This design comes from an exercise in tuning for small area on the open sky130 flow, not from production work.
RTL that was checked went through simulation tests only; none was proved equivalent to the original.
Some runs may be left out. An edit can pass the tests and still lose a function that they never use.
No functional check of the RTL was part of runs 3, 4 and 17.

File: design/flow/config.mk
export PLATFORM = sky130hd
export DESIGN_NAME = mch_codec
export DESIGN_NICKNAME = mch_codec
export VERILOG_FILES = /design/flow/design.v
export SDC_FILE = /design/flow/constraint.sdc
export NUM_CORES = 4
export LEC_CHECK = 0
export CAP_MARGIN = 20
export CORE_MARGIN = 2
export CORE_UTILIZATION = 40
export SLEW_MARGIN = 20
File: design/flow/constraint.sdc
create_clock -name core_clock -period 10.0 [get_ports {clk}]
set_input_delay 2.0000 -clock core_clock [delete_from_list [all_inputs] [get_ports {clk}]]
set_output_delay 2.0000 -clock core_clock [all_outputs]
set_load 0.01 [all_outputs]
File: design/flow/design.v
module debounce(
    input  btnl,
    input  clk,
    input  stb,      
    input  ph2,      
    input  btn,
    output fire
    );
reg       btn0, btn1, key, rose;
reg [4:0] btn_cnt;
assign fire = rose & ph2;
always @(posedge clk or posedge btnl)
begin
    if (btnl)
        begin
            btn0 <= 0;  btn1 <= 0;  btn_cnt <= 0;  key <= 0;  rose <= 0;
        end
    else if (stb)
        begin
            btn0 <= btn;  btn1 <= btn0;
            if (btn0 ^ btn1)
                btn_cnt <= 0;
            else if (btn_cnt < 30)
                btn_cnt <= btn_cnt + 1;
            rose <= (btn_cnt == 29) & btn1 & ~key;
            if (btn_cnt == 29)
                key <= btn1;
        end
end
endmodule
module mch_codec
(
    input   btnl,  
    input   clk,   
    input   btnr,  
    input   btnd,  
    input   [15:0] sw,
    input   rxsd,
    output  reg txsd,
    output  [6:0] seg,
    output  dp,
    output  [3:0] an,
    output  reg [15:0] led
);
assign seg = 7'b1111111;
assign dp  = 1'b0;
reg [6:0] pre;
wire stb = (pre == 7'd0);
wire ph2 = (pre == 7'd2);
always @(posedge clk or posedge btnl)
    if (btnl)
        pre <= 7'd99;
    else if (pre == 7'd99)
        pre <= 7'd0;
    else
        pre <= pre + 7'd1;
wire start, lsel_tg;
debounce u_debounce0 (.btnl(btnl), .clk(clk), .stb(stb), .ph2(ph2), .btn(btnr), .fire(start));
debounce u_debounce1 (.btnl(btnl), .clk(clk), .stb(stb), .ph2(ph2), .btn(btnd), .fire(lsel_tg));
reg lsel;
assign an = {lsel, ~lsel, ~lsel, lsel};
always @(posedge clk or posedge btnl)
    if (btnl)
        lsel <= 1'b0;
    else if (lsel_tg)
        lsel <= ~lsel;
reg [4:0] q25;
reg [1:0] q4;
reg [6:0] q80;
always @(posedge clk or posedge btnl)
    if (btnl)
        begin q25 <= 31;  q4 <= 3;  q80 <= 127; end
    else if (start)
        begin q25 <= 0;   q4 <= 0;  q80 <= 0;   end
    else if (q25 < 24)
        q25 <= q25 + 1'b1;
    else if (q4 < 3)
        begin q25 <= 0;  q4 <= q4 + 1'b1; end
    else if (q80 < 80)
        begin q25 <= 0;  q4 <= 0;  q80 <= q80 + 1'b1; end
    else
        begin q25 <= 31;  q4 <= 3;  q80 <= 127; end
reg [3:0] nib;
reg       sbit;
wire      lt   = (nib < 10);
wire [3:0] low = lt ? nib : nib + 4'd7;
wire      cap  = (q4 == 3) & (q25 == 23) & (q80[2:0] == 3'd2) &
                 (q80[6:3] >= 4'd3) & (q80[6:3] <= 4'd7);
always @(posedge clk)
    if (cap)
        begin
            sbit <= low[0];
            case (q80[5:3])
            3'd3: nib <= sw[15:12];
            3'd4: nib <= sw[11:8];
            3'd5: nib <= sw[7:4];
            3'd6: nib <= sw[3:0];
            default: ;
            endcase
        end
wire [2:0] j = {~q80[2], q80[1:0]};      
reg        cbit;
always @*
    case (j)
    3'd0: cbit = 1'b0;
    3'd1: cbit = ~lt;
    3'd2: cbit = lt;
    3'd3: cbit = lt;
    3'd4: cbit = low[3];
    3'd5: cbit = low[2];
    3'd6: cbit = low[1];
    default: cbit = sbit;
    endcase
reg bbit;
always @*
    if (q80 < 20)       bbit = ~q80[1];           
    else if (q80 < 28)  bbit = (j == 3'd5);       
    else if (q80 < 60)  bbit = cbit;              
    else                bbit = ~q80[1];           
wire sdo = bbit ^ ~q4[1];
reg tpl0, tpl1;
always @(posedge clk or posedge btnl)
    if (btnl)
        begin tpl0 <= 1; tpl1 <= 1; txsd <= 1; end
    else
        begin
            tpl0 <= q4[0];  tpl1 <= tpl0;
            if (tpl0 & ~tpl1)
                begin
                    if (q80 < 12)       txsd <= q80[1];
                    else if (q80 < 68)  txsd <= sdo;
                    else if (q80 < 80)  txsd <= ~q80[1];
                    else                txsd <= 1'b1;
                end
        end
reg       rd0, rd1, rxing;
reg [5:0] cnt;
reg       pl0, pl1;
reg [7:0] acnt;
reg [4:0] sy_cnt;
reg       syok, sy_ok, rcv_sd, pls1m;
wire rR = pl0 & ~pl1;
wire rF = pl1 & ~pl0;
always @(posedge clk or posedge btnl)
    if (btnl)
        begin rd0 <= 1;  rd1 <= 1; end
    else
        begin rd0 <= rxsd;  rd1 <= rd0; end
always @(posedge clk or posedge btnl)
    if (btnl)
        begin rxing <= 0;  cnt <= 63; end
    else if (~rxing & rd1 & ~rd0)
        begin rxing <= 1;  cnt <= 0; end
    else if (rxing)
        begin
            if (rd0 ^ rd1)      cnt <= 0;
            else if (cnt < 49)  cnt <= cnt + 1'b1;
            else                cnt <= 0;
            if (acnt == 170)    rxing <= 0;
        end
    else
        cnt <= 63;
always @(posedge clk or posedge btnl)
    if (btnl)
        begin pl0 <= 1;  pl1 <= 1; end
    else
        begin pl0 <= (cnt >= 25);  pl1 <= pl0; end
always @(posedge clk or posedge btnl)
    if (btnl)
        acnt <= 0;
    else if (~rxing)
        acnt <= 0;
    else if (rR & (acnt < 170))
        acnt <= acnt + 1'b1;
always @(posedge clk or posedge btnl)
    if (btnl)
        pls1m <= 1;
    else if (~rxing)
        pls1m <= 1;
    else if (rF)
        pls1m <= ~acnt[0];
always @(posedge clk or posedge btnl)
    if (btnl)
        syok <= 0;
    else if (~rxing)
        syok <= 0;
    else if (rF)
        syok <= (acnt < 136) & (sy_cnt == 24);
always @(posedge clk or posedge btnl)
    if (btnl)
        sy_ok <= 0;
    else if (rR)
        sy_ok <= syok;
always @(posedge clk or posedge btnl)
    if (btnl)
        rcv_sd <= 0;
    else if (~syok)
        rcv_sd <= 0;
    else if (rR)
        rcv_sd <= rd0 ^ pls1m;
always @(posedge clk or posedge btnl)
    if (btnl)
        sy_cnt <= 0;
    else if (~rxing)
        sy_cnt <= 0;
    else if (rR & (sy_cnt < 24))
        begin
            if (rd0 == sy_cnt[2])
                sy_cnt <= sy_cnt + 1'b1;
            else
                sy_cnt <= 31;
        end
reg rpl0, rpl1, dsy_ok, drcv_sd;
reg sy0, sy1, spl0, spl1;
reg [2:0] bcnt, bycnt;
always @(posedge clk or posedge btnl)
    if (btnl)
        begin rpl0 <= 1;  rpl1 <= 1;  dsy_ok <= 0;  drcv_sd <= 0; end
    else
        begin
            rpl0 <= pl1;  rpl1 <= rpl0;
            if (rpl1 & ~rpl0)
                begin dsy_ok <= sy_ok;  drcv_sd <= rcv_sd; end
        end
always @(posedge clk or posedge btnl)
    if (btnl)
        begin sy0 <= 1;  sy1 <= 1;  spl0 <= 1;  spl1 <= 1; end
    else
        begin sy0 <= dsy_ok;  sy1 <= sy0;  spl0 <= pls1m;  spl1 <= spl0; end
wire sE1 = spl0 & ~spl1;
wire sE2 = spl1 & ~spl0;
always @(posedge clk or posedge btnl)
    if (btnl)
        begin bcnt <= 7;  bycnt <= 7; end
    else if (sy0 & ~sy1)
        begin bcnt <= 0;  bycnt <= 0; end
    else if (sE2)
        begin
            if (bcnt < 7)
                bcnt <= bcnt + 1'b1;
            else if (bycnt < 7)
                begin bcnt <= 0;  bycnt <= bycnt + 1'b1; end
        end
reg [6:0] tpd;
reg       flag;
reg [3:0] d0, d1, d2, d3;
reg [3:0] v;
reg       cm;
reg [3:0] nb0, nb1, nb2, nb3;
wire [7:0] rbyte = {tpd, drcv_sd};
wire       dig   = (rbyte[7:4] == 4'h3) & (rbyte[3:0] < 10);
wire       alp   = (rbyte[7:4] == 4'h4) & (rbyte[3:0] > 0) & (rbyte[3:0] < 7);
wire       rvld  = dig | alp;
wire [3:0] rdec  = dig ? rbyte[3:0] : rbyte[3:0] + 4'd9;
wire       bend  = sE1 & (bcnt == 7);
always @(posedge clk)
    begin
        if (sE1)
            tpd <= {tpd[5:0], drcv_sd};
        if (bend & (bycnt == 0))
            flag <= (rbyte != 8'hcc);
        if (bend & (bycnt == 2)) begin d0 <= rdec;  v[0] <= rvld; end
        if (bend & (bycnt == 3)) begin d1 <= rdec;  v[1] <= rvld; end
        if (bend & (bycnt == 4)) begin d2 <= rdec;  v[2] <= rvld; end
        if (bend & (bycnt == 5)) begin d3 <= rdec;  v[3] <= rvld; end
    end
always @(posedge clk or posedge btnl)
    if (btnl)
        cm <= 0;
    else
        cm <= sE1 & (bcnt == 2) & (bycnt == 7) & ~flag;
always @(posedge clk or posedge btnl)
    if (btnl)
        begin nb0 <= 0;  nb1 <= 0;  nb2 <= 0;  nb3 <= 0; end
    else if (cm)
        begin
            if (v[0]) nb0 <= d0;
            if (v[1]) nb1 <= d1;
            if (v[2]) nb2 <= d2;
            if (v[3]) nb3 <= d3;
        end
always @(posedge clk or posedge btnl)
    if (btnl)
        led <= 0;
    else if (lsel == 0)
        led <= sw;
    else
        led <= {nb0, nb1, nb2, nb3};
endmodule
File: design/flow/run.sh
#!/bin/bash
# synth_recipe.tcl (not shown) runs the flow's synth.tcl, then flattens the netlist and writes it again
# the make line also repeats each setting of config.mk as NAME=value (left out here)
make -C /OpenROAD-flow-scripts/flow DESIGN_CONFIG=/design/flow/config.mk WORK_HOME=/design/flow/orfs CLKGATE_MAP_FILE= SYNTH_SCRIPT=/design/flow/synth_recipe.tcl finish
==> flow_summary_export.csv, run 1 <==
group,metric,value,unit
logic_synthesis,synth_fa_ha_area_frac,0.05787,
floorplan,initial_core_util,0.4110,
worst_setup_path,endpoint,"an[3]",
global_route,grt-ovfl-total,0,
drt,dr_wl_met2,6.286,mm
clocking,cts-root-buf,"clkbuf_16",
logic_synthesis,synthMuxAreaShare,0.06524,
logic_synthesis,synth_compound_gate_area_share,0.09909,
layout,largest_class,"registers",
worst_setup_path,reg2reg_depth,4,
timing,fin_setup_tns,0,ns
status,status,"finished clean",
drt,drtIter0Drc,272,
clocking,cts_buffers,17,
timing,post-route-period-util,0.4011,
flow_run,maxCapViolations,0,
global_route,grt.total_usage,0.1525,
logic_synthesis,synthTopCellsByCount,"dfrtp_1 (74), nand2_1 (52), dfstp_2 (44), nor2_1 (43), mux2_2 (36)",
logic_synthesis,synth_simple_gate_area_share,0.1456,
logic_synthesis,syn_inst,622,
placed_design,io_buffers,41,
layout,signal_buffers,42,
logic_synthesis,yosysTopAreaCell,"dfrtp_1",
timing,fin_worst_skew,0.004432,ns
worst_setup_path,worst-setup-path-type,"flop to primary output",
layout,nNetsFinal,718,
logic_synthesis,ys_ff_latch,151,
floorplan,dieArea,18920,µm²
layout,clkCellAreaFrac,0.06857,
clocking,cts_hold_buf,0,
floorplan,tap_cells,225,
timing,drv_slew,0,
drt,drc,0,
layout,largest_register,"led",
worst_setup_path,cp.arrival,2.01,ns
global_route,antenna_found_initial,0,
placed_design,pre_cts_ws,6.155,ns
timing,layout_setup_ws,5.989,ns
worst_setup_path,end_kind,"primary output",
timing,slew_headroom,0.3847,
worst_hold_path,hold_path.class,"flop to flop",
global_route,grt.busiest_layer,"met2",
logic_synthesis,synth_area,7134,µm²
timing,tightest_slew,0.9229,ns
global_route,grt_pass1_wl,22.41,mm
floorplan,die_y,137.6,µm
### M1 wires, run 1

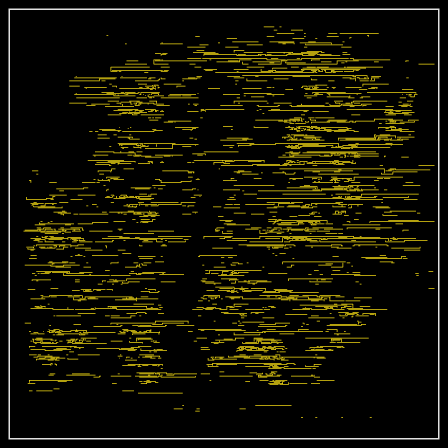
- longest straight run: 35.9 µm
- main direction: horizontal
- wire length on this layer: 6,330 µm
- share of all routed wire: 47%
- nets with wire on the layer: 649
vias: 4,688
M1 GR Usage: 0.2031
final wirelength: 13.34 mm

### M2 wires, run 1

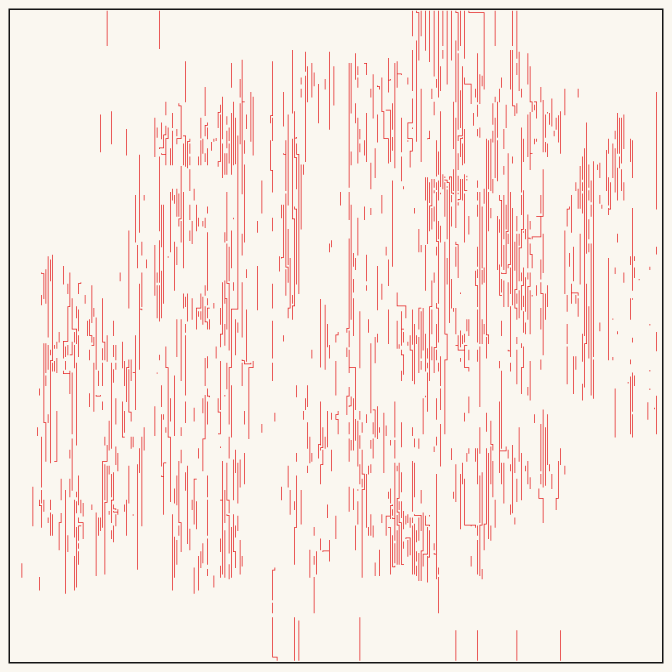
- nets with wire on the layer: 610
- main direction: vertical
- longest straight run: 41.3 µm
- wire length on this layer: 6,290 µm
met2 Resource Use GR: 0.2399

### Metal 3, run 1

Scale bar: 50 µm. Cells faint in the background.
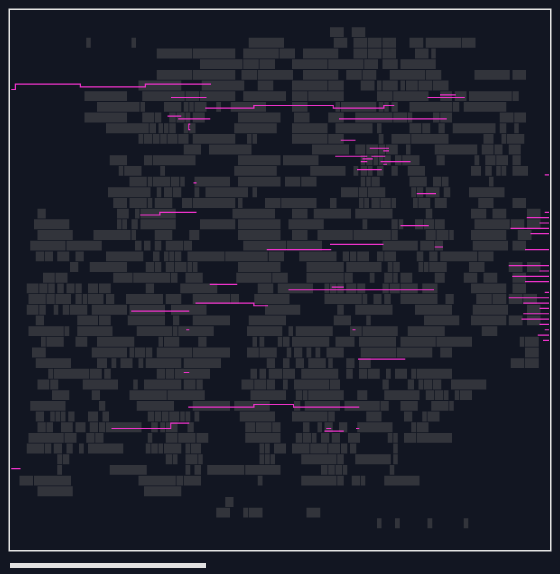
- share of all routed wire: 3.9%
- nets with wire on the layer: 46
GR met3 Demand/Resource: 0.04341

### M4 wires, run 1

Scale bar: 50 µm.
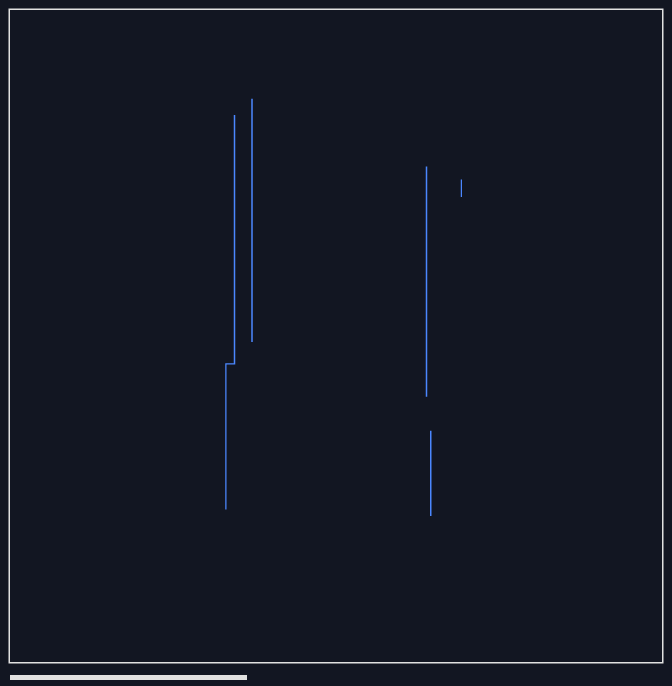
- share of all routed wire: 1.5%
- wire length on this layer: 205 µm
- nets with wire on the layer: 4
- longest straight run: 52.4 µm

==> run 2, diff against run 1 <==
--- a/design/flow/config.mk
+++ b/design/flow/config.mk
@@ -10,2 +10,5 @@
 export CORE_UTILIZATION = 40
+export CTS_BUF_LIST = sky130_fd_sc_hd__clkbuf_4
+export CTS_CLUSTER_DIAMETER = 100
+export CTS_CLUSTER_SIZE = 30
 export SLEW_MARGIN = 20
==> run 2 against run 1 <==
  * Non-clock buffer count is the same
  * Largest cell class unchanged
  * Highest routed layer unchanged
  * Critical endpoint unchanged
  * Synthesized area is the same
  * Routed wire length is 0.64% lower
  * Final area fell by 3.7%
  * Worst setup slack got worse by 0.15 ns
  * Sequential cell count unchanged
==> flow_summary_export.csv, run 2 <==
group,metric,value,unit
status,status,"finished clean",
clocking,cts-root-buf,"clkbuf_4",
layout,nNetsFinal,718,
worst_setup_path,cp.arrival,2.16,ns
worst_setup_path,end_kind,"primary output",
logic_synthesis,yosysTopAreaCell,"dfrtp_1",
worst_hold_path,hold_path.class,"flop to flop",
timing,fin_worst_skew,0.009071,ns
global_route,grt.total_usage,0.1508,
drt,dr_wl_met2,6.408,mm
clocking,cts_hold_buf,0,
flow_run,maxCapViolations,0,
logic_synthesis,ys_ff_latch,151,
timing,fin_setup_tns,0,ns
global_route,grt.busiest_layer,"met2",
floorplan,tap_cells,225,
worst_setup_path,endpoint,"an[3]",
logic_synthesis,synth_compound_gate_area_share,0.09909,
placed_design,pre_cts_ws,6.155,ns
global_route,antenna_found_initial,1,
global_route,grt_pass1_wl,22.27,mm
layout,clkCellAreaFrac,0.03277,
logic_synthesis,syn_inst,622,
logic_synthesis,synthMuxAreaShare,0.06524,
layout,largest_register,"led",
### Top view of the die, run 2

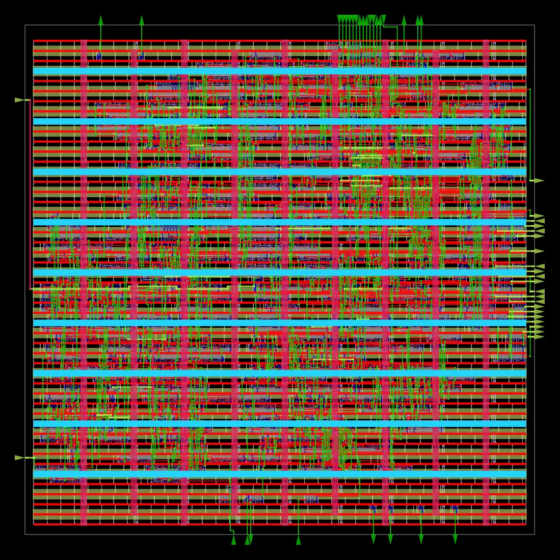
final wirelength: 13.26 mm
total die area: 18,920 µm²
Die X: 137.6 µm

### Metal 3, run 2

Scale bar: 50 µm. Cells faint in the background.
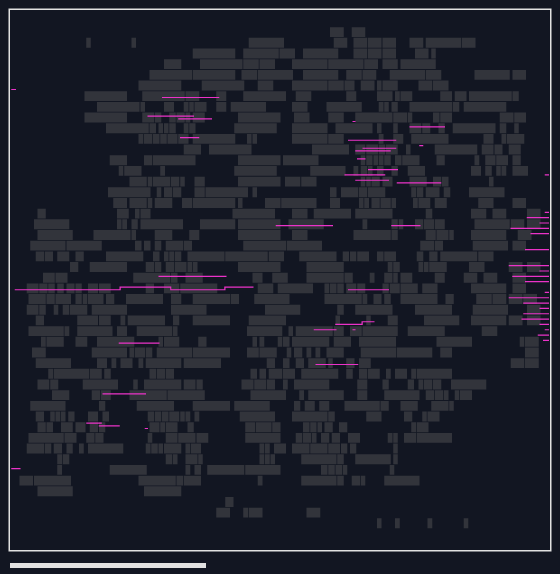
- longest straight run: 26.7 µm
- share of all routed wire: 2.9%
- main direction: horizontal
GR met3 Demand/Resource: 0.03458
vias: 4,689

### M1 wires, run 2

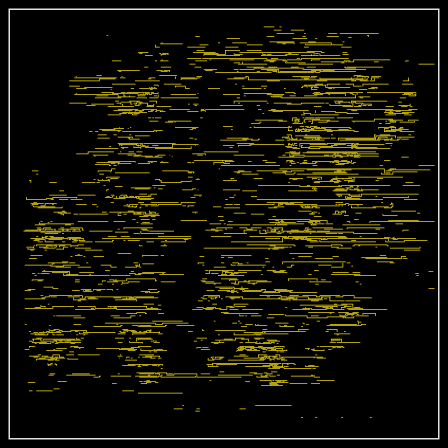
- longest straight run: 40.5 µm
- main direction: horizontal
- share of all routed wire: 48%
- wire length on this layer: 6,310 µm
M1 GR Usage: 0.2013

==> run 3, diff against run 2 <==
--- a/design/flow/design.v
+++ b/design/flow/design.v
@@ -46,15 +46,16 @@
 assign dp  = 1'b0;
-reg [6:0] pre;
-wire stb = (pre == 7'd0);
-wire ph2 = (pre == 7'd2);
-always @(posedge clk or posedge btnl)
-    if (btnl)
-        pre <= 7'd99;
-    else if (pre == 7'd99)
-        pre <= 7'd0;
-    else
-        pre <= pre + 7'd1;
+reg [4:0] q25p;
+reg [1:0] q4p;
+wire p99 = (q4p == 2'd3) & (q25p == 5'd24);
+wire stb = (q4p == 2'd3) & (q25p == 5'd22);
+always @(posedge clk or posedge btnl)
+    if (btnl)
+        begin q25p <= 5'd21;  q4p <= 2'd3; end
+    else if (q25p == 5'd24)
+        begin q25p <= 5'd0;  q4p <= q4p + 2'd1; end
+    else
+        q25p <= q25p + 5'd1;
 wire start, lsel_tg;
-debounce u_debounce0 (.btnl(btnl), .clk(clk), .stb(stb), .ph2(ph2), .btn(btnr), .fire(start));
-debounce u_debounce1 (.btnl(btnl), .clk(clk), .stb(stb), .ph2(ph2), .btn(btnd), .fire(lsel_tg));
+debounce u_debounce0 (.btnl(btnl), .clk(clk), .stb(stb), .ph2(p99), .btn(btnr), .fire(start));
+debounce u_debounce1 (.btnl(btnl), .clk(clk), .stb(stb), .ph2(p99), .btn(btnd), .fire(lsel_tg));
 reg lsel;
@@ -66,18 +67,10 @@
         lsel <= ~lsel;
-reg [4:0] q25;
-reg [1:0] q4;
-reg [6:0] q80;
-always @(posedge clk or posedge btnl)
-    if (btnl)
-        begin q25 <= 31;  q4 <= 3;  q80 <= 127; end
+reg [6:0] q80;       
+always @(posedge clk or posedge btnl)
+    if (btnl)
+        q80 <= 127;
     else if (start)
-        begin q25 <= 0;   q4 <= 0;  q80 <= 0;   end
-    else if (q25 < 24)
-        q25 <= q25 + 1'b1;
-    else if (q4 < 3)
-        begin q25 <= 0;  q4 <= q4 + 1'b1; end
-    else if (q80 < 80)
-        begin q25 <= 0;  q4 <= 0;  q80 <= q80 + 1'b1; end
-    else
-        begin q25 <= 31;  q4 <= 3;  q80 <= 127; end
+        q80 <= 0;
+    else if (p99)
+        q80 <= (q80 < 80) ? q80 + 1'b1 : 7'd127;
 reg [3:0] nib;
@@ -86,3 +79,3 @@
 wire [3:0] low = lt ? nib : nib + 4'd7;
-wire      cap  = (q4 == 3) & (q25 == 23) & (q80[2:0] == 3'd2) &
+wire      cap  = (q4p == 3) & (q25p == 23) & (q80[2:0] == 3'd2) &
                  (q80[6:3] >= 4'd3) & (q80[6:3] <= 4'd7);
@@ -119,17 +112,12 @@
     else                bbit = ~q80[1];           
-wire sdo = bbit ^ ~q4[1];
-reg tpl0, tpl1;
-always @(posedge clk or posedge btnl)
-    if (btnl)
-        begin tpl0 <= 1; tpl1 <= 1; txsd <= 1; end
-    else
-        begin
-            tpl0 <= q4[0];  tpl1 <= tpl0;
-            if (tpl0 & ~tpl1)
-                begin
-                    if (q80 < 12)       txsd <= q80[1];
-                    else if (q80 < 68)  txsd <= sdo;
-                    else if (q80 < 80)  txsd <= ~q80[1];
-                    else                txsd <= 1'b1;
-                end
+wire sdo = bbit ^ ~q4p[1];
+always @(posedge clk or posedge btnl)
+    if (btnl)
+        txsd <= 1;
+    else if ((q25p == 5'd1) & q4p[0])
+        begin
+            if (q80 < 12)       txsd <= q80[1];
+            else if (q80 < 68)  txsd <= sdo;
+            else if (q80 < 80)  txsd <= ~q80[1];
+            else                txsd <= 1'b1;
         end
@@ -140,3 +128,3 @@
 reg [4:0] sy_cnt;
-reg       syok, sy_ok, rcv_sd, pls1m;
+reg       syok, rcv_sd, pls1m;
 wire rR = pl0 & ~pl1;
@@ -188,7 +176,2 @@
         syok <= (acnt < 136) & (sy_cnt == 24);
-always @(posedge clk or posedge btnl)
-    if (btnl)
-        sy_ok <= 0;
-    else if (rR)
-        sy_ok <= syok;
 always @(posedge clk or posedge btnl)
@@ -212,4 +195,3 @@
         end
-reg rpl0, rpl1, dsy_ok, drcv_sd;
-reg sy0, sy1, spl0, spl1;
+reg drcv_sd, spl0, spl1;
 reg [2:0] bcnt, bycnt;
@@ -217,16 +199,12 @@
     if (btnl)
-        begin rpl0 <= 1;  rpl1 <= 1;  dsy_ok <= 0;  drcv_sd <= 0; end
-    else
-        begin
-            rpl0 <= pl1;  rpl1 <= rpl0;
-            if (rpl1 & ~rpl0)
-                begin dsy_ok <= sy_ok;  drcv_sd <= rcv_sd; end
-        end
-always @(posedge clk or posedge btnl)
-    if (btnl)
-        begin sy0 <= 1;  sy1 <= 1;  spl0 <= 1;  spl1 <= 1; end
-    else
-        begin sy0 <= dsy_ok;  sy1 <= sy0;  spl0 <= pls1m;  spl1 <= spl0; end
-wire sE1 = spl0 & ~spl1;
-wire sE2 = spl1 & ~spl0;
+        begin spl0 <= 1;  spl1 <= 1;  drcv_sd <= 0; end
+    else
+        begin
+            spl0 <= pls1m;  spl1 <= spl0;
+            if (spl0 ^ spl1)
+                drcv_sd <= rcv_sd;
+        end
+wire sE1  = spl0 & ~spl1;
+wire sE2  = spl1 & ~spl0;
+wire sync = (spl0 ^ spl1) & syok & (acnt == 8'd25);
 always @(posedge clk or posedge btnl)
@@ -234,3 +212,3 @@
         begin bcnt <= 7;  bycnt <= 7; end
-    else if (sy0 & ~sy1)
+    else if (sync)
         begin bcnt <= 0;  bycnt <= 0; end
==> run 3 against run 2 <==
  * Still clean
  * Synthesized area shrank 7.4%
  * Routed wire length down 11%
  * Synthesized cell count down 7.7%
  * Final cell count is 6.4% lower
  * Hold slack gained 0.014 ns
  * Highest routed layer unchanged
==> flow_summary_export.csv, run 3 <==
group,metric,value,unit
status,status,"finished clean",
logic_synthesis,synth_area,6606,µm²
logic_synthesis,syn_inst,574,
timing,layout_setup_ws,5.896,ns
layout,nNetsFinal,673,
logic_synthesis,synth_fa_ha_area_frac,0.06818,
worst_setup_path,end_kind,"primary output",
timing,tightest_slew,0.8180,ns
worst_setup_path,reg2reg_depth,8,
clocking,cts-root-buf,"clkbuf_4",
logic_synthesis,synthTopCellsByCount,"dfrtp_1 (71), nand2_1 (53), nor2_1 (45), mux2_2 (42), ha_1 (36)",
layout,signal_buffers,42,
flow_run,maxCapViolations,0,
drt,drc,0,
floorplan,dieArea,17560,µm²
drt,drtIter0Drc,249,
layout,largest_class,"registers",
logic_synthesis,synth_compound_gate_area_share,0.09792,
timing,post-route-period-util,0.4104,
global_route,grt-ovfl-total,0,
logic_synthesis,synth_simple_gate_area_share,0.1252,
layout,clkCellAreaFrac,0.03303,
worst_setup_path,endpoint,"an[3]",
worst_hold_path,hold_path.class,"flop to flop",
logic_synthesis,synthMuxAreaShare,0.08220,
### Cell outlines without signal wires, run 3

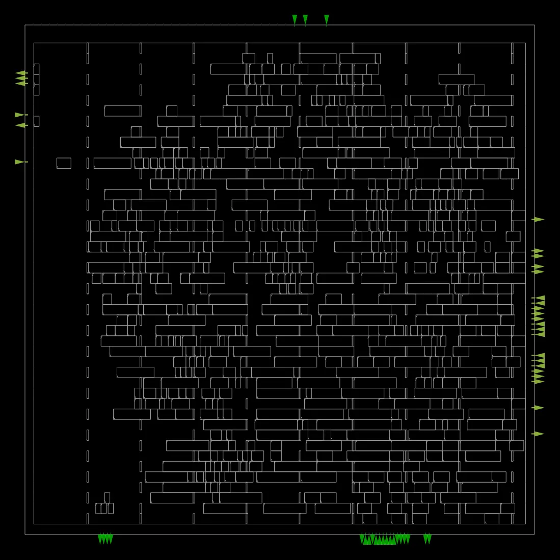
final std cells w/o fill: 845
post-layout util: 0.4640
# rows: 46
fillcell total: 1,521

### M1 wires, run 3

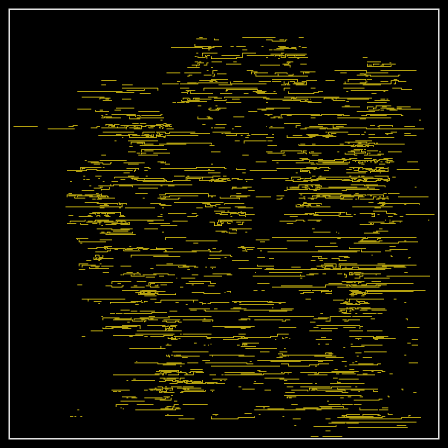
- nets with wire on the layer: 606
- wire length on this layer: 5,640 µm
final wirelength: 11.87 mm
M1 GR Usage: 0.1841
vias: 4,235

### Metal 3, run 3

Scale bar: 50 µm. Cells faint in the background.
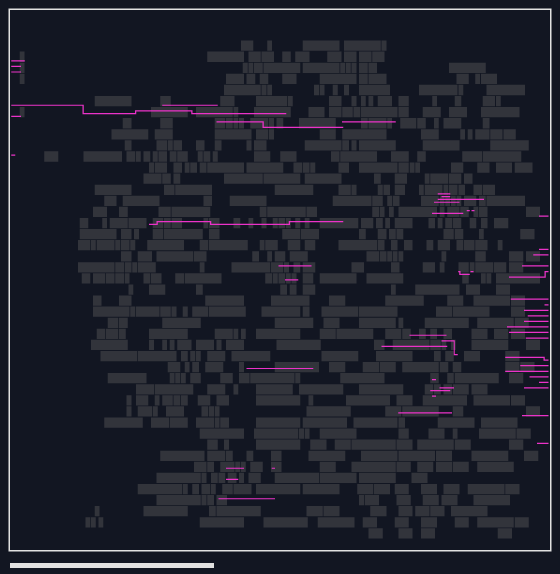
- longest straight run: 23.0 µm
- nets with wire on the layer: 40
- main direction: horizontal
- wire length on this layer: 447 µm
GR met3 Demand/Resource: 0.04751

==> run 4, diff against run 3 <==
--- a/design/flow/config.mk
+++ b/design/flow/config.mk
@@ -7,2 +7,3 @@
 export LEC_CHECK = 0
+export ABC_AREA = 1
 export CAP_MARGIN = 20
@@ -10,5 +11,5 @@
 export CORE_UTILIZATION = 40
-export CTS_BUF_LIST = sky130_fd_sc_hd__clkbuf_4
-export CTS_CLUSTER_DIAMETER = 100
-export CTS_CLUSTER_SIZE = 30
+export CTS_BUF_LIST = sky130_fd_sc_hd__clkbuf_8
+export CTS_CLUSTER_DIAMETER = 60
+export CTS_CLUSTER_SIZE = 20
 export SLEW_MARGIN = 20
==> run 4 against run 3 <==
  * Non-clock buffer count is the same
  * Die area grew 1.2%
  * Fmax shrank 1.5%
  * Critical path depth grew 1
  * Synthesized area grew 1.2%
  * Worst setup slack lost 0.062 ns
==> flow_summary_export.csv, run 4 <==
group,metric,value,unit
drt,drtIter0Drc,277,
timing,post-route-period-util,0.4166,
timing,drv_slew,0,
layout,nFillCells,1541,
logic_synthesis,synth_compound_gate_area_share,0.07859,
worst_setup_path,end_kind,"primary output",
flow_run,maxCapViolations,0,
timing,tightest_slew,0.7463,ns
worst_setup_path,reg2reg_depth,9,
global_route,grt-ovfl-total,0,
clocking,cts-root-buf,"clkbuf_8",
global_route,grt.met1_usage,0.1882,
timing,fin_worst_skew,0.01139,ns
status,status,"finished clean",
layout,signal_buffers,42,
worst_setup_path,endpoint,"an[2]",
floorplan,initial_core_util,0.4061,
floorplan,dieArea,17770,µm²
clocking,cts_buffers,17,
layout,clkCellAreaFrac,0.05613,
worst_setup_path,worst-setup-path-type,"flop to primary output",
clocking,cts_hold_buf,0,
### Cell outlines without signal wires, run 4

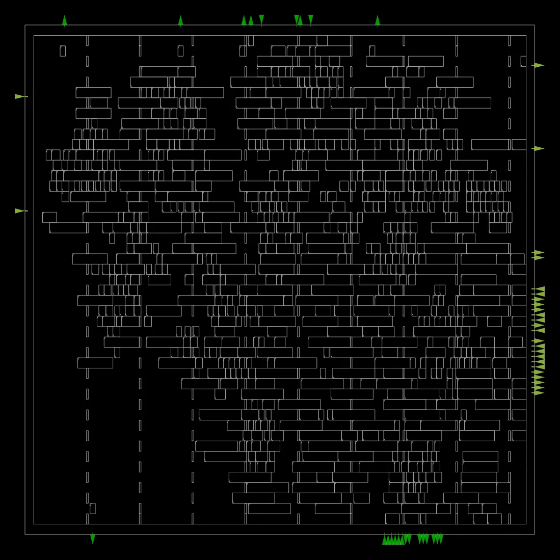
flip-flop and latch count: 136
Tapcells: 220
# rows: 47

### M2 wires, run 4

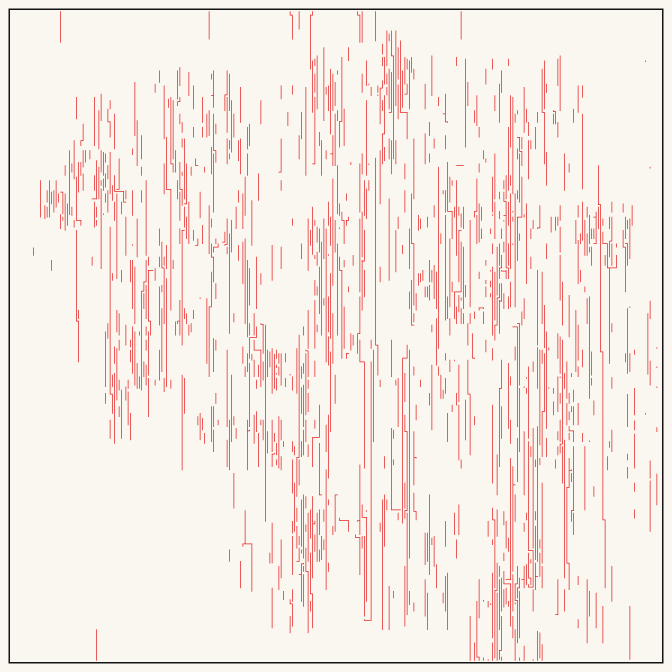
- share of all routed wire: 49%
- longest straight run: 52.9 µm
- main direction: vertical
- wire length on this layer: 6,090 µm
- nets with wire on the layer: 647
vias: 4,717
met2 Resource Use GR: 0.2491
final wirelength: 12.42 mm

### Metal 3, run 4

Scale bar: 50 µm. Cells faint in the background.
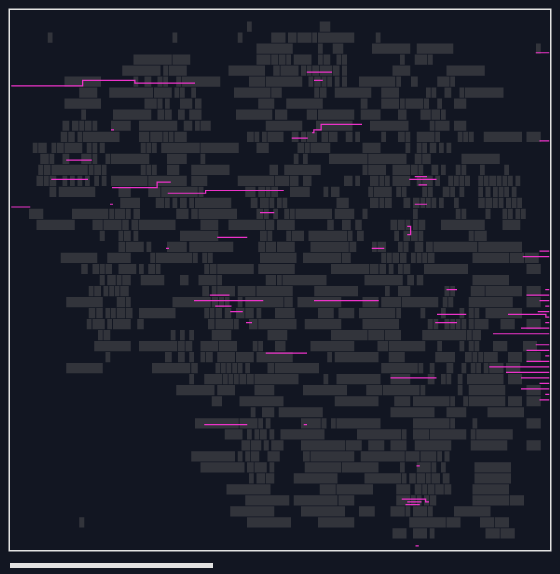
- main direction: horizontal
- nets with wire on the layer: 50
- wire length on this layer: 385 µm
- share of all routed wire: 3.1%
- longest straight run: 19.1 µm
GR met3 Demand/Resource: 0.03539

==> run 5, diff against run 4 <==
--- a/design/flow/design.v
+++ b/design/flow/design.v
@@ -10,2 +10,3 @@
 reg [4:0] btn_cnt;
+localparam [4:0] C29 = 5'd24, C30 = 5'd16;
 assign fire = rose & ph2;
@@ -22,6 +23,6 @@
                 btn_cnt <= 0;
-            else if (btn_cnt < 30)
-                btn_cnt <= btn_cnt + 1;
-            rose <= (btn_cnt == 29) & btn1 & ~key;
-            if (btn_cnt == 29)
+            else if (btn_cnt != C30)
+                btn_cnt <= {btn_cnt[3:0], ~(btn_cnt[4] ^ btn_cnt[2])};
+            rose <= (btn_cnt == C29) & btn1 & ~key;
+            if (btn_cnt == C29)
                 key <= btn1;
@@ -48,11 +49,12 @@
 reg [1:0] q4p;
-wire p99 = (q4p == 2'd3) & (q25p == 5'd24);
-wire stb = (q4p == 2'd3) & (q25p == 5'd22);
-always @(posedge clk or posedge btnl)
-    if (btnl)
-        begin q25p <= 5'd21;  q4p <= 2'd3; end
-    else if (q25p == 5'd24)
-        begin q25p <= 5'd0;  q4p <= q4p + 2'd1; end
-    else
-        q25p <= q25p + 5'd1;
+localparam [4:0] L0 = 5'd0, L1 = 5'd1, L21 = 5'd22, L22 = 5'd13, L23 = 5'd26, L24 = 5'd20;
+wire p99 = (q4p == 2'd3) & (q25p == L24);
+wire stb = (q4p == 2'd3) & (q25p == L22);
+always @(posedge clk or posedge btnl)
+    if (btnl)
+        begin q25p <= L21;  q4p <= 2'd3; end
+    else if (q25p == L24)
+        begin q25p <= L0;  q4p <= q4p + 2'd1; end
+    else
+        q25p <= {q25p[3:0], ~(q25p[4] ^ q25p[2])};
 wire start, lsel_tg;
@@ -79,3 +81,3 @@
 wire [3:0] low = lt ? nib : nib + 4'd7;
-wire      cap  = (q4p == 3) & (q25p == 23) & (q80[2:0] == 3'd2) &
+wire      cap  = (q4p == 3) & (q25p == L23) & (q80[2:0] == 3'd2) &
                  (q80[6:3] >= 4'd3) & (q80[6:3] <= 4'd7);
@@ -116,3 +118,3 @@
         txsd <= 1;
-    else if ((q25p == 5'd1) & q4p[0])
+    else if ((q25p == L1) & q4p[0])
         begin
@@ -124,6 +126,7 @@
 reg       rd0, rd1, rxing;
-reg [5:0] cnt;
+reg       chi;
+reg [4:0] clo;
 reg       pl0, pl1;
 reg [7:0] acnt;
-reg [4:0] sy_cnt;
+reg       fail;        
 reg       syok, rcv_sd, pls1m;
@@ -138,10 +141,13 @@
     if (btnl)
-        begin rxing <= 0;  cnt <= 63; end
+        begin rxing <= 0;  chi <= 1;  clo <= L0; end
     else if (~rxing & rd1 & ~rd0)
-        begin rxing <= 1;  cnt <= 0; end
+        begin rxing <= 1;  chi <= 0;  clo <= L0; end
     else if (rxing)
         begin
-            if (rd0 ^ rd1)      cnt <= 0;
-            else if (cnt < 49)  cnt <= cnt + 1'b1;
-            else                cnt <= 0;
+            if (rd0 ^ rd1)
+                begin chi <= 0;  clo <= L0; end
+            else if (clo != L24)
+                clo <= {clo[3:0], ~(clo[4] ^ clo[2])};
+            else
+                begin chi <= ~chi;  clo <= L0; end
             if (acnt == 170)    rxing <= 0;
@@ -149,3 +155,3 @@
     else
-        cnt <= 63;
+        begin chi <= 1;  clo <= L0; end
 always @(posedge clk or posedge btnl)
@@ -154,3 +160,3 @@
     else
-        begin pl0 <= (cnt >= 25);  pl1 <= pl0; end
+        begin pl0 <= chi;  pl1 <= pl0; end
 always @(posedge clk or posedge btnl)
@@ -175,3 +181,3 @@
     else if (rF)
-        syok <= (acnt < 136) & (sy_cnt == 24);
+        syok <= (acnt < 136) & (acnt >= 24) & ~fail;
 always @(posedge clk or posedge btnl)
@@ -185,12 +191,7 @@
     if (btnl)
-        sy_cnt <= 0;
-    else if (~rxing)
-        sy_cnt <= 0;
-    else if (rR & (sy_cnt < 24))
-        begin
-            if (rd0 == sy_cnt[2])
-                sy_cnt <= sy_cnt + 1'b1;
-            else
-                sy_cnt <= 31;
-        end
+        fail <= 0;
+    else if (~rxing)
+        fail <= 0;
+    else if (rR & (acnt < 24) & (rd0 != acnt[2]))
+        fail <= 1;
 reg drcv_sd, spl0, spl1;
==> design/flow/flow/run.sh (new file) <==
#!/bin/bash
# Standard ORFS layout with two changes: ports are buffered with the
# smallest buffer, and CTS inserts no dummy loads.
set -euo pipefail
export BUFFER_PORTS_ARGS="-buffer_cell sky130_fd_sc_hd__buf_1"
export CTS_ARGS="-sink_clustering_enable -repair_clock_nets -buf_list sky130_fd_sc_hd__clkbuf_8 -dont_use_dummy_load"
bash standard.sh > standard_flow.log 2>&1
==> design/flow/standard.sh (new file) <==
#!/bin/bash
# synth_recipe.tcl (not shown) runs the flow's synth.tcl, then flattens the netlist and writes it again
# the make line also repeats each setting of config.mk as NAME=value (left out here)
make -C /OpenROAD-flow-scripts/flow DESIGN_CONFIG=/design/flow/config.mk WORK_HOME=/design/flow/orfs CLKGATE_MAP_FILE= SYNTH_SCRIPT=/design/flow/synth_recipe.tcl "${@:-finish}"
--- a/design/flow/config.mk
+++ b/design/flow/config.mk
@@ -7,3 +7,2 @@
 export LEC_CHECK = 0
-export ABC_AREA = 1
 export CAP_MARGIN = 20
@@ -12,4 +11,2 @@
 export CTS_BUF_LIST = sky130_fd_sc_hd__clkbuf_8
-export CTS_CLUSTER_DIAMETER = 60
-export CTS_CLUSTER_SIZE = 20
 export SLEW_MARGIN = 20
removed: design/flow/run.sh
==> run 5 against run 4 <==
  * Still clean on timing, DRC and antenna
  * Synthesized cell count is 24% lower
  * Final area fell by 14%
  * Sequential share of layout area increased by 5.9 points
  * Critical endpoint is now an[1]
==> flow_summary_export.csv, run 5 <==
group,metric,value,unit
status,status,"finished clean",
logic_synthesis,synthMuxAreaShare,0.06975,
flow_run,maxCapViolations,0,
layout,largest_class,"registers",
placed_design,io_buffers,41,
worst_setup_path,reg2reg_depth,5,
global_route,grt_pass1_wl,18.49,mm
timing,slew_headroom,0.4445,
timing,tightest_slew,0.8333,ns
floorplan,rows,45,
global_route,grt.busiest_layer,"met2",
logic_synthesis,ys_ff_latch,132,
drt,drtIter0Drc,290,
drt,drc,0,
placed_design,pre_cts_ws,6.692,ns
floorplan,die_y,128.2,µm
layout,nFillCells,1427,
logic_synthesis,synth_simple_gate_area_share,0.1498,
clocking,cts_hold_buf,0,
floorplan,die_w,128.2,µm
global_route,antenna_found_initial,0,
timing,fin_worst_skew,0.02321,ns
floorplan,tap_cells,188,
worst_hold_path,hold_path.class,"flop to flop",
drt,dr_wl_met2,5.122,mm
layout,nFlopsAndLatches,132,
### Metal 3, run 5

Scale bar: 50 µm. Cells faint in the background.
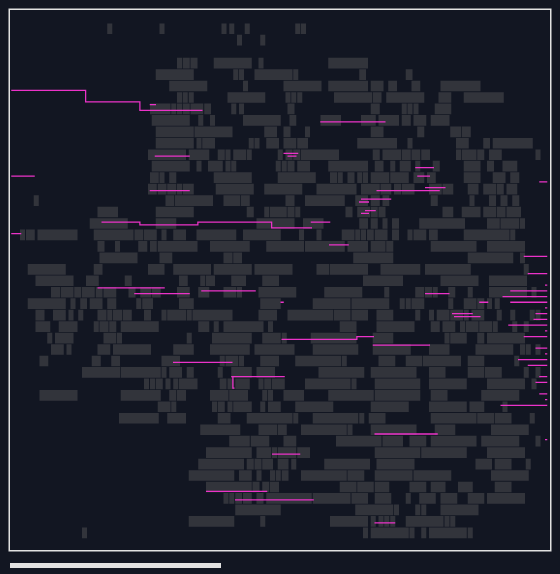
- share of all routed wire: 4.3%
- main direction: horizontal
- longest straight run: 18.4 µm
final wirelength: 10.96 mm
GR met3 Demand/Resource: 0.04007
vias: 3,942

### Top view of the die, run 5

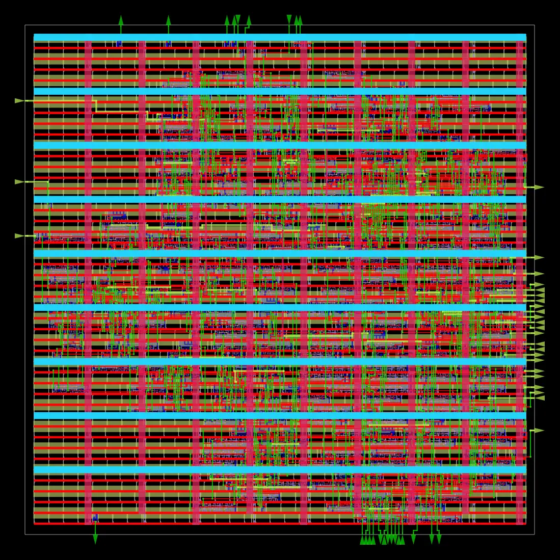
total die area: 16,440 µm²
final std cells w/o fill: 757
post-layout util: 0.4390

### M2 wires, run 5

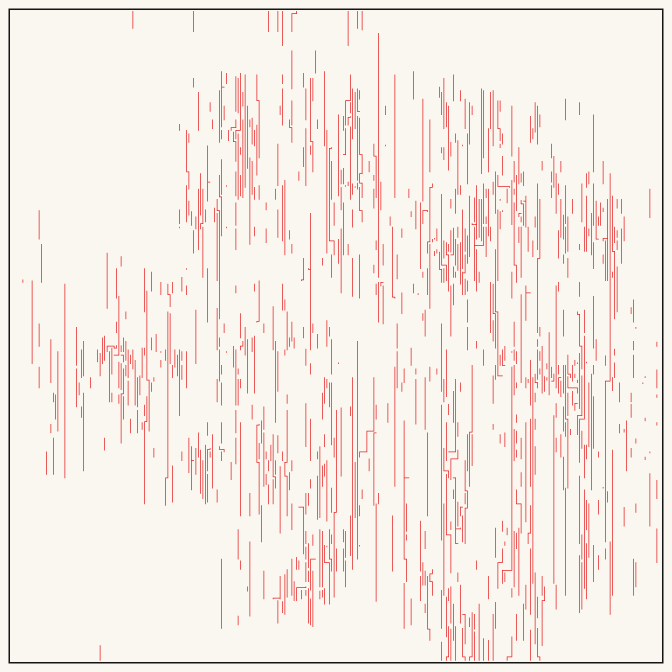
- share of all routed wire: 47%
- longest straight run: 47.9 µm
- main direction: vertical
- nets with wire on the layer: 510
- wire length on this layer: 5,120 µm
met2 Resource Use GR: 0.2206

==> run 6, diff against run 5 <==
==> design/flow/run.sh (new file) <==
#!/bin/bash
# synth_recipe.tcl (not shown) runs the flow's synth.tcl, then flattens the netlist and writes it again
# the make line also repeats each setting of config.mk as NAME=value (left out here)
make -C /OpenROAD-flow-scripts/flow DESIGN_CONFIG=/design/flow/config.mk WORK_HOME=/design/flow/orfs CLKGATE_MAP_FILE= SYNTH_SCRIPT=/design/flow/synth_recipe.tcl finish
removed: design/flow/flow/run.sh
removed: design/flow/standard.sh
==> run 6 against run 5 <==
  * Hold slack better by 0.0047 ns
  * Global-route usage up 0.63 points
  * Synthesized cell count unchanged
  * Critical path depth unchanged
  * Final cell count is 2.0% higher
  * Critical path type unchanged
  * Critical endpoint unchanged
  * Largest cell class unchanged
==> flow_summary_export.csv, run 6 <==
group,metric,value,unit
status,status,"finished clean",
placed_design,place_inst,740,
timing,fin_setup_tns,0,ns
logic_synthesis,synthMuxAreaShare,0.06975,
layout,signal_buffers,42,
clocking,cts-root-buf,"clkbuf_8",
timing,layout_setup_ws,5.869,ns
floorplan,dieArea,16440,µm²
timing,drv_slew,0,
logic_synthesis,synth_area,6171,µm²
worst_setup_path,end_kind,"primary output",
timing,fin_worst_skew,0.009425,ns
floorplan,initial_core_util,0.4074,
layout,finalInstanceArea,7066,µm²
layout,clkCellAreaFrac,0.05631,
logic_synthesis,synth_simple_gate_area_share,0.1498,
logic_synthesis,synth_compound_gate_area_share,0.09124,
global_route,grt.busiest_layer,"met2",
layout,nNetsFinal,614,
flow_run,maxCapViolations,0,
worst_setup_path,endpoint,"an[1]",
drt,drc,0,
layout,largest_class,"registers",
drt,dr_wl_met2,5.196,mm
worst_hold_path,hold_path.class,"flop to flop",
logic_synthesis,ys_ff_latch,132,
timing,slew_headroom,0.3887,
worst_setup_path,worstSetupStartpointType,"flop",
global_route,use_met2,0.2309,
logic_synthesis,syn_area_per_cell,11.51,µm²
worst_setup_path,worst-setup-path-type,"flop to primary output",
clocking,cts_htree_levels,4,
logic_synthesis,yosysTopAreaCell,"dfrtp_1",
global_route,grt.met1_usage,0.1985,
logic_synthesis,syn_inst,536,
global_route,grt.total_usage,0.1482,
layout,nFlopsAndLatches,132,
worst_setup_path,cp.arrival,2.13,ns
global_route,grt-ovfl-total,0,
logic_synthesis,synth_fa_ha_area_frac,0.04461,
global_route,globalRouteMet3Util,0.04007,
clocking,cts_hold_buf,0,
timing,post-route-period-util,0.4131,
timing,tightest_slew,0.9170,ns
global_route,antenna_found_initial,0,
logic_synthesis,synthTopCellsByCount,"dfrtp_1 (72), nand2_1 (62), edfxtp_1 (33), mux2_2 (32), dfstp_2 (27)",
global_route,grt_pass1_wl,19.33,mm
placed_design,pre_cts_ws,6.316,ns
clocking,cts_buffers,17,
drt,drtIter0Drc,290,
### Cell outlines without signal wires, run 6

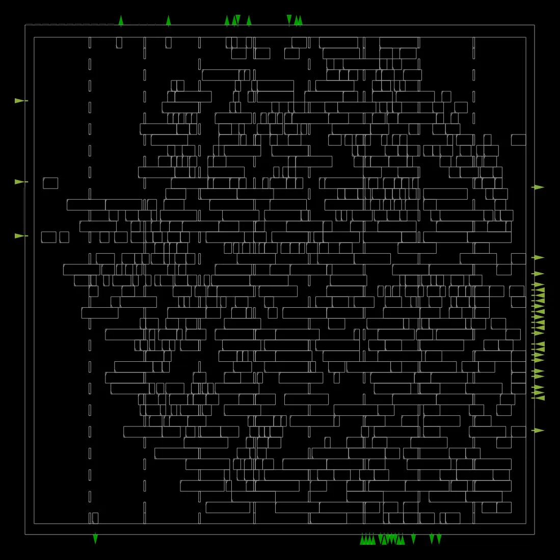
Seq area share: 0.4957
# rows: 45
Tapcells: 188
post-layout util: 0.4665
CORE AREA: 15,150 µm²

### Top view of the die, run 6

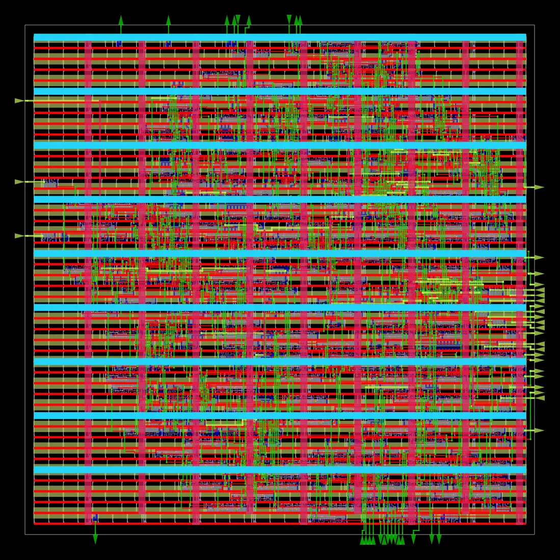
Die X: 128.2 µm
final wirelength: 11.24 mm
# IOs: 50
final std cells w/o fill: 772
Die Y: 128.2 µm

### M4 wires, run 6

Scale bar: 50 µm.
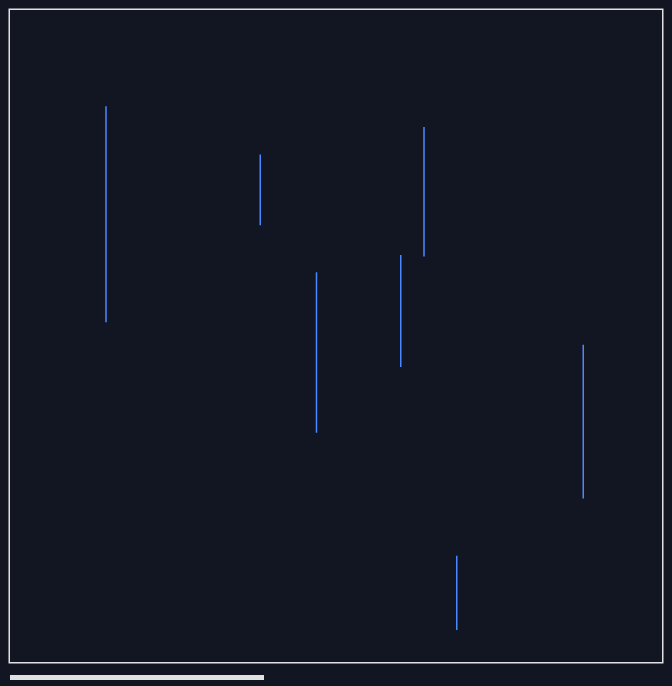
- main direction: vertical
- nets with wire on the layer: 4
- share of all routed wire: 1.6%
- longest straight run: 42.2 µm
- wire length on this layer: 178 µm
vias: 4,009

==> run 7, diff against run 6 <==
--- a/design/flow/design.v
+++ b/design/flow/design.v
@@ -131,3 +131,2 @@
 reg       fail;        
-reg       syok, rcv_sd, pls1m;
 wire rR = pl0 & ~pl1;
@@ -170,23 +169,2 @@
     if (btnl)
-        pls1m <= 1;
-    else if (~rxing)
-        pls1m <= 1;
-    else if (rF)
-        pls1m <= ~acnt[0];
-always @(posedge clk or posedge btnl)
-    if (btnl)
-        syok <= 0;
-    else if (~rxing)
-        syok <= 0;
-    else if (rF)
-        syok <= (acnt < 136) & (acnt >= 24) & ~fail;
-always @(posedge clk or posedge btnl)
-    if (btnl)
-        rcv_sd <= 0;
-    else if (~syok)
-        rcv_sd <= 0;
-    else if (rR)
-        rcv_sd <= rd0 ^ pls1m;
-always @(posedge clk or posedge btnl)
-    if (btnl)
         fail <= 0;
@@ -196,29 +174,3 @@
         fail <= 1;
-reg drcv_sd, spl0, spl1;
-reg [2:0] bcnt, bycnt;
-always @(posedge clk or posedge btnl)
-    if (btnl)
-        begin spl0 <= 1;  spl1 <= 1;  drcv_sd <= 0; end
-    else
-        begin
-            spl0 <= pls1m;  spl1 <= spl0;
-            if (spl0 ^ spl1)
-                drcv_sd <= rcv_sd;
-        end
-wire sE1  = spl0 & ~spl1;
-wire sE2  = spl1 & ~spl0;
-wire sync = (spl0 ^ spl1) & syok & (acnt == 8'd25);
-always @(posedge clk or posedge btnl)
-    if (btnl)
-        begin bcnt <= 7;  bycnt <= 7; end
-    else if (sync)
-        begin bcnt <= 0;  bycnt <= 0; end
-    else if (sE2)
-        begin
-            if (bcnt < 7)
-                bcnt <= bcnt + 1'b1;
-            else if (bycnt < 7)
-                begin bcnt <= 0;  bycnt <= bycnt + 1'b1; end
-        end
-reg [6:0] tpd;
+reg [7:0] tpd;
 reg       flag;
@@ -226,26 +178,27 @@
 reg [3:0] v;
-reg       cm;
+reg       x0, x1, cm;
 reg [3:0] nb0, nb1, nb2, nb3;
-wire [7:0] rbyte = {tpd, drcv_sd};
-wire       dig   = (rbyte[7:4] == 4'h3) & (rbyte[3:0] < 10);
-wire       alp   = (rbyte[7:4] == 4'h4) & (rbyte[3:0] > 0) & (rbyte[3:0] < 7);
+wire       dig   = (tpd[7:4] == 4'h3) & (tpd[3:0] < 10);
+wire       alp   = (tpd[7:4] == 4'h4) & (tpd[3:0] > 0) & (tpd[3:0] < 7);
 wire       rvld  = dig | alp;
-wire [3:0] rdec  = dig ? rbyte[3:0] : rbyte[3:0] + 4'd9;
-wire       bend  = sE1 & (bcnt == 7);
+wire [3:0] rdec  = dig ? tpd[3:0] : tpd[3:0] + 4'd9;
 always @(posedge clk)
-    begin
-        if (sE1)
-            tpd <= {tpd[5:0], drcv_sd};
-        if (bend & (bycnt == 0))
-            flag <= (rbyte != 8'hcc);
-        if (bend & (bycnt == 2)) begin d0 <= rdec;  v[0] <= rvld; end
-        if (bend & (bycnt == 3)) begin d1 <= rdec;  v[1] <= rvld; end
-        if (bend & (bycnt == 4)) begin d2 <= rdec;  v[2] <= rvld; end
-        if (bend & (bycnt == 5)) begin d3 <= rdec;  v[3] <= rvld; end
-    end
-always @(posedge clk or posedge btnl)
-    if (btnl)
-        cm <= 0;
-    else
-        cm <= sE1 & (bcnt == 2) & (bycnt == 7) & ~flag;
+    if (rR)
+        begin
+            if (~acnt[0])
+                tpd <= {tpd[6:0], ~rd0};
+            if (acnt == 8'd39)  flag <= (tpd != 8'hcc);
+            if (acnt == 8'd71)  begin d0 <= rdec;  v[0] <= rvld; end
+            if (acnt == 8'd87)  begin d1 <= rdec;  v[1] <= rvld; end
+            if (acnt == 8'd103) begin d2 <= rdec;  v[2] <= rvld; end
+            if (acnt == 8'd119) begin d3 <= rdec;  v[3] <= rvld; end
+        end
+always @(posedge clk or posedge btnl)
+    if (btnl)
+        begin x0 <= 1;  x1 <= 1;  cm <= 0; end
+    else
+        begin
+            x0 <= pl1;  x1 <= x0;
+            cm <= x1 & ~x0 & (acnt == 8'd142) & ~fail & ~flag;
+        end
 always @(posedge clk or posedge btnl)
==> run 7 against run 6 <==
  * Non-clock buffer count rose by 1
  * First-iteration DRC count fell by 12%
  * Highest routed layer unchanged
  * Critical path depth rose by 1
  * Sequential share of layout area rose by 0.94 points
  * Utilization rose by 0.41 points
  * Fmax rose by 10%
  * Register-to-register slack got worse by 0.26 ns
  * Worst setup slack improved by 0.39 ns
  * Routed wire length fell by 7.6%
==> flow_summary_export.csv, run 7 <==
group,metric,value,unit
global_route,grt-ovfl-total,0,
placed_design,io_buffers,41,
logic_synthesis,synthTopCellsByCount,"dfrtp_1 (69), nand2_1 (54), mux2_2 (37), edfxtp_1 (34), nor2_1 (32)",
worst_setup_path,endpoint,"an[1]",
floorplan,core,13770,µm²
drt,drc,0,
floorplan,die_y,122.1,µm
layout,signal_buffers,43,
layout,nFlopsAndLatches,123,
logic_synthesis,ys_ff_latch,123,
global_route,antenna_found_initial,0,
timing,tightest_slew,0.7591,ns
clocking,cts_htree_levels,4,
logic_synthesis,synth_simple_gate_area_share,0.1520,
status,status,"finished clean",
clocking,cts_hold_buf,0,
global_route,grt.total_usage,0.1504,
worst_setup_path,worstSetupStartpointType,"flop",
timing,fin_setup_tns,0,ns
global_route,grt.busiest_layer,"met2",
layout,largest_class,"registers",
layout,finalInstanceArea,6481,µm²
layout,nFillCells,1263,
timing,layout_setup_ws,6.256,ns
timing,post-route-period-util,0.3744,
logic_synthesis,syn_inst,479,
layout,seq-cell-share,0.5050,
clocking,cts_buffers,17,
drt,dr_wl_met2,4.826,mm
logic_synthesis,synth_fa_ha_area_frac,0.02242,
logic_synthesis,synthMuxAreaShare,0.08406,
clocking,cts-root-buf,"clkbuf_8",
floorplan,rows,43,
flow_run,maxCapViolations,0,
layout,nNetsFinal,545,
placed_design,place_inst,675,
timing,drv_slew,0,
worst_setup_path,worst-setup-path-type,"flop to primary output",
logic_synthesis,synth_area,5582,µm²
### Metal 3, run 7

Scale bar: 20 µm. Cells faint in the background.
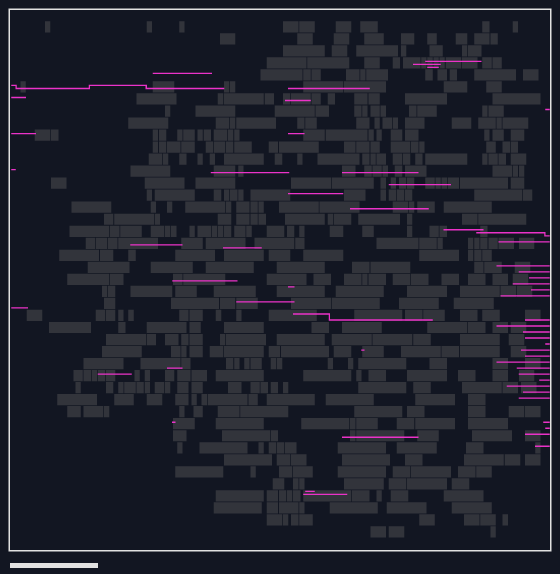
- wire length on this layer: 505 µm
- main direction: horizontal
- nets with wire on the layer: 43
- share of all routed wire: 4.9%
final wirelength: 10.39 mm
vias: 3,590
GR met3 Demand/Resource: 0.04682

### M1 wires, run 7

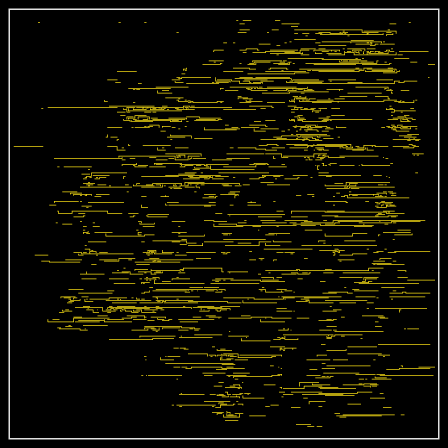
- nets with wire on the layer: 492
- longest straight run: 27.6 µm
- wire length on this layer: 4,900 µm
- main direction: horizontal
- share of all routed wire: 47%
M1 GR Usage: 0.1981

### M2 wires, run 7

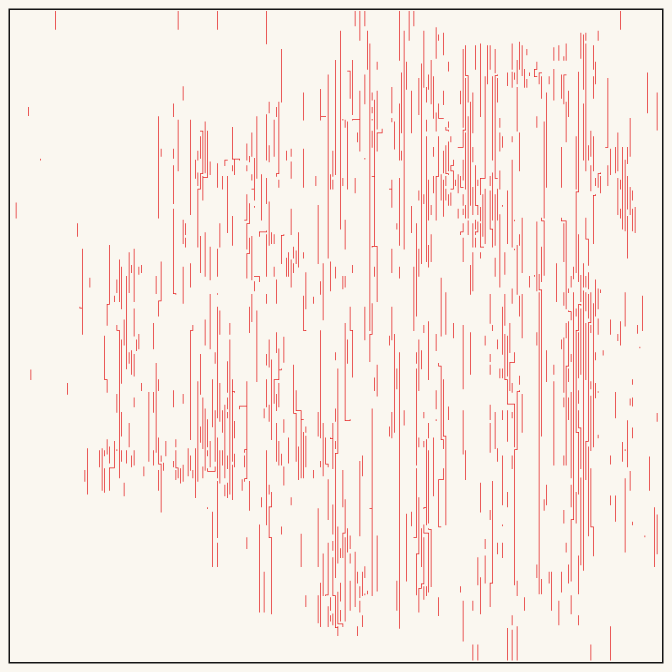
- nets with wire on the layer: 462
- share of all routed wire: 46%
met2 Resource Use GR: 0.2322

==> run 8, diff against run 7 <==
==> design/flow/flow/run.sh (new file) <==
#!/bin/bash
# Standard ORFS layout with two changes: ports are buffered with the
# smallest buffer, and CTS inserts no dummy loads.
set -euo pipefail
export BUFFER_PORTS_ARGS="-buffer_cell sky130_fd_sc_hd__buf_1"
export CTS_ARGS="-sink_clustering_enable -repair_clock_nets -buf_list sky130_fd_sc_hd__clkbuf_4 -dont_use_dummy_load"
bash standard.sh > standard_flow.log 2>&1
==> design/flow/standard.sh (new file) <==
#!/bin/bash
# synth_recipe.tcl (not shown) runs the flow's synth.tcl, then flattens the netlist and writes it again
# the make line also repeats each setting of config.mk as NAME=value (left out here)
make -C /OpenROAD-flow-scripts/flow DESIGN_CONFIG=/design/flow/config.mk WORK_HOME=/design/flow/orfs CLKGATE_MAP_FILE= SYNTH_SCRIPT=/design/flow/synth_recipe.tcl "${@:-finish}"
removed: design/flow/run.sh
==> run 8 against run 7 <==
  * Critical path depth unchanged
  * Clock-buffer cell count unchanged
  * Global-route usage down 0.31 points
  * Utilization down 3.8 points
  * Final area down 8.1%
  * Routed wire length about the same
  * Synthesized cell count unchanged
  * Register-to-register slack worse by 0.03 ns
  * Critical path type unchanged
==> flow_summary_export.csv, run 8 <==
group,metric,value,unit
layout,nFlopsAndLatches,123,
worst_setup_path,reg2reg_depth,7,
timing,fin_setup_tns,0,ns
worst_setup_path,worst-setup-path-type,"flop to primary output",
worst_setup_path,endpoint,"an[2]",
floorplan,rows,43,
global_route,grt.busiest_layer,"met2",
global_route,grt_pass1_wl,16.82,mm
layout,largest_class,"registers",
worst_hold_path,hold_path.class,"flop to flop",
layout,signal_buffers,43,
timing,fin_worst_skew,0.03933,ns
clocking,cts_hold_buf,0,
global_route,antenna_found_initial,0,
timing,post-route-period-util,0.3447,
floorplan,tap_cells,180,
flow_run,maxCapViolations,0,
clocking,cts_buffers,17,
clocking,cts_htree_levels,4,
layout,seq-cell-share,0.5493,
timing,tightest_slew,0.7360,ns
layout,largest_register,"led",
timing,drv_slew,0,
logic_synthesis,synthTopCellsByCount,"dfrtp_1 (69), nand2_1 (54), mux2_2 (37), edfxtp_1 (34), nor2_1 (32)",
global_route,globalRouteMet3Util,0.05524,
floorplan,die_y,122.1,µm
logic_synthesis,synth_compound_gate_area_share,0.08451,
logic_synthesis,synthMuxAreaShare,0.08406,
drt,drtIter0Drc,262,
status,status,"finished clean",
logic_synthesis,synth_fa_ha_area_frac,0.02242,
clocking,cts-root-buf,"clkbuf_4",
worst_setup_path,end_kind,"primary output",
layout,clkCellAreaFrac,0.02142,
layout,finalInstanceArea,5958,µm²
### M2 wires, run 8

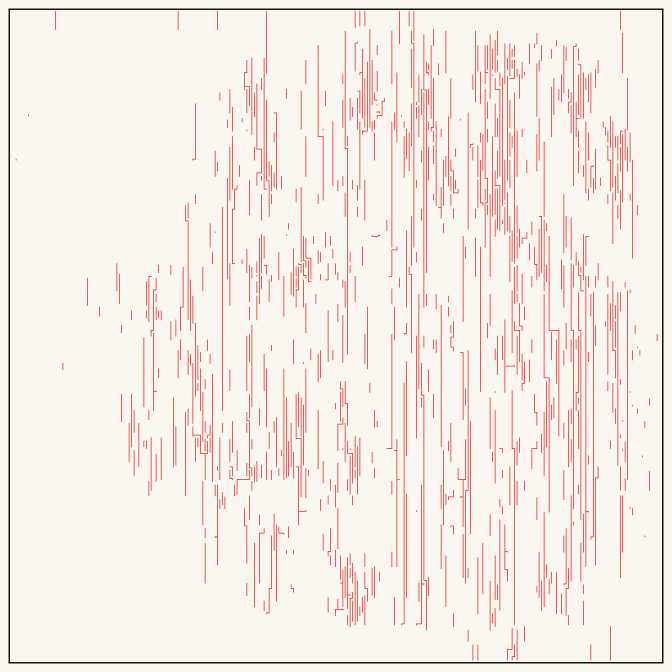
- nets with wire on the layer: 461
- share of all routed wire: 47%
- longest straight run: 54.4 µm
- wire length on this layer: 4,850 µm
- main direction: vertical
final wirelength: 10.40 mm
met2 Resource Use GR: 0.2284
vias: 3,583

### M1 wires, run 8

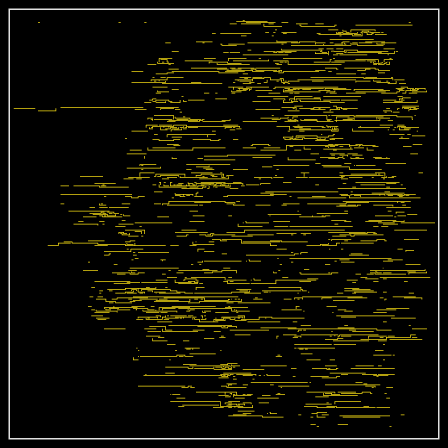
- nets with wire on the layer: 480
- share of all routed wire: 47%
- longest straight run: 29.9 µm
- wire length on this layer: 4,910 µm
M1 GR Usage: 0.1955

### Top view of the die, run 8

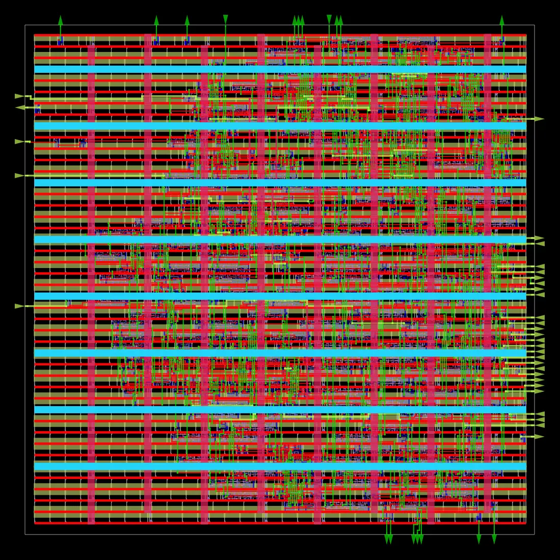
post-layout util: 0.4326
final std cells w/o fill: 692
total die area: 14,910 µm²

==> run 9, diff against run 8 <==
==> design/flow/flow/run.sh (replaced) <==
#!/bin/bash
# Standard ORFS layout with two changes: ports are buffered with the
# smallest buffer, and CTS inserts no dummy loads.
set -euo pipefail
export BUFFER_PORTS_ARGS="-buffer_cell sky130_fd_sc_hd__buf_1"
export CTS_ARGS="-sink_clustering_enable -repair_clock_nets -buf_list sky130_fd_sc_hd__clkbuf_8 -dont_use_dummy_load"
bash standard.sh > standard_flow.log 2>&1
==> run 9 against run 8 <==
  * Die area unchanged
  * Largest cell class unchanged
  * Highest routed layer unchanged
  * Sequential share of layout area decreased by 0.96 points
  * Critical endpoint unchanged
  * Synthesized cell count unchanged
  * Fmax increased by 2.5%
  * Non-clock buffer count unchanged
  * Synthesized area unchanged
  * Critical path type unchanged
  * Final area increased by 1.8%
  * Routed wire length decreased by 0.37%
  * Sequential cell count unchanged
==> flow_summary_export.csv, run 9 <==
group,metric,value,unit
layout,largest_class,"registers",
layout,fin_util,0.4403,
logic_synthesis,syn_inst,479,
logic_synthesis,synthMuxAreaShare,0.08406,
drt,dr_wl_met2,4.862,mm
worst_setup_path,end_kind,"primary output",
global_route,grt.busiest_layer,"met2",
placed_design,io_buffers,41,
status,status,"finished clean",
global_route,antenna_found_initial,0,
logic_synthesis,ys_ff_latch,123,
global_route,grt-ovfl-total,0,
layout,clkCellAreaFrac,0.03858,
layout,nFillCells,1367,
logic_synthesis,ys_seq_area_frac,0.5864,
global_route,use_met2,0.2284,
logic_synthesis,synthTopCellsByCount,"dfrtp_1 (69), nand2_1 (54), mux2_2 (37), edfxtp_1 (34), nor2_1 (32)",
worst_setup_path,reg2reg_depth,7,
floorplan,tap_cells,180,
timing,post-route-period-util,0.3361,
worst_setup_path,endpoint,"an[2]",
clocking,cts_hold_buf,0,
worst_setup_path,cp.arrival,1.36,ns
flow_run,maxCapViolations,0,
timing,slew_headroom,0.5128,
placed_design,pre_cts_ws,6.753,ns
layout,signal_buffers,43,
timing,layout_setup_ws,6.639,ns
layout,area_growth,8.653,%
layout,seq-cell-share,0.5397,
drt,drtIter0Drc,281,
logic_synthesis,syn_area_per_cell,11.65,µm²
layout,nNetsFinal,545,
floorplan,io_pins,50,
floorplan,initial_core_util,0.4053,
floorplan,rows,43,
global_route,grt_pass1_wl,16.85,mm
timing,fin_setup_tns,0,ns
clocking,cts_buffers,17,
worst_setup_path,worstSetupStartpointType,"flop",
layout,finalInstanceArea,6065,µm²
placed_design,place_inst,675,
global_route,grt.total_usage,0.1468,
global_route,globalRouteMet3Util,0.04401,
logic_synthesis,synth_compound_gate_area_share,0.08451,
timing,drv_slew,0,
logic_synthesis,yosysTopAreaCell,"dfrtp_1",
floorplan,dieArea,14910,µm²
timing,fin_worst_skew,0.02376,ns
logic_synthesis,synth_simple_gate_area_share,0.1520,
clocking,cts_htree_levels,4,
worst_setup_path,worst-setup-path-type,"flop to primary output",
floorplan,core,13770,µm²
### M2 wires, run 9

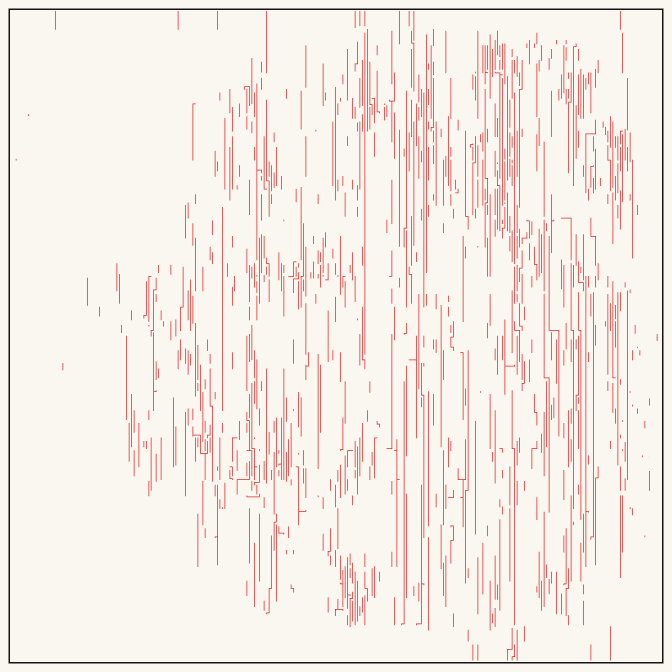
- wire length on this layer: 4,860 µm
- share of all routed wire: 47%
- longest straight run: 60.2 µm
- nets with wire on the layer: 466
final wirelength: 10.36 mm
vias: 3,590

### M1 wires, run 9

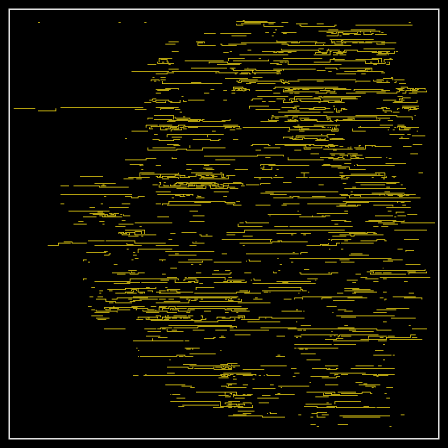
- wire length on this layer: 4,890 µm
- main direction: horizontal
- longest straight run: 29.9 µm
M1 GR Usage: 0.1950

### Top view of the die, run 9

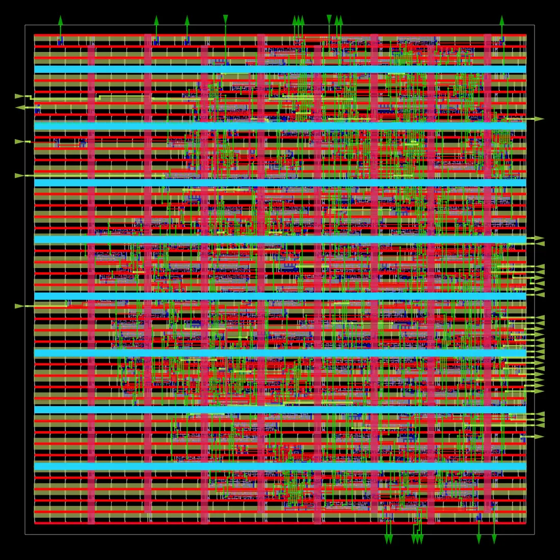
Die X: 122.1 µm
Die Y: 122.1 µm

==> run 10, diff against run 9 <==
--- a/design/flow/design.v
+++ b/design/flow/design.v
@@ -140,5 +140,5 @@
     if (btnl)
-        begin rxing <= 0;  chi <= 1;  clo <= L0; end
+        begin rxing <= 0;  chi <= 1; end
     else if (~rxing & rd1 & ~rd0)
-        begin rxing <= 1;  chi <= 0;  clo <= L0; end
+        begin rxing <= 1;  chi <= 0; end
     else if (rxing)
@@ -146,7 +146,5 @@
             if (rd0 ^ rd1)
-                begin chi <= 0;  clo <= L0; end
-            else if (clo != L24)
-                clo <= {clo[3:0], ~(clo[4] ^ clo[2])};
-            else
-                begin chi <= ~chi;  clo <= L0; end
+                chi <= 0;
+            else if (clo == L24)
+                chi <= ~chi;
             if (acnt == 170)    rxing <= 0;
@@ -154,12 +152,12 @@
     else
-        begin chi <= 1;  clo <= L0; end
-always @(posedge clk or posedge btnl)
-    if (btnl)
-        begin pl0 <= 1;  pl1 <= 1; end
-    else
-        begin pl0 <= chi;  pl1 <= pl0; end
-always @(posedge clk or posedge btnl)
-    if (btnl)
-        acnt <= 0;
-    else if (~rxing)
+        chi <= 1;
+always @(posedge clk)
+    if (~rxing | (rd0 ^ rd1) | (clo == L24))
+        clo <= L0;
+    else
+        clo <= {clo[3:0], ~(clo[4] ^ clo[2])};
+always @(posedge clk)
+    begin pl0 <= chi;  pl1 <= pl0; end
+always @(posedge clk)
+    if (~rxing)
         acnt <= 0;
@@ -167,6 +165,4 @@
         acnt <= acnt + 1'b1;
-always @(posedge clk or posedge btnl)
-    if (btnl)
-        fail <= 0;
-    else if (~rxing)
+always @(posedge clk)
+    if (~rxing)
         fail <= 0;
==> design/flow/flow/run.sh (replaced) <==
#!/bin/bash
# Standard ORFS layout with two changes: ports are buffered with the
# smallest buffer, and CTS inserts no dummy loads.
set -euo pipefail
export BUFFER_PORTS_ARGS="-buffer_cell sky130_fd_sc_hd__buf_1"
export CTS_ARGS="-sink_clustering_enable -repair_clock_nets -buf_list {sky130_fd_sc_hd__clkbuf_4 sky130_fd_sc_hd__clkbuf_8} -dont_use_dummy_load"
bash standard.sh > standard_flow.log 2>&1
==> run 10 against run 9 <==
  * Still clean on timing, DRC and antenna
  * Routed wire length is 3.9% lower
  * Synthesized area fell by 1.2%
  * Non-clock buffer count down 1
  * Worst setup slack got worse by 0.37 ns
  * Sequential cell count stayed put
  * Critical path depth shrank 1
  * Die area is 1.2% lower
  * First-iteration DRC count is 8.9% higher
  * Sequential share of layout area is 0.64 points lower
==> flow_summary_export.csv, run 10 <==
group,metric,value,unit
worst_setup_path,cp.arrival,1.73,ns
timing,layout_setup_ws,6.266,ns
placed_design,pre_cts_ws,6.661,ns
layout,signal_buffers,42,
logic_synthesis,ys_seq_area_frac,0.5788,
clocking,cts_buffers,17,
layout,seq-cell-share,0.5334,
timing,tightest_slew,0.9378,ns
timing,fin_worst_skew,0.01553,ns
logic_synthesis,yosysTopAreaCell,"dfrtp_1",
logic_synthesis,synthTopCellsByCount,"dfrtp_1 (55), nand2_1 (50), mux2_2 (35), edfxtp_1 (34), o21ai_0 (28)",
logic_synthesis,synth_fa_ha_area_frac,0.02270,
layout,largest_class,"registers",
floorplan,initial_core_util,0.4130,
floorplan,die_w,121.4,µm
status,status,"finished clean",
global_route,grt.busiest_layer,"met2",
logic_synthesis,synthMuxAreaShare,0.08783,
worst_setup_path,reg2reg_depth,5,
logic_synthesis,syn_inst,482,
layout,largest_register,"led",
global_route,globalRouteMet3Util,0.04605,
layout,nFillCells,1275,
worst_setup_path,worstSetupStartpointType,"flop",
timing,fin_setup_tns,0,ns
layout,area_growth,8.511,%
clocking,cts_htree_levels,4,
flow_run,maxCapViolations,0,
### Cell outlines without signal wires, run 10

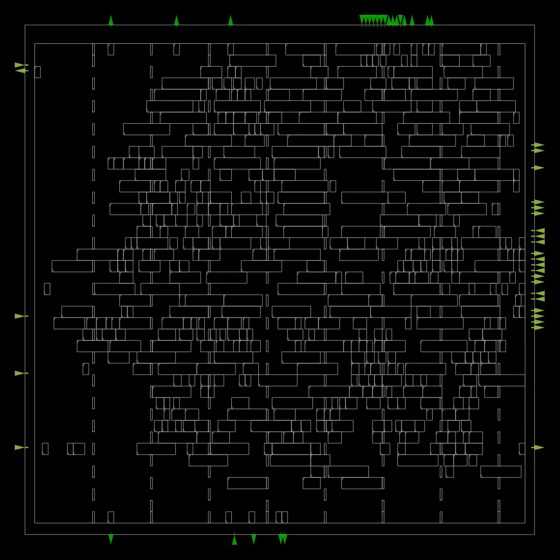
CORE AREA: 13,350 µm²
final std cells w/o fill: 691

### M2 wires, run 10

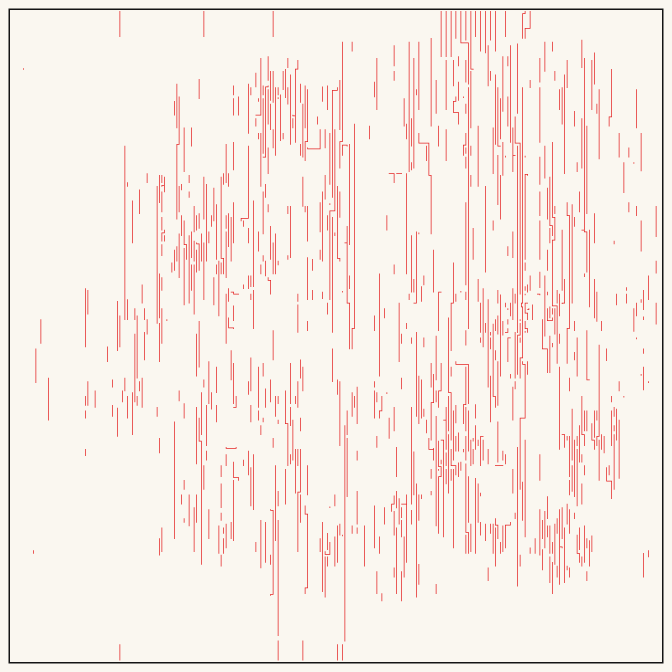
- nets with wire on the layer: 456
- share of all routed wire: 44%
- wire length on this layer: 4,370 µm
- longest straight run: 44.9 µm
vias: 3,585
final wirelength: 9.956 mm

### M1 wires, run 10

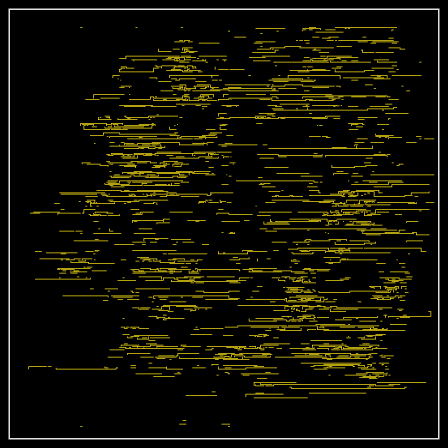
- share of all routed wire: 49%
- main direction: horizontal
- wire length on this layer: 4,900 µm
- nets with wire on the layer: 495
- longest straight run: 32.2 µm
M1 GR Usage: 0.2006

==> run 11, diff against run 10 <==
==> design/flow/flow/run.sh (replaced) <==
#!/bin/bash
# Standard ORFS layout with two changes: ports are buffered with the
# smallest buffer, and CTS inserts no dummy loads.
set -euo pipefail
export BUFFER_PORTS_ARGS="-buffer_cell sky130_fd_sc_hd__buf_1"
export CTS_ARGS="-sink_clustering_enable -sink_clustering_size 40 -sink_clustering_max_diameter 300 -sink_clustering_levels 1 -buf_list sky130_fd_sc_hd__clkbuf_8 -dont_use_dummy_load -repair_clock_nets"
bash standard.sh > standard_flow.log 2>&1
==> run 11 against run 10 <==
  * Global-route usage stayed put
  * Non-clock buffer count stayed put
  * Still clean
  * Utilization stayed put
  * Worst setup slack stayed put
  * Final cell count stayed put
  * Highest routed layer unchanged
==> flow_summary_export.csv, run 11 <==
group,metric,value,unit
status,status,"finished clean",
drt,vias,3585,
floorplan,core,13350,µm²
timing,layout_setup_ws,6.266,ns
floorplan,io_pins,50,
logic_synthesis,synth_area,5513,µm²
timing,slew_headroom,0.3729,
timing,fin_setup_tns,0,ns
layout,nFillCells,1275,
layout,signal_buffers,42,
worst_setup_path,cp.arrival,1.73,ns
timing,drv_slew,0,
clocking,cts-root-buf,"clkbuf_8",
placed_design,place_inst,674,
logic_synthesis,synthMuxAreaShare,0.08783,
layout,fin_util,0.4482,
placed_design,pre_cts_ws,6.661,ns
layout,nFlopsAndLatches,123,
logic_synthesis,yosysTopAreaCell,"dfrtp_1",
layout,nNetsFinal,548,
logic_synthesis,ys_ff_latch,123,
timing,fin_worst_skew,0.01553,ns
layout,largest_class,"registers",
global_route,use_met2,0.2272,
timing,tightest_slew,0.9378,ns
worst_setup_path,endpoint,"an[2]",
placed_design,io_buffers,41,
clocking,cts_htree_levels,4,
drt,drt_wl_total,9.956,mm
global_route,grt.busiest_layer,"met2",
logic_synthesis,synthTopCellsByCount,"dfrtp_1 (55), nand2_1 (50), mux2_2 (35), edfxtp_1 (34), o21ai_0 (28)",
worst_setup_path,worst-setup-path-type,"flop to primary output",
layout,stdcell_count,691,
drt,drtIter0Drc,306,
drt,dr_wl_met2,4.371,mm
layout,clkCellAreaFrac,0.03911,
logic_synthesis,syn_area_per_cell,11.44,µm²
logic_synthesis,synth_compound_gate_area_share,0.09691,
flow_run,maxCapViolations,0,
logic_synthesis,synth_simple_gate_area_share,0.1414,
timing,post-route-period-util,0.3734,
clocking,cts_hold_buf,0,
worst_hold_path,hold_path.class,"flop to flop",
worst_setup_path,worstSetupStartpointType,"flop",
global_route,grt_pass1_wl,17.25,mm
global_route,grt.total_usage,0.1510,
### Top view of the die, run 11

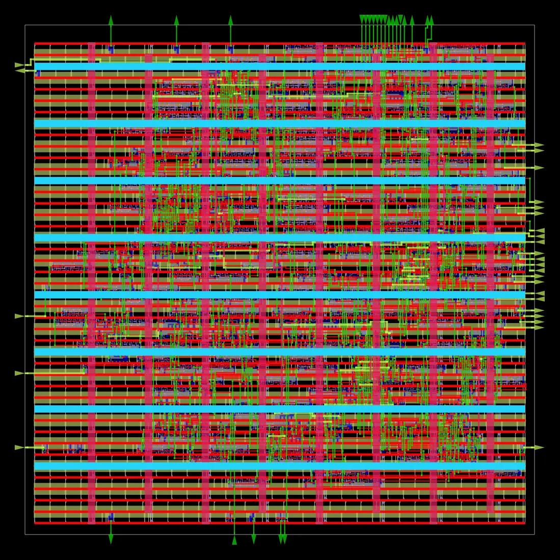
total die area: 14,740 µm²
Die X: 121.4 µm
Die Y: 121.4 µm

### Metal 3, run 11

Scale bar: 20 µm. Cells faint in the background.
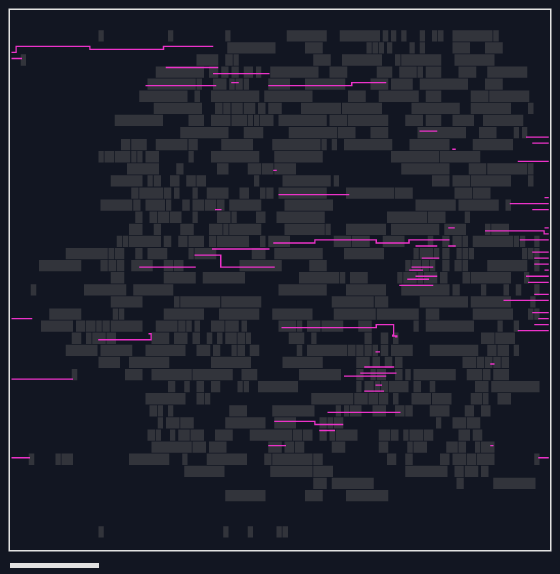
- share of all routed wire: 5.0%
- nets with wire on the layer: 48
- wire length on this layer: 493 µm
- longest straight run: 21.2 µm
- main direction: horizontal
GR met3 Demand/Resource: 0.04605

==> run 12, diff against run 11 <==
==> design/flow/flow/run.sh (replaced) <==
#!/bin/bash
# Standard ORFS layout with two changes: ports are buffered with the
# smallest buffer, and CTS inserts no dummy loads.
set -euo pipefail
export BUFFER_PORTS_ARGS="-buffer_cell sky130_fd_sc_hd__buf_1"
export CTS_ARGS="-sink_clustering_enable -repair_clock_nets -buf_list sky130_fd_sc_hd__clkbuf_4 -dont_use_dummy_load"
bash standard.sh > standard_flow.log 2>&1
--- a/design/flow/config.mk
+++ b/design/flow/config.mk
@@ -9,4 +9,3 @@
 export CORE_MARGIN = 2
-export CORE_UTILIZATION = 40
-export CTS_BUF_LIST = sky130_fd_sc_hd__clkbuf_8
+export CORE_UTILIZATION = 60
 export SLEW_MARGIN = 20
==> run 12 against run 11 <==
  * Still clean on timing, DRC and antenna
  * Via count is essentially flat
  * Clock-buffer cell count stayed put
  * Sequential cell count unchanged
  * First-iteration DRC count decreased by 55%
  * Worst setup slack better by 0.022 ns
  * Routed wire length is 4.7% lower
  * Sequential share of layout area increased by 1.8 points
  * Critical endpoint unchanged
  * Highest routed layer unchanged
==> flow_summary_export.csv, run 12 <==
group,metric,value,unit
floorplan,core,8806,µm²
logic_synthesis,synth_compound_gate_area_share,0.09691,
timing,finalSetupViolations,0,
layout,nFillCells,716,
layout,multi_input_area_share,0.3615,
timing,drv_slew,0,
logic_synthesis,synth_simple_gate_area_share,0.1414,
floorplan,io_pins,50,
logic_synthesis,synthMuxAreaShare,0.08783,
worst_setup_path,end_kind,"primary output",
worst_setup_path,endpoint,"an[2]",
logic_synthesis,synth_area,5513,µm²
global_route,grt-ovfl-total,0,
worst_hold_path,hold_path.class,"flop to flop",
layout,nNetsFinal,548,
timing,tightest_slew,0.9184,ns
global_route,grt_pass1_wl,15.81,mm
floorplan,tap_cells,108,
worst_setup_path,worstSetupStartpointType,"flop",
layout,stdcell_count,623,
logic_synthesis,ys_ff_latch,123,
drt,drc,0,
layout,signal_buffers,42,
placed_design,io_buffers,41,
placed_design,pre_cts_ws,6.758,ns
clocking,cts_hold_buf,0,
layout,finalInstanceArea,5791,µm²
worst_hold_path,min_delay_worst_endpoint,"x0",
clocking,cts_htree_levels,4,
logic_synthesis,ys_seq_area_frac,0.5788,
timing,layout_setup_ws,6.288,ns
drt,dr_wl_met2,4.397,mm
global_route,globalRouteMet3Util,0.06128,
layout,seq-cell-share,0.5510,
drt,drtIter0Drc,137,
logic_synthesis,yosysTopAreaCell,"dfrtp_1",
timing,post-route-period-util,0.3712,
worst_setup_path,reg2reg_depth,5,
global_route,grt.busiest_layer,"met2",
logic_synthesis,syn_area_per_cell,11.44,µm²
flow_run,maxCapViolations,0,
placed_design,place_inst,606,
global_route,antenna_found_initial,0,
logic_synthesis,synthTopCellsByCount,"dfrtp_1 (55), nand2_1 (50), mux2_2 (35), edfxtp_1 (34), o21ai_0 (28)",
status,status,"finished clean",
timing,slew_headroom,0.3859,
logic_synthesis,synth_fa_ha_area_frac,0.02270,
clocking,cts_buffers,17,
layout,area_growth,5.039,%
worst_setup_path,worst-setup-path-type,"flop to primary output",
logic_synthesis,syn_inst,482,
### M2 wires, run 12

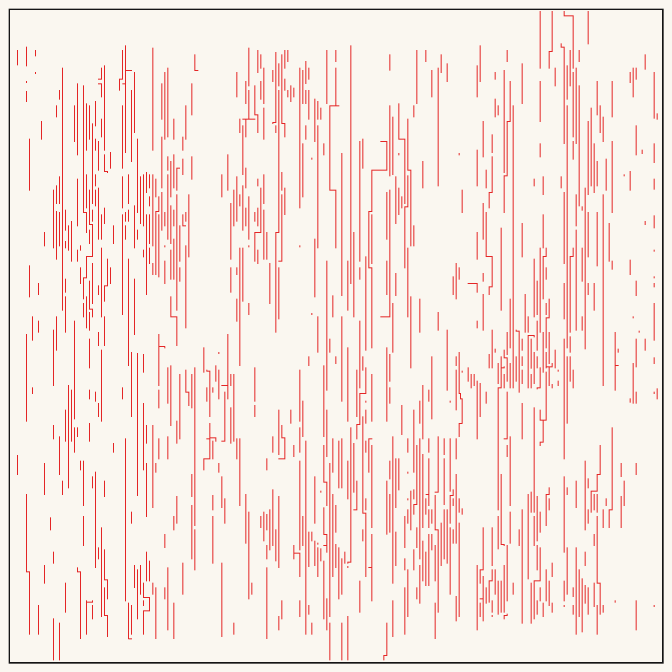
- wire length on this layer: 4,400 µm
- longest straight run: 43.2 µm
- nets with wire on the layer: 451
- main direction: vertical
final wirelength: 9.489 mm
met2 Resource Use GR: 0.3160
vias: 3,582

### Top view of the die, run 12

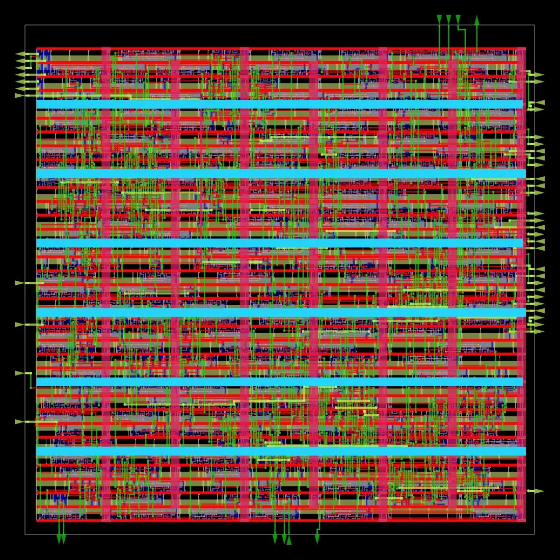
post-layout util: 0.6576
# rows: 34
Die Y: 99.86 µm
total die area: 9971 µm²

### Wiring by layer, run 12

Scale bar: 20 µm.
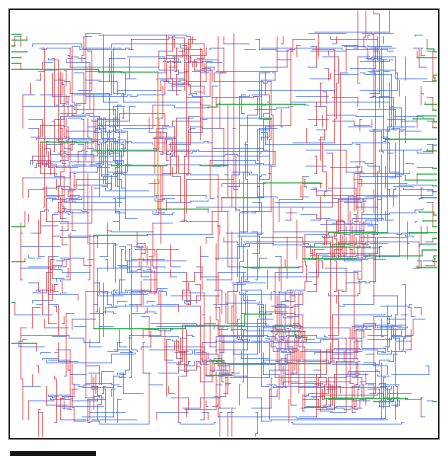
- met2: red (wire length 4,400 µm)
- met1: blue (wire length 4,590 µm)
- met4: orange (wire length 32.0 µm)
- met3: green (wire length 465 µm)
WL/cell: 15.23 µm
Overall Global Routing Usage: 0.2036

==> run 13, diff against run 12 <==
==> design/flow/flow/run.sh (replaced) <==
#!/bin/bash
# Standard ORFS layout with these changes: ports are buffered with the
# smallest buffer, CTS inserts no dummy loads, tie cells are not split per load.
set -euo pipefail
export BUFFER_PORTS_ARGS="-buffer_cell sky130_fd_sc_hd__buf_1"
export CTS_ARGS="-sink_clustering_enable -repair_clock_nets -buf_list sky130_fd_sc_hd__clkbuf_4 -dont_use_dummy_load"
export SKIP_REPAIR_TIE_FANOUT=1
bash standard.sh > standard_flow.log 2>&1
--- a/design/flow/config.mk
+++ b/design/flow/config.mk
@@ -9,3 +9,3 @@
 export CORE_MARGIN = 2
-export CORE_UTILIZATION = 60
+export CORE_UTILIZATION = 75
 export SLEW_MARGIN = 20
==> run 13 against run 12 <==
  * Highest routed layer unchanged
  * Synthesized cell count unchanged
  * Global-route usage grew 4.8 points
  * Fmax down 0.78%
  * First-iteration DRC count increased by 31%
  * Worst setup slack worse by 0.029 ns
  * Hold slack lost 0.011 ns
==> flow_summary_export.csv, run 13 <==
group,metric,value,unit
layout,seq-cell-share,0.5531,
floorplan,dieArea,8052,µm²
placed_design,io_buffers,41,
worst_setup_path,cp.arrival,1.74,ns
layout,area_growth,4.630,%
drt,wl_per_cell,15.63,µm
drt,drtIter0Drc,179,
logic_synthesis,yosysTopAreaCell,"dfrtp_1",
worst_setup_path,end_kind,"primary output",
logic_synthesis,syn_area_per_cell,11.44,µm²
layout,nFlopsAndLatches,123,
logic_synthesis,syn_inst,482,
worst_setup_path,worst-setup-path-type,"flop to primary output",
logic_synthesis,ys_seq_area_frac,0.5788,
drt,drc,0,
floorplan,core,7176,µm²
worst_setup_path,worstSetupStartpointType,"flop",
layout,nFillCells,447,
global_route,grt-ovfl-total,0,
logic_synthesis,ys_ff_latch,123,
timing,slew_headroom,0.4026,
global_route,grt_pass1_wl,16.20,mm
layout,stdcell_count,609,
clocking,cts-root-buf,"clkbuf_4",
layout,largest_register,"led",
timing,post-route-period-util,0.3741,
floorplan,io_pins,50,
clocking,cts_hold_buf,0,
drt,dr_wl_met2,4.556,mm
floorplan,tap_cells,99,
timing,tightest_slew,0.8960,ns
clocking,cts_htree_levels,4,
logic_synthesis,synth_compound_gate_area_share,0.09691,
layout,finalInstanceArea,5768,µm²
status,status,"finished clean",
timing,drv_slew,0,
layout,signal_buffers,43,
timing,fin_worst_skew,0.04935,ns
### M2 wires, run 13

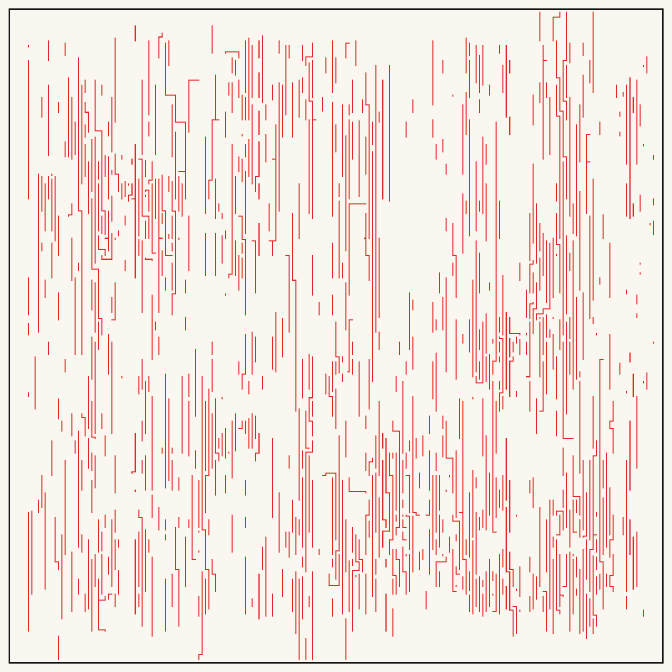
- longest straight run: 36.7 µm
- nets with wire on the layer: 463
vias: 3,667
final wirelength: 9.519 mm
met2 Resource Use GR: 0.4009

### Top view of the die, run 13

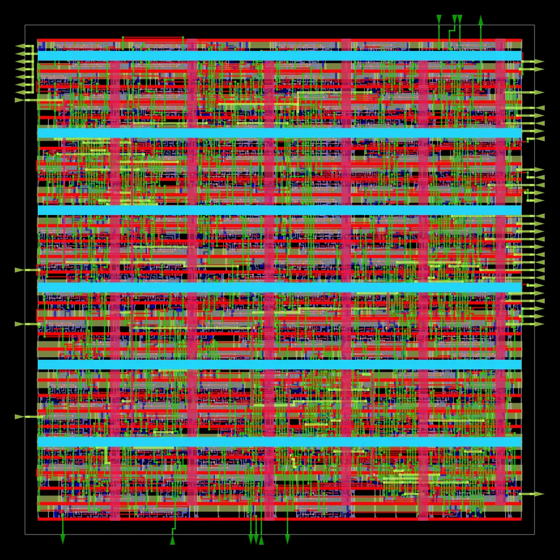
Die X: 89.74 µm
# rows: 31
Die Y: 89.74 µm

### M1 wires, run 13

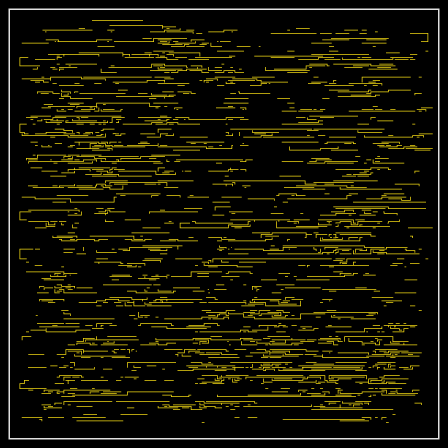
- wire length on this layer: 4,310 µm
- longest straight run: 29.0 µm
M1 GR Usage: 0.3442

==> run 14, diff against run 13 <==
--- a/design/flow/config.mk
+++ b/design/flow/config.mk
@@ -9,3 +9,4 @@
 export CORE_MARGIN = 2
-export CORE_UTILIZATION = 75
+export CORE_UTILIZATION = 60
+export PLACE_DENSITY = 0.8
 export SLEW_MARGIN = 20
==> run 14 against run 13 <==
  * Hold slack better by 0.020 ns
  * Critical path depth unchanged
  * Worst setup slack better by 0.0026 ns
  * Synthesized cell count unchanged
  * Via count down 1.8%
  * Synthesized area unchanged
  * Fmax about the same
  * Utilization down 15 points
  * Register-to-register slack worse by 0.15 ns
  * Critical endpoint is now an[2]
  * Highest routed layer unchanged
==> flow_summary_export.csv, run 14 <==
group,metric,value,unit
worst_setup_path,endpoint,"an[2]",
flow_run,maxCapViolations,0,
worst_setup_path,worst-setup-path-type,"flop to primary output",
timing,tightest_slew,0.9053,ns
worst_hold_path,hold_path.class,"flop to flop",
layout,largest_register,"led",
floorplan,dieArea,9971,µm²
worst_setup_path,cp.arrival,1.74,ns
worst_setup_path,end_kind,"primary output",
status,status,"finished clean",
logic_synthesis,synth_compound_gate_area_share,0.09691,
floorplan,io_pins,50,
floorplan,core,8806,µm²
global_route,grt.met1_usage,0.2844,
drt,drtIter0Drc,174,
clocking,cts_buffers,17,
layout,signal_buffers,42,
worst_setup_path,reg2reg_depth,5,
timing,post-route-period-util,0.3739,
global_route,grt_pass1_wl,16.08,mm
logic_synthesis,ys_ff_latch,123,
timing,finalSetupViolations,0,
timing,drv_slew,0,
worst_setup_path,worstSetupStartpointType,"flop",
logic_synthesis,yosysTopAreaCell,"dfrtp_1",
logic_synthesis,syn_area_per_cell,11.44,µm²
timing,fin_worst_skew,0.04783,ns
logic_synthesis,ys_seq_area_frac,0.5788,
timing,fin_setup_tns,0,ns
global_route,use_met2,0.3217,
floorplan,initial_core_util,0.6260,
drt,dr_wl_met2,4.563,mm
### Top view of the die, run 14

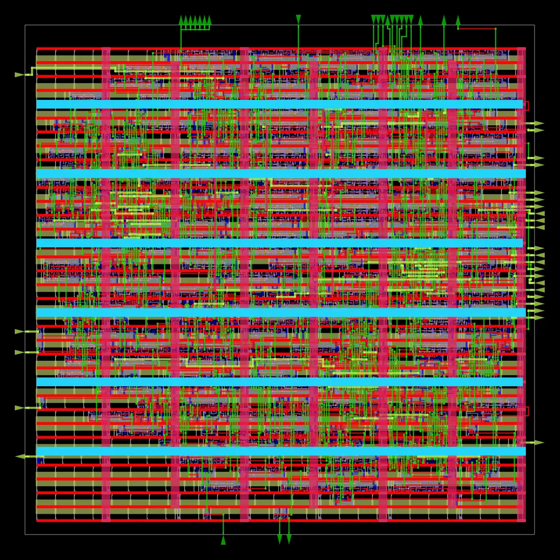
final wirelength: 9.638 mm
Die X: 99.86 µm

### Cell outlines without signal wires, run 14

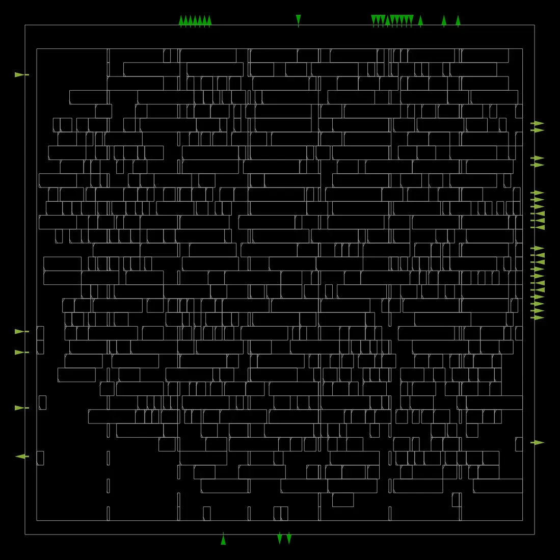
flip-flop and latch count: 123
fillcell total: 698
final std cells w/o fill: 617
# rows: 34
Tapcells: 108

### Metal 3, run 14

Scale bar: 20 µm. Cells faint in the background.
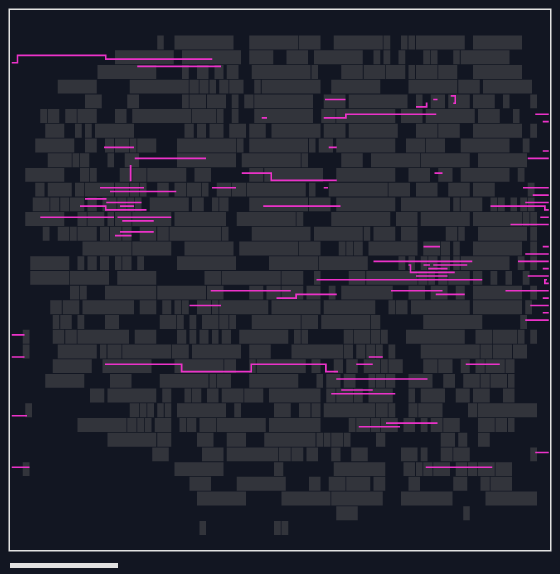
- main direction: horizontal
- longest straight run: 30.4 µm
- share of all routed wire: 5.7%
vias: 3,600
GR met3 Demand/Resource: 0.05501

==> run 15, diff against run 14 <==
--- a/design/flow/flow/run.sh
+++ b/design/flow/flow/run.sh
@@ -5,3 +5,3 @@
 export BUFFER_PORTS_ARGS="-buffer_cell sky130_fd_sc_hd__buf_1"
-export CTS_ARGS="-sink_clustering_enable -repair_clock_nets -buf_list sky130_fd_sc_hd__clkbuf_4 -dont_use_dummy_load"
+export CTS_ARGS="-sink_clustering_enable -repair_clock_nets -buf_list sky130_fd_sc_hd__clkbuf_8 -dont_use_dummy_load"
 export SKIP_REPAIR_TIE_FANOUT=1
--- a/design/flow/config.mk
+++ b/design/flow/config.mk
@@ -9,4 +9,3 @@
 export CORE_MARGIN = 2
-export CORE_UTILIZATION = 60
-export PLACE_DENSITY = 0.8
+export CORE_UTILIZATION = 40
 export SLEW_MARGIN = 20
==> run 15 against run 14 <==
  * Highest routed layer unchanged
  * Non-clock buffer count rose by 1
  * Synthesized area did not move
  * Worst setup slack improved by 0.042 ns
  * Still clean
  * Register-to-register slack improved by 0.32 ns
  * Final area rose by 3.5%
  * Via count fell by 2.3%
  * Largest cell class unchanged
==> flow_summary_export.csv, run 15 <==
group,metric,value,unit
floorplan,initial_core_util,0.4130,
drt,wl_per_cell,14.21,µm
clocking,cts_htree_levels,4,
clocking,cts_hold_buf,0,
logic_synthesis,synthMuxAreaShare,0.08783,
logic_synthesis,ys_ff_latch,123,
layout,seq-cell-share,0.5344,
global_route,grt.total_usage,0.1468,
placed_design,io_buffers,41,
layout,nNetsFinal,543,
global_route,grt_pass1_wl,16.81,mm
logic_synthesis,synthTopCellsByCount,"dfrtp_1 (55), nand2_1 (50), mux2_2 (35), edfxtp_1 (34), o21ai_0 (28)",
global_route,grt.busiest_layer,"met2",
timing,post-route-period-util,0.3696,
drt,dr_wl_met2,4.423,mm
drt,drtIter0Drc,299,
layout,largest_class,"registers",
status,status,"finished clean",
logic_synthesis,ys_seq_area_frac,0.5788,
worst_setup_path,end_kind,"primary output",
clocking,cts_buffers,17,
global_route,antenna_found_initial,0,
logic_synthesis,synth_simple_gate_area_share,0.1414,
clocking,cts-root-buf,"clkbuf_8",
timing,fin_worst_skew,0.02304,ns
### Metal 3, run 15

Scale bar: 20 µm. Cells faint in the background.
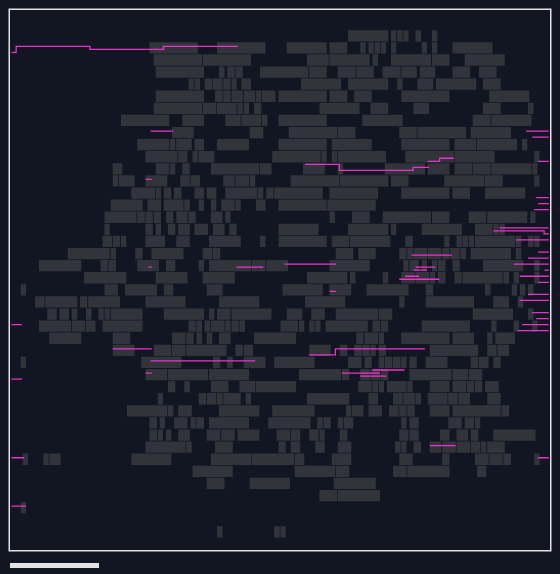
- nets with wire on the layer: 37
- wire length on this layer: 339 µm
final wirelength: 9.748 mm
vias: 3,517
GR met3 Demand/Resource: 0.04088

### M2 wires, run 15

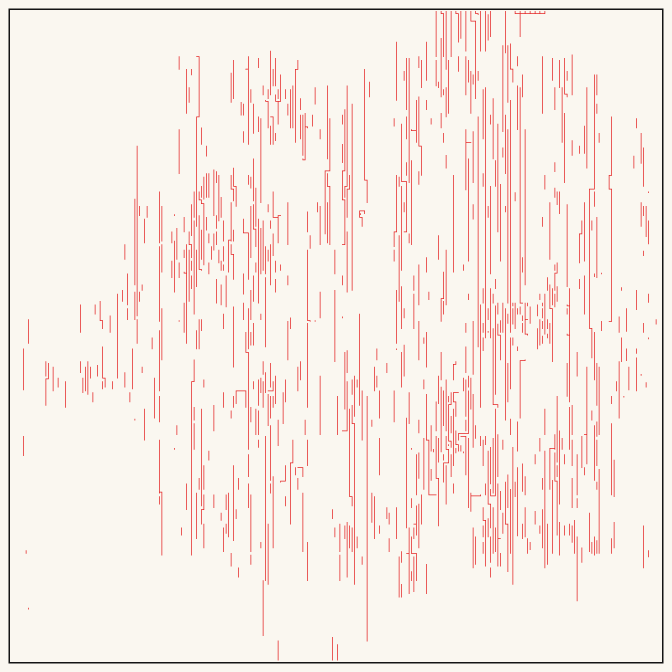
- wire length on this layer: 4,420 µm
- longest straight run: 46.6 µm
met2 Resource Use GR: 0.2212

### Top view of the die, run 15

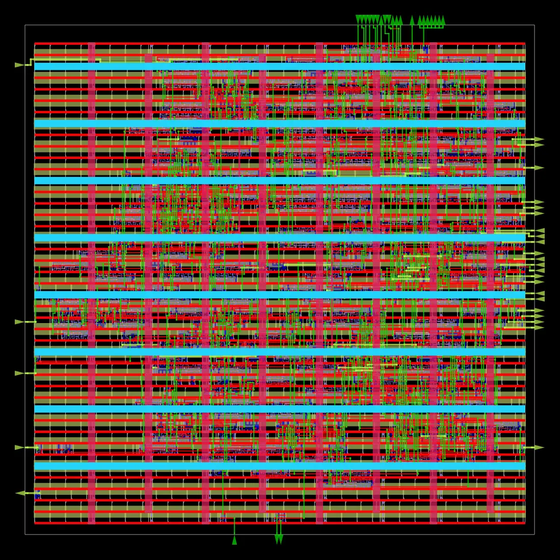
post-layout util: 0.4473
Die X: 121.4 µm
design area: 5971 µm²
total die area: 14,740 µm²

==> run 16, diff against run 15 <==
==> design/flow/flow/run.sh (replaced) <==
#!/bin/bash
# Standard ORFS layout with two changes: ports are buffered with the
# smallest buffer, and CTS inserts no dummy loads.
set -euo pipefail
export BUFFER_PORTS_ARGS="-buffer_cell sky130_fd_sc_hd__buf_1"
export CTS_ARGS="-sink_clustering_enable -repair_clock_nets -buf_list sky130_fd_sc_hd__clkbuf_8 -dont_use_dummy_load"
bash standard.sh > standard_flow.log 2>&1
--- a/design/flow/config.mk
+++ b/design/flow/config.mk
@@ -10,2 +10,3 @@
 export CORE_UTILIZATION = 40
+export CTS_BUF_LIST = sky130_fd_sc_hd__clkbuf_8
 export SLEW_MARGIN = 20
==> run 16 against run 15 <==
  * Clock skew shrank 0.0075 ns
  * Routed wire length up 2.1%
  * Synthesized area did not move
  * Via count grew 1.9%
  * Hold slack got worse by 0.0095 ns
  * Sequential cell count is the same
  * Worst setup slack worse by 0.038 ns
  * Critical endpoint is now an[2]
  * Highest routed layer unchanged
==> flow_summary_export.csv, run 16 <==
group,metric,value,unit
floorplan,io_pins,50,
clocking,cts_hold_buf,0,
logic_synthesis,synthTopCellsByCount,"dfrtp_1 (55), nand2_1 (50), mux2_2 (35), edfxtp_1 (34), o21ai_0 (28)",
timing,post-route-period-util,0.3734,
drt,wl_per_cell,14.41,µm
floorplan,die_y,121.4,µm
timing,fin_setup_tns,0,ns
worst_setup_path,cp.arrival,1.73,ns
timing,tightest_slew,0.9378,ns
worst_hold_path,hold_path.class,"flop to flop",
status,status,"finished clean",
layout,largest_register,"led",
worst_setup_path,reg2reg_depth,5,
logic_synthesis,synth_simple_gate_area_share,0.1414,
layout,multi_input_area_share,0.3499,
worst_setup_path,endpoint,"an[2]",
global_route,grt-ovfl-total,0,
logic_synthesis,yosysTopAreaCell,"dfrtp_1",
floorplan,core,13350,µm²
layout,nFlopsAndLatches,123,
drt,drc,0,
global_route,antenna_found_initial,0,
drt,drt_wl_total,9.956,mm
layout,largest_class,"registers",
floorplan,initial_core_util,0.4130,
logic_synthesis,synth_fa_ha_area_frac,0.02270,
logic_synthesis,ys_ff_latch,123,
logic_synthesis,synth_compound_gate_area_share,0.09691,
worst_setup_path,end_kind,"primary output",
clocking,cts_buffers,17,
floorplan,dieArea,14740,µm²
flow_run,maxCapViolations,0,
==> run 17, diff against run 16 <==
--- a/design/flow/design.v
+++ b/design/flow/design.v
@@ -8,6 +8,8 @@
     );
-reg       btn0, btn1, key, rose;
+reg       btn0, btn1, key;
 reg [4:0] btn_cnt;
-localparam [4:0] C29 = 5'd24, C30 = 5'd16;
-assign fire = rose & ph2;
+localparam [4:0] C0 = 5'd0, C1 = 5'd1, C29 = 5'd24, C30 = 5'd16, CS = 5'd31;
+wire c30 = (btn_cnt == C30);
+wire cs  = (btn_cnt == CS);
+assign fire = ph2 & ~key & ((c30 & btn1) | (cs & ~btn1));
 always @(posedge clk or posedge btnl)
@@ -16,3 +18,3 @@
         begin
-            btn0 <= 0;  btn1 <= 0;  btn_cnt <= 0;  key <= 0;  rose <= 0;
+            btn0 <= 0;  btn1 <= 0;  btn_cnt <= C0;
         end
@@ -22,10 +24,14 @@
             if (btn0 ^ btn1)
-                btn_cnt <= 0;
-            else if (btn_cnt != C30)
+                btn_cnt <= (btn_cnt == C29) ? CS : C0;
+            else if (cs)
+                btn_cnt <= C1;
+            else if (~c30)
                 btn_cnt <= {btn_cnt[3:0], ~(btn_cnt[4] ^ btn_cnt[2])};
-            rose <= (btn_cnt == C29) & btn1 & ~key;
-            if (btn_cnt == C29)
-                key <= btn1;
         end
 end
+always @(posedge clk or posedge btnl)
+    if (btnl)
+        key <= 0;
+    else if (ph2 & (c30 | cs))
+        key <= btn1 ^ cs;
 endmodule
==> run 17 against run 16 <==
  * Sequential share of layout area decreased by 1.2 points
  * Routed wire length grew 4.0%
  * Synthesized cell count is 4.1% higher
  * Worst setup slack gained 0.11 ns
  * Synthesized area rose by 0.48%
  * Clock-buffer cell count unchanged
==> flow_summary_export.csv, run 17 <==
group,metric,value,unit
layout,largest_class,"registers",
floorplan,tap_cells,176,
logic_synthesis,ys_seq_area_frac,0.5670,
layout,area_growth,8.697,%
floorplan,initial_core_util,0.4134,
timing,fin_worst_skew,0.01579,ns
timing,drv_slew,0,
logic_synthesis,syn_inst,502,
status,status,"finished clean",
layout,finalInstanceArea,6021,µm²
global_route,grt.busiest_layer,"met2",
logic_synthesis,synthMuxAreaShare,0.06980,
layout,seq-cell-share,0.5216,
global_route,globalRouteMet3Util,0.05103,
worst_hold_path,hold_path.class,"flop to flop",
layout,signal_buffers,42,
worst_setup_path,endpoint,"an[2]",
worst_setup_path,reg2reg_depth,4,
floorplan,die_w,121.7,µm
timing,post-route-period-util,0.3627,
flow_run,maxCapViolations,0,
layout,clkCellAreaFrac,0.03886,
logic_synthesis,synth_area,5539,µm²
floorplan,die_y,121.7,µm
layout,multi_input_area_share,0.3631,
placed_design,io_buffers,41,
global_route,grt.total_usage,0.1543,
logic_synthesis,ys_ff_latch,121,
clocking,cts_hold_buf,0,
timing,fin_setup_tns,0,ns
clocking,cts_htree_levels,4,
### M1 wires, run 17

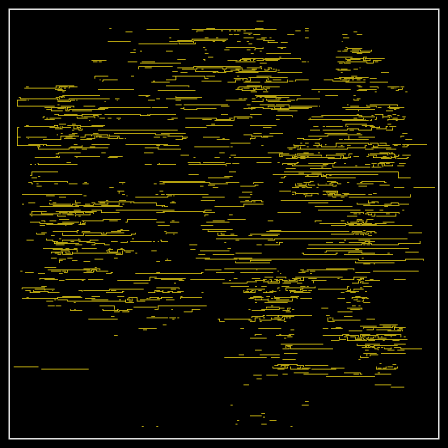
- wire length on this layer: 4,590 µm
- share of all routed wire: 44%
- main direction: horizontal
- longest straight run: 37.7 µm
- nets with wire on the layer: 525
M1 GR Usage: 0.1905
vias: 3,737
final wirelength: 10.35 mm

### Cell outlines without signal wires, run 17

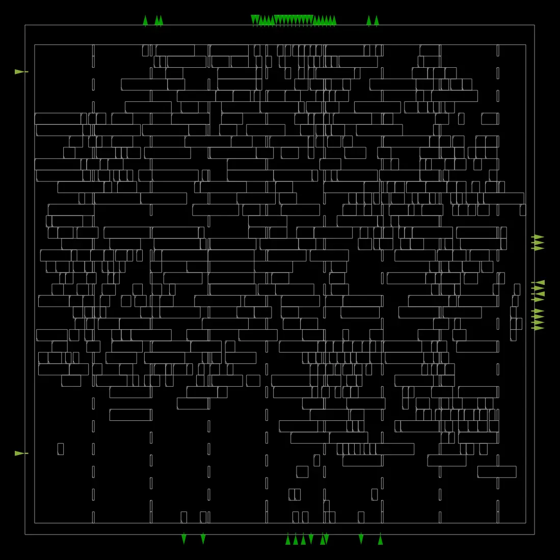
post-layout util: 0.4493
CORE AREA: 13,400 µm²
final std cells w/o fill: 713
flip-flop and latch count: 121

### M2 wires, run 17

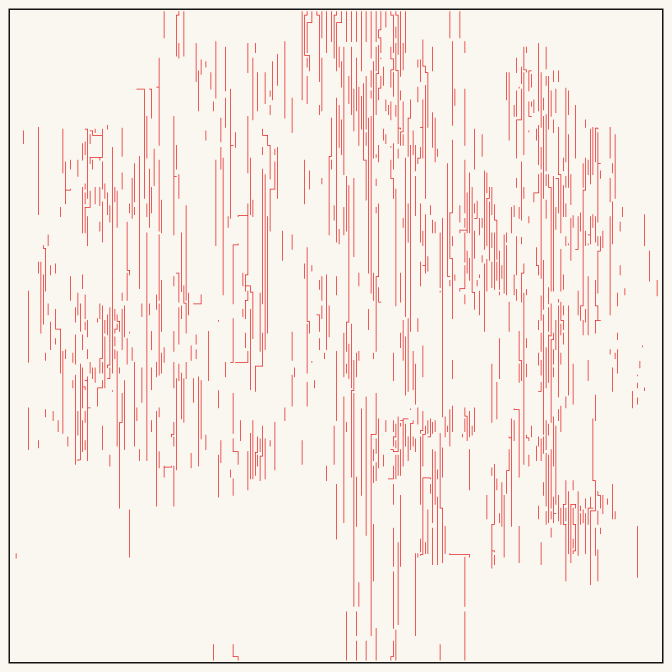
- nets with wire on the layer: 485
- main direction: vertical
- longest straight run: 42.5 µm
- wire length on this layer: 5,150 µm
- share of all routed wire: 50%
met2 Resource Use GR: 0.2461

==> run 18, diff against run 17 <==
--- a/design/flow/design.v
+++ b/design/flow/design.v
@@ -8,8 +8,6 @@
     );
-reg       btn0, btn1, key;
+reg       btn0, btn1, key, rose;
 reg [4:0] btn_cnt;
-localparam [4:0] C0 = 5'd0, C1 = 5'd1, C29 = 5'd24, C30 = 5'd16, CS = 5'd31;
-wire c30 = (btn_cnt == C30);
-wire cs  = (btn_cnt == CS);
-assign fire = ph2 & ~key & ((c30 & btn1) | (cs & ~btn1));
+localparam [4:0] C29 = 5'd24, C30 = 5'd16;
+assign fire = rose & ph2;
 always @(posedge clk or posedge btnl)
@@ -18,3 +16,3 @@
         begin
-            btn0 <= 0;  btn1 <= 0;  btn_cnt <= C0;
+            btn0 <= 0;  btn1 <= 0;  btn_cnt <= 0;  key <= 0;  rose <= 0;
         end
@@ -24,14 +22,10 @@
             if (btn0 ^ btn1)
-                btn_cnt <= (btn_cnt == C29) ? CS : C0;
-            else if (cs)
-                btn_cnt <= C1;
-            else if (~c30)
+                btn_cnt <= 0;
+            else if (btn_cnt != C30)
                 btn_cnt <= {btn_cnt[3:0], ~(btn_cnt[4] ^ btn_cnt[2])};
+            rose <= (btn_cnt == C29) & btn1 & ~key;
+            if (btn_cnt == C29)
+                key <= btn1;
         end
 end
-always @(posedge clk or posedge btnl)
-    if (btnl)
-        key <= 0;
-    else if (ph2 & (c30 | cs))
-        key <= btn1 ^ cs;
 endmodule
@@ -75,10 +69,10 @@
         lsel <= ~lsel;
-reg [6:0] q80;       
-always @(posedge clk or posedge btnl)
-    if (btnl)
-        q80 <= 127;
+reg [6:0] u;
+always @(posedge clk or posedge btnl)
+    if (btnl)
+        u <= 127;
     else if (start)
-        q80 <= 0;
+        u <= 4;
     else if (p99)
-        q80 <= (q80 < 80) ? q80 + 1'b1 : 7'd127;
+        u <= (u < 83) ? u + 1'b1 : 7'd127;
 reg [3:0] nib;
@@ -87,4 +81,4 @@
 wire [3:0] low = lt ? nib : nib + 4'd7;
-wire      cap  = (q4p == 3) & (q25p == L23) & (q80[2:0] == 3'd2) &
-                 (q80[6:3] >= 4'd3) & (q80[6:3] <= 4'd7);
+wire      cap  = (q4p == 3) & (q25p == L23) & (u[2:0] == 3'd6) &
+                 (u[6:3] >= 4'd3) & (u[6:3] <= 4'd7);
 always @(posedge clk)
@@ -93,3 +87,3 @@
             sbit <= low[0];
-            case (q80[5:3])
+            case (u[5:3])
             3'd3: nib <= sw[15:12];
@@ -101,3 +95,3 @@
         end
-wire [2:0] j = {~q80[2], q80[1:0]};      
+wire [2:0] j = u[2:0];
 reg        cbit;
@@ -116,6 +110,6 @@
 always @*
-    if (q80 < 20)       bbit = ~q80[1];           
-    else if (q80 < 28)  bbit = (j == 3'd5);       
-    else if (q80 < 60)  bbit = cbit;              
-    else                bbit = ~q80[1];           
+    if (u < 24)         bbit = ~u[1];             
+    else if (u < 32)    bbit = (j == 3'd5);       
+    else if (u < 64)    bbit = cbit;              
+    else                bbit = ~u[1];             
 wire sdo = bbit ^ ~q4p[1];
@@ -126,5 +120,5 @@
         begin
-            if (q80 < 12)       txsd <= q80[1];
-            else if (q80 < 68)  txsd <= sdo;
-            else if (q80 < 80)  txsd <= ~q80[1];
+            if (u < 16)         txsd <= u[1];
+            else if (u < 72)    txsd <= sdo;
+            else if (u < 84)    txsd <= ~u[1];
             else                txsd <= 1'b1;
@@ -136,3 +130,3 @@
 reg [7:0] acnt;
-reg       fail;        
+reg       bad;         
 wire rR = pl0 & ~pl1;
@@ -173,7 +167,6 @@
     if (~rxing)
-        fail <= 0;
-    else if (rR & (acnt < 24) & (rd0 != acnt[2]))
-        fail <= 1;
+        bad <= 0;
+    else if (rR & (((acnt < 24) & (rd0 != acnt[2])) | ((acnt == 8'd39) & (tpd != 8'hcc))))
+        bad <= 1;
 reg [7:0] tpd;
-reg       flag;
 reg [3:0] d0, d1, d2, d3;
@@ -191,3 +184,2 @@
                 tpd <= {tpd[6:0], ~rd0};
-            if (acnt == 8'd39)  flag <= (tpd != 8'hcc);
             if (acnt == 8'd71)  begin d0 <= rdec;  v[0] <= rvld; end
@@ -203,3 +195,3 @@
             x0 <= pl1;  x1 <= x0;
-            cm <= x1 & ~x0 & (acnt == 8'd142) & ~fail & ~flag;
+            cm <= x1 & ~x0 & (acnt == 8'd142) & ~bad;
         end
==> design/flow/flow/run.sh (replaced) <==
#!/bin/bash
# Standard ORFS layout with these changes: ports are buffered with the
# smallest buffer, CTS inserts no dummy loads, tie cells are not split per load.
set -euo pipefail
export BUFFER_PORTS_ARGS="-buffer_cell sky130_fd_sc_hd__buf_1"
export CTS_ARGS="-sink_clustering_enable -repair_clock_nets -root_buf sky130_fd_sc_hd__clkbuf_16 -buf_list sky130_fd_sc_hd__clkbuf_4 -dont_use_dummy_load"
export SKIP_REPAIR_TIE_FANOUT=1
bash standard.sh > standard_flow.log 2>&1
--- a/design/flow/config.mk
+++ b/design/flow/config.mk
@@ -9,4 +9,3 @@
 export CORE_MARGIN = 2
-export CORE_UTILIZATION = 40
-export CTS_BUF_LIST = sky130_fd_sc_hd__clkbuf_8
+export CORE_UTILIZATION = 50
 export SLEW_MARGIN = 20
==> run 18 against run 17 <==
  * Clock-buffer cell count unchanged
  * Worst setup slack improved by 0.032 ns
  * Sequential cell count increased by 1
  * Fmax increased by 0.90%
  * Highest routed layer unchanged
  * Routed wire length decreased by 9.4%
==> flow_summary_export.csv, run 18 <==
group,metric,value,unit
worst_hold_path,hold_path.class,"flop to flop",
worst_setup_path,worstSetupStartpointType,"flop",
timing,layout_setup_ws,6.405,ns
layout,fin_util,0.5383,
floorplan,initial_core_util,0.5082,
worst_hold_path,min_delay_worst_endpoint,"x0",
layout,clkCellAreaFrac,0.02509,
layout,seq-cell-share,0.5464,
logic_synthesis,synthMuxAreaShare,0.08685,
floorplan,die_w,108.5,µm
global_route,grt_pass1_wl,15.59,mm
timing,slew_headroom,0.3879,
floorplan,tap_cells,140,
floorplan,core,10750,µm²
global_route,grt.total_usage,0.1730,
timing,fin_setup_tns,0,ns
timing,finalSetupViolations,0,
layout,signal_buffers,42,
layout,nFlopsAndLatches,122,
placed_design,io_buffers,41,
status,status,"finished clean",
### M1 wires, run 18

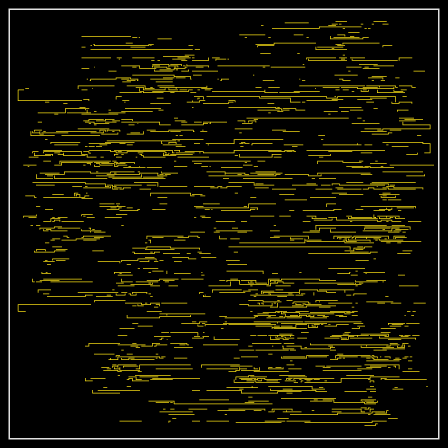
- share of all routed wire: 50%
- longest straight run: 30.8 µm
- wire length on this layer: 4,720 µm
M1 GR Usage: 0.2450
final wirelength: 9.381 mm
vias: 3,432

### Metal 3, run 18

Scale bar: 20 µm. Cells faint in the background.
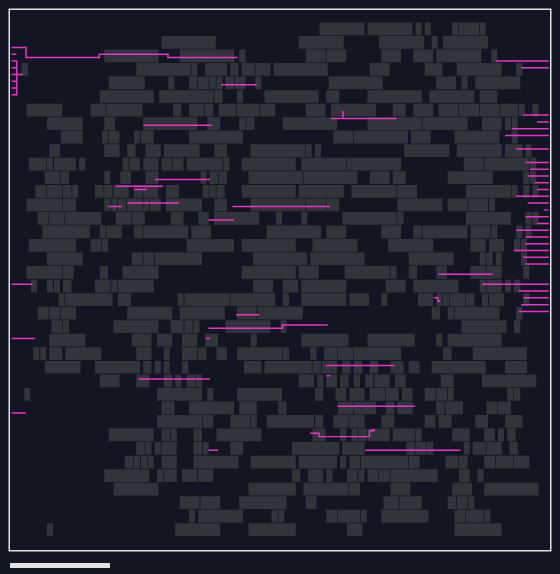
- nets with wire on the layer: 42
- wire length on this layer: 430 µm
GR met3 Demand/Resource: 0.05304

### Top view of the die, run 18

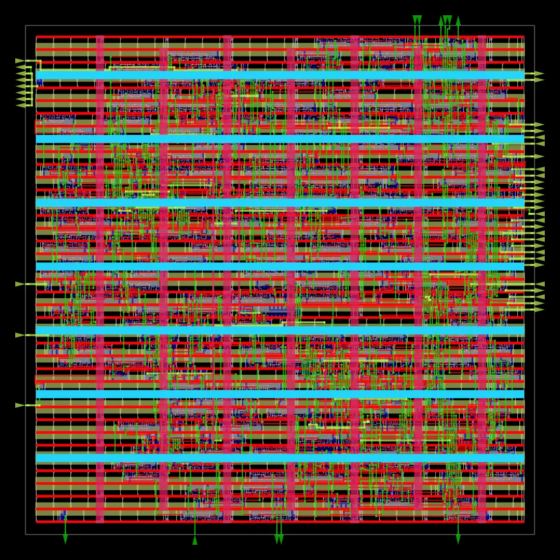
design area: 5784 µm²
Die Y: 108.5 µm
total die area: 11,770 µm²
final std cells w/o fill: 636

-- afterwards: timing with drivers on the ports --
The flow's constraints put no driver on any port. The routed layouts listed below were extracted and timed again, unchanged, in two steps.
Step 1: set_driving_cell puts a clkbuf_16 on clk and a buf_2 on each other input, an assumption about the parent block.
Step 2 adds t to the input delays and takes it off the output delays; t is the mean of the earliest and latest rising clock arrival at the registers after step 1. Input paths then give back, and output paths get back, about the clock's delay inside the block.
Three values: ideal, step 1, step 2; two values: the first two.
run	shift t [ns]	setup slack, ns	slew at the worst register clock pin (ns)	worst slew at a driven data input, ns
run 1	0.457	5.989 / 5.951 / 6.275	0.06 / 0.06	0.04
run 2	0.560	5.840 / 5.807 / 6.295	0.12 / 0.12	0.04
run 3	0.565	5.896 / 5.862 / 6.427	0.12 / 0.12	0.04
run 4	0.465	5.834 / 5.794 / 6.259	0.08 / 0.08	0.04
run 5	0.458	6.309 / 6.272 / 6.730	0.08 / 0.08	0.04
run 6	0.463	5.869 / 5.835 / 6.298	0.08 / 0.08	0.04
run 7	0.472	6.256 / 6.224 / 6.508	0.07 / 0.07	0.04
run 8	0.520	6.553 / 6.523 / 6.831	0.12 / 0.12	0.04
run 9	0.446	6.639 / 6.604 / 6.836	0.08 / 0.08	0.04
run 10	0.459	6.266 / 6.231 / 6.690	0.07 / 0.07	0.04
run 11	0.459	6.266 / 6.231 / 6.690	0.07 / 0.07	0.04
run 12	0.499	6.288 / 6.259 / 6.758	0.11 / 0.11	0.04
run 13	0.511	6.259 / 6.231 / 6.742	0.12 / 0.12	0.04
run 14	0.513	6.261 / 6.229 / 6.742	0.12 / 0.12	0.04
run 15	0.449	6.304 / 6.270 / 6.718	0.07 / 0.07	0.04
run 16	0.459	6.266 / 6.231 / 6.690	0.07 / 0.07	0.04
run 17	0.444	6.373 / 6.340 / 6.784	0.07 / 0.07	0.03
run 18	0.377	6.405 / 6.365 / 6.742	0.11 / 0.11	0.03
After both steps setup and hold are still met in every run listed. The worst setup slack also covers recovery checks on asynchronous resets.
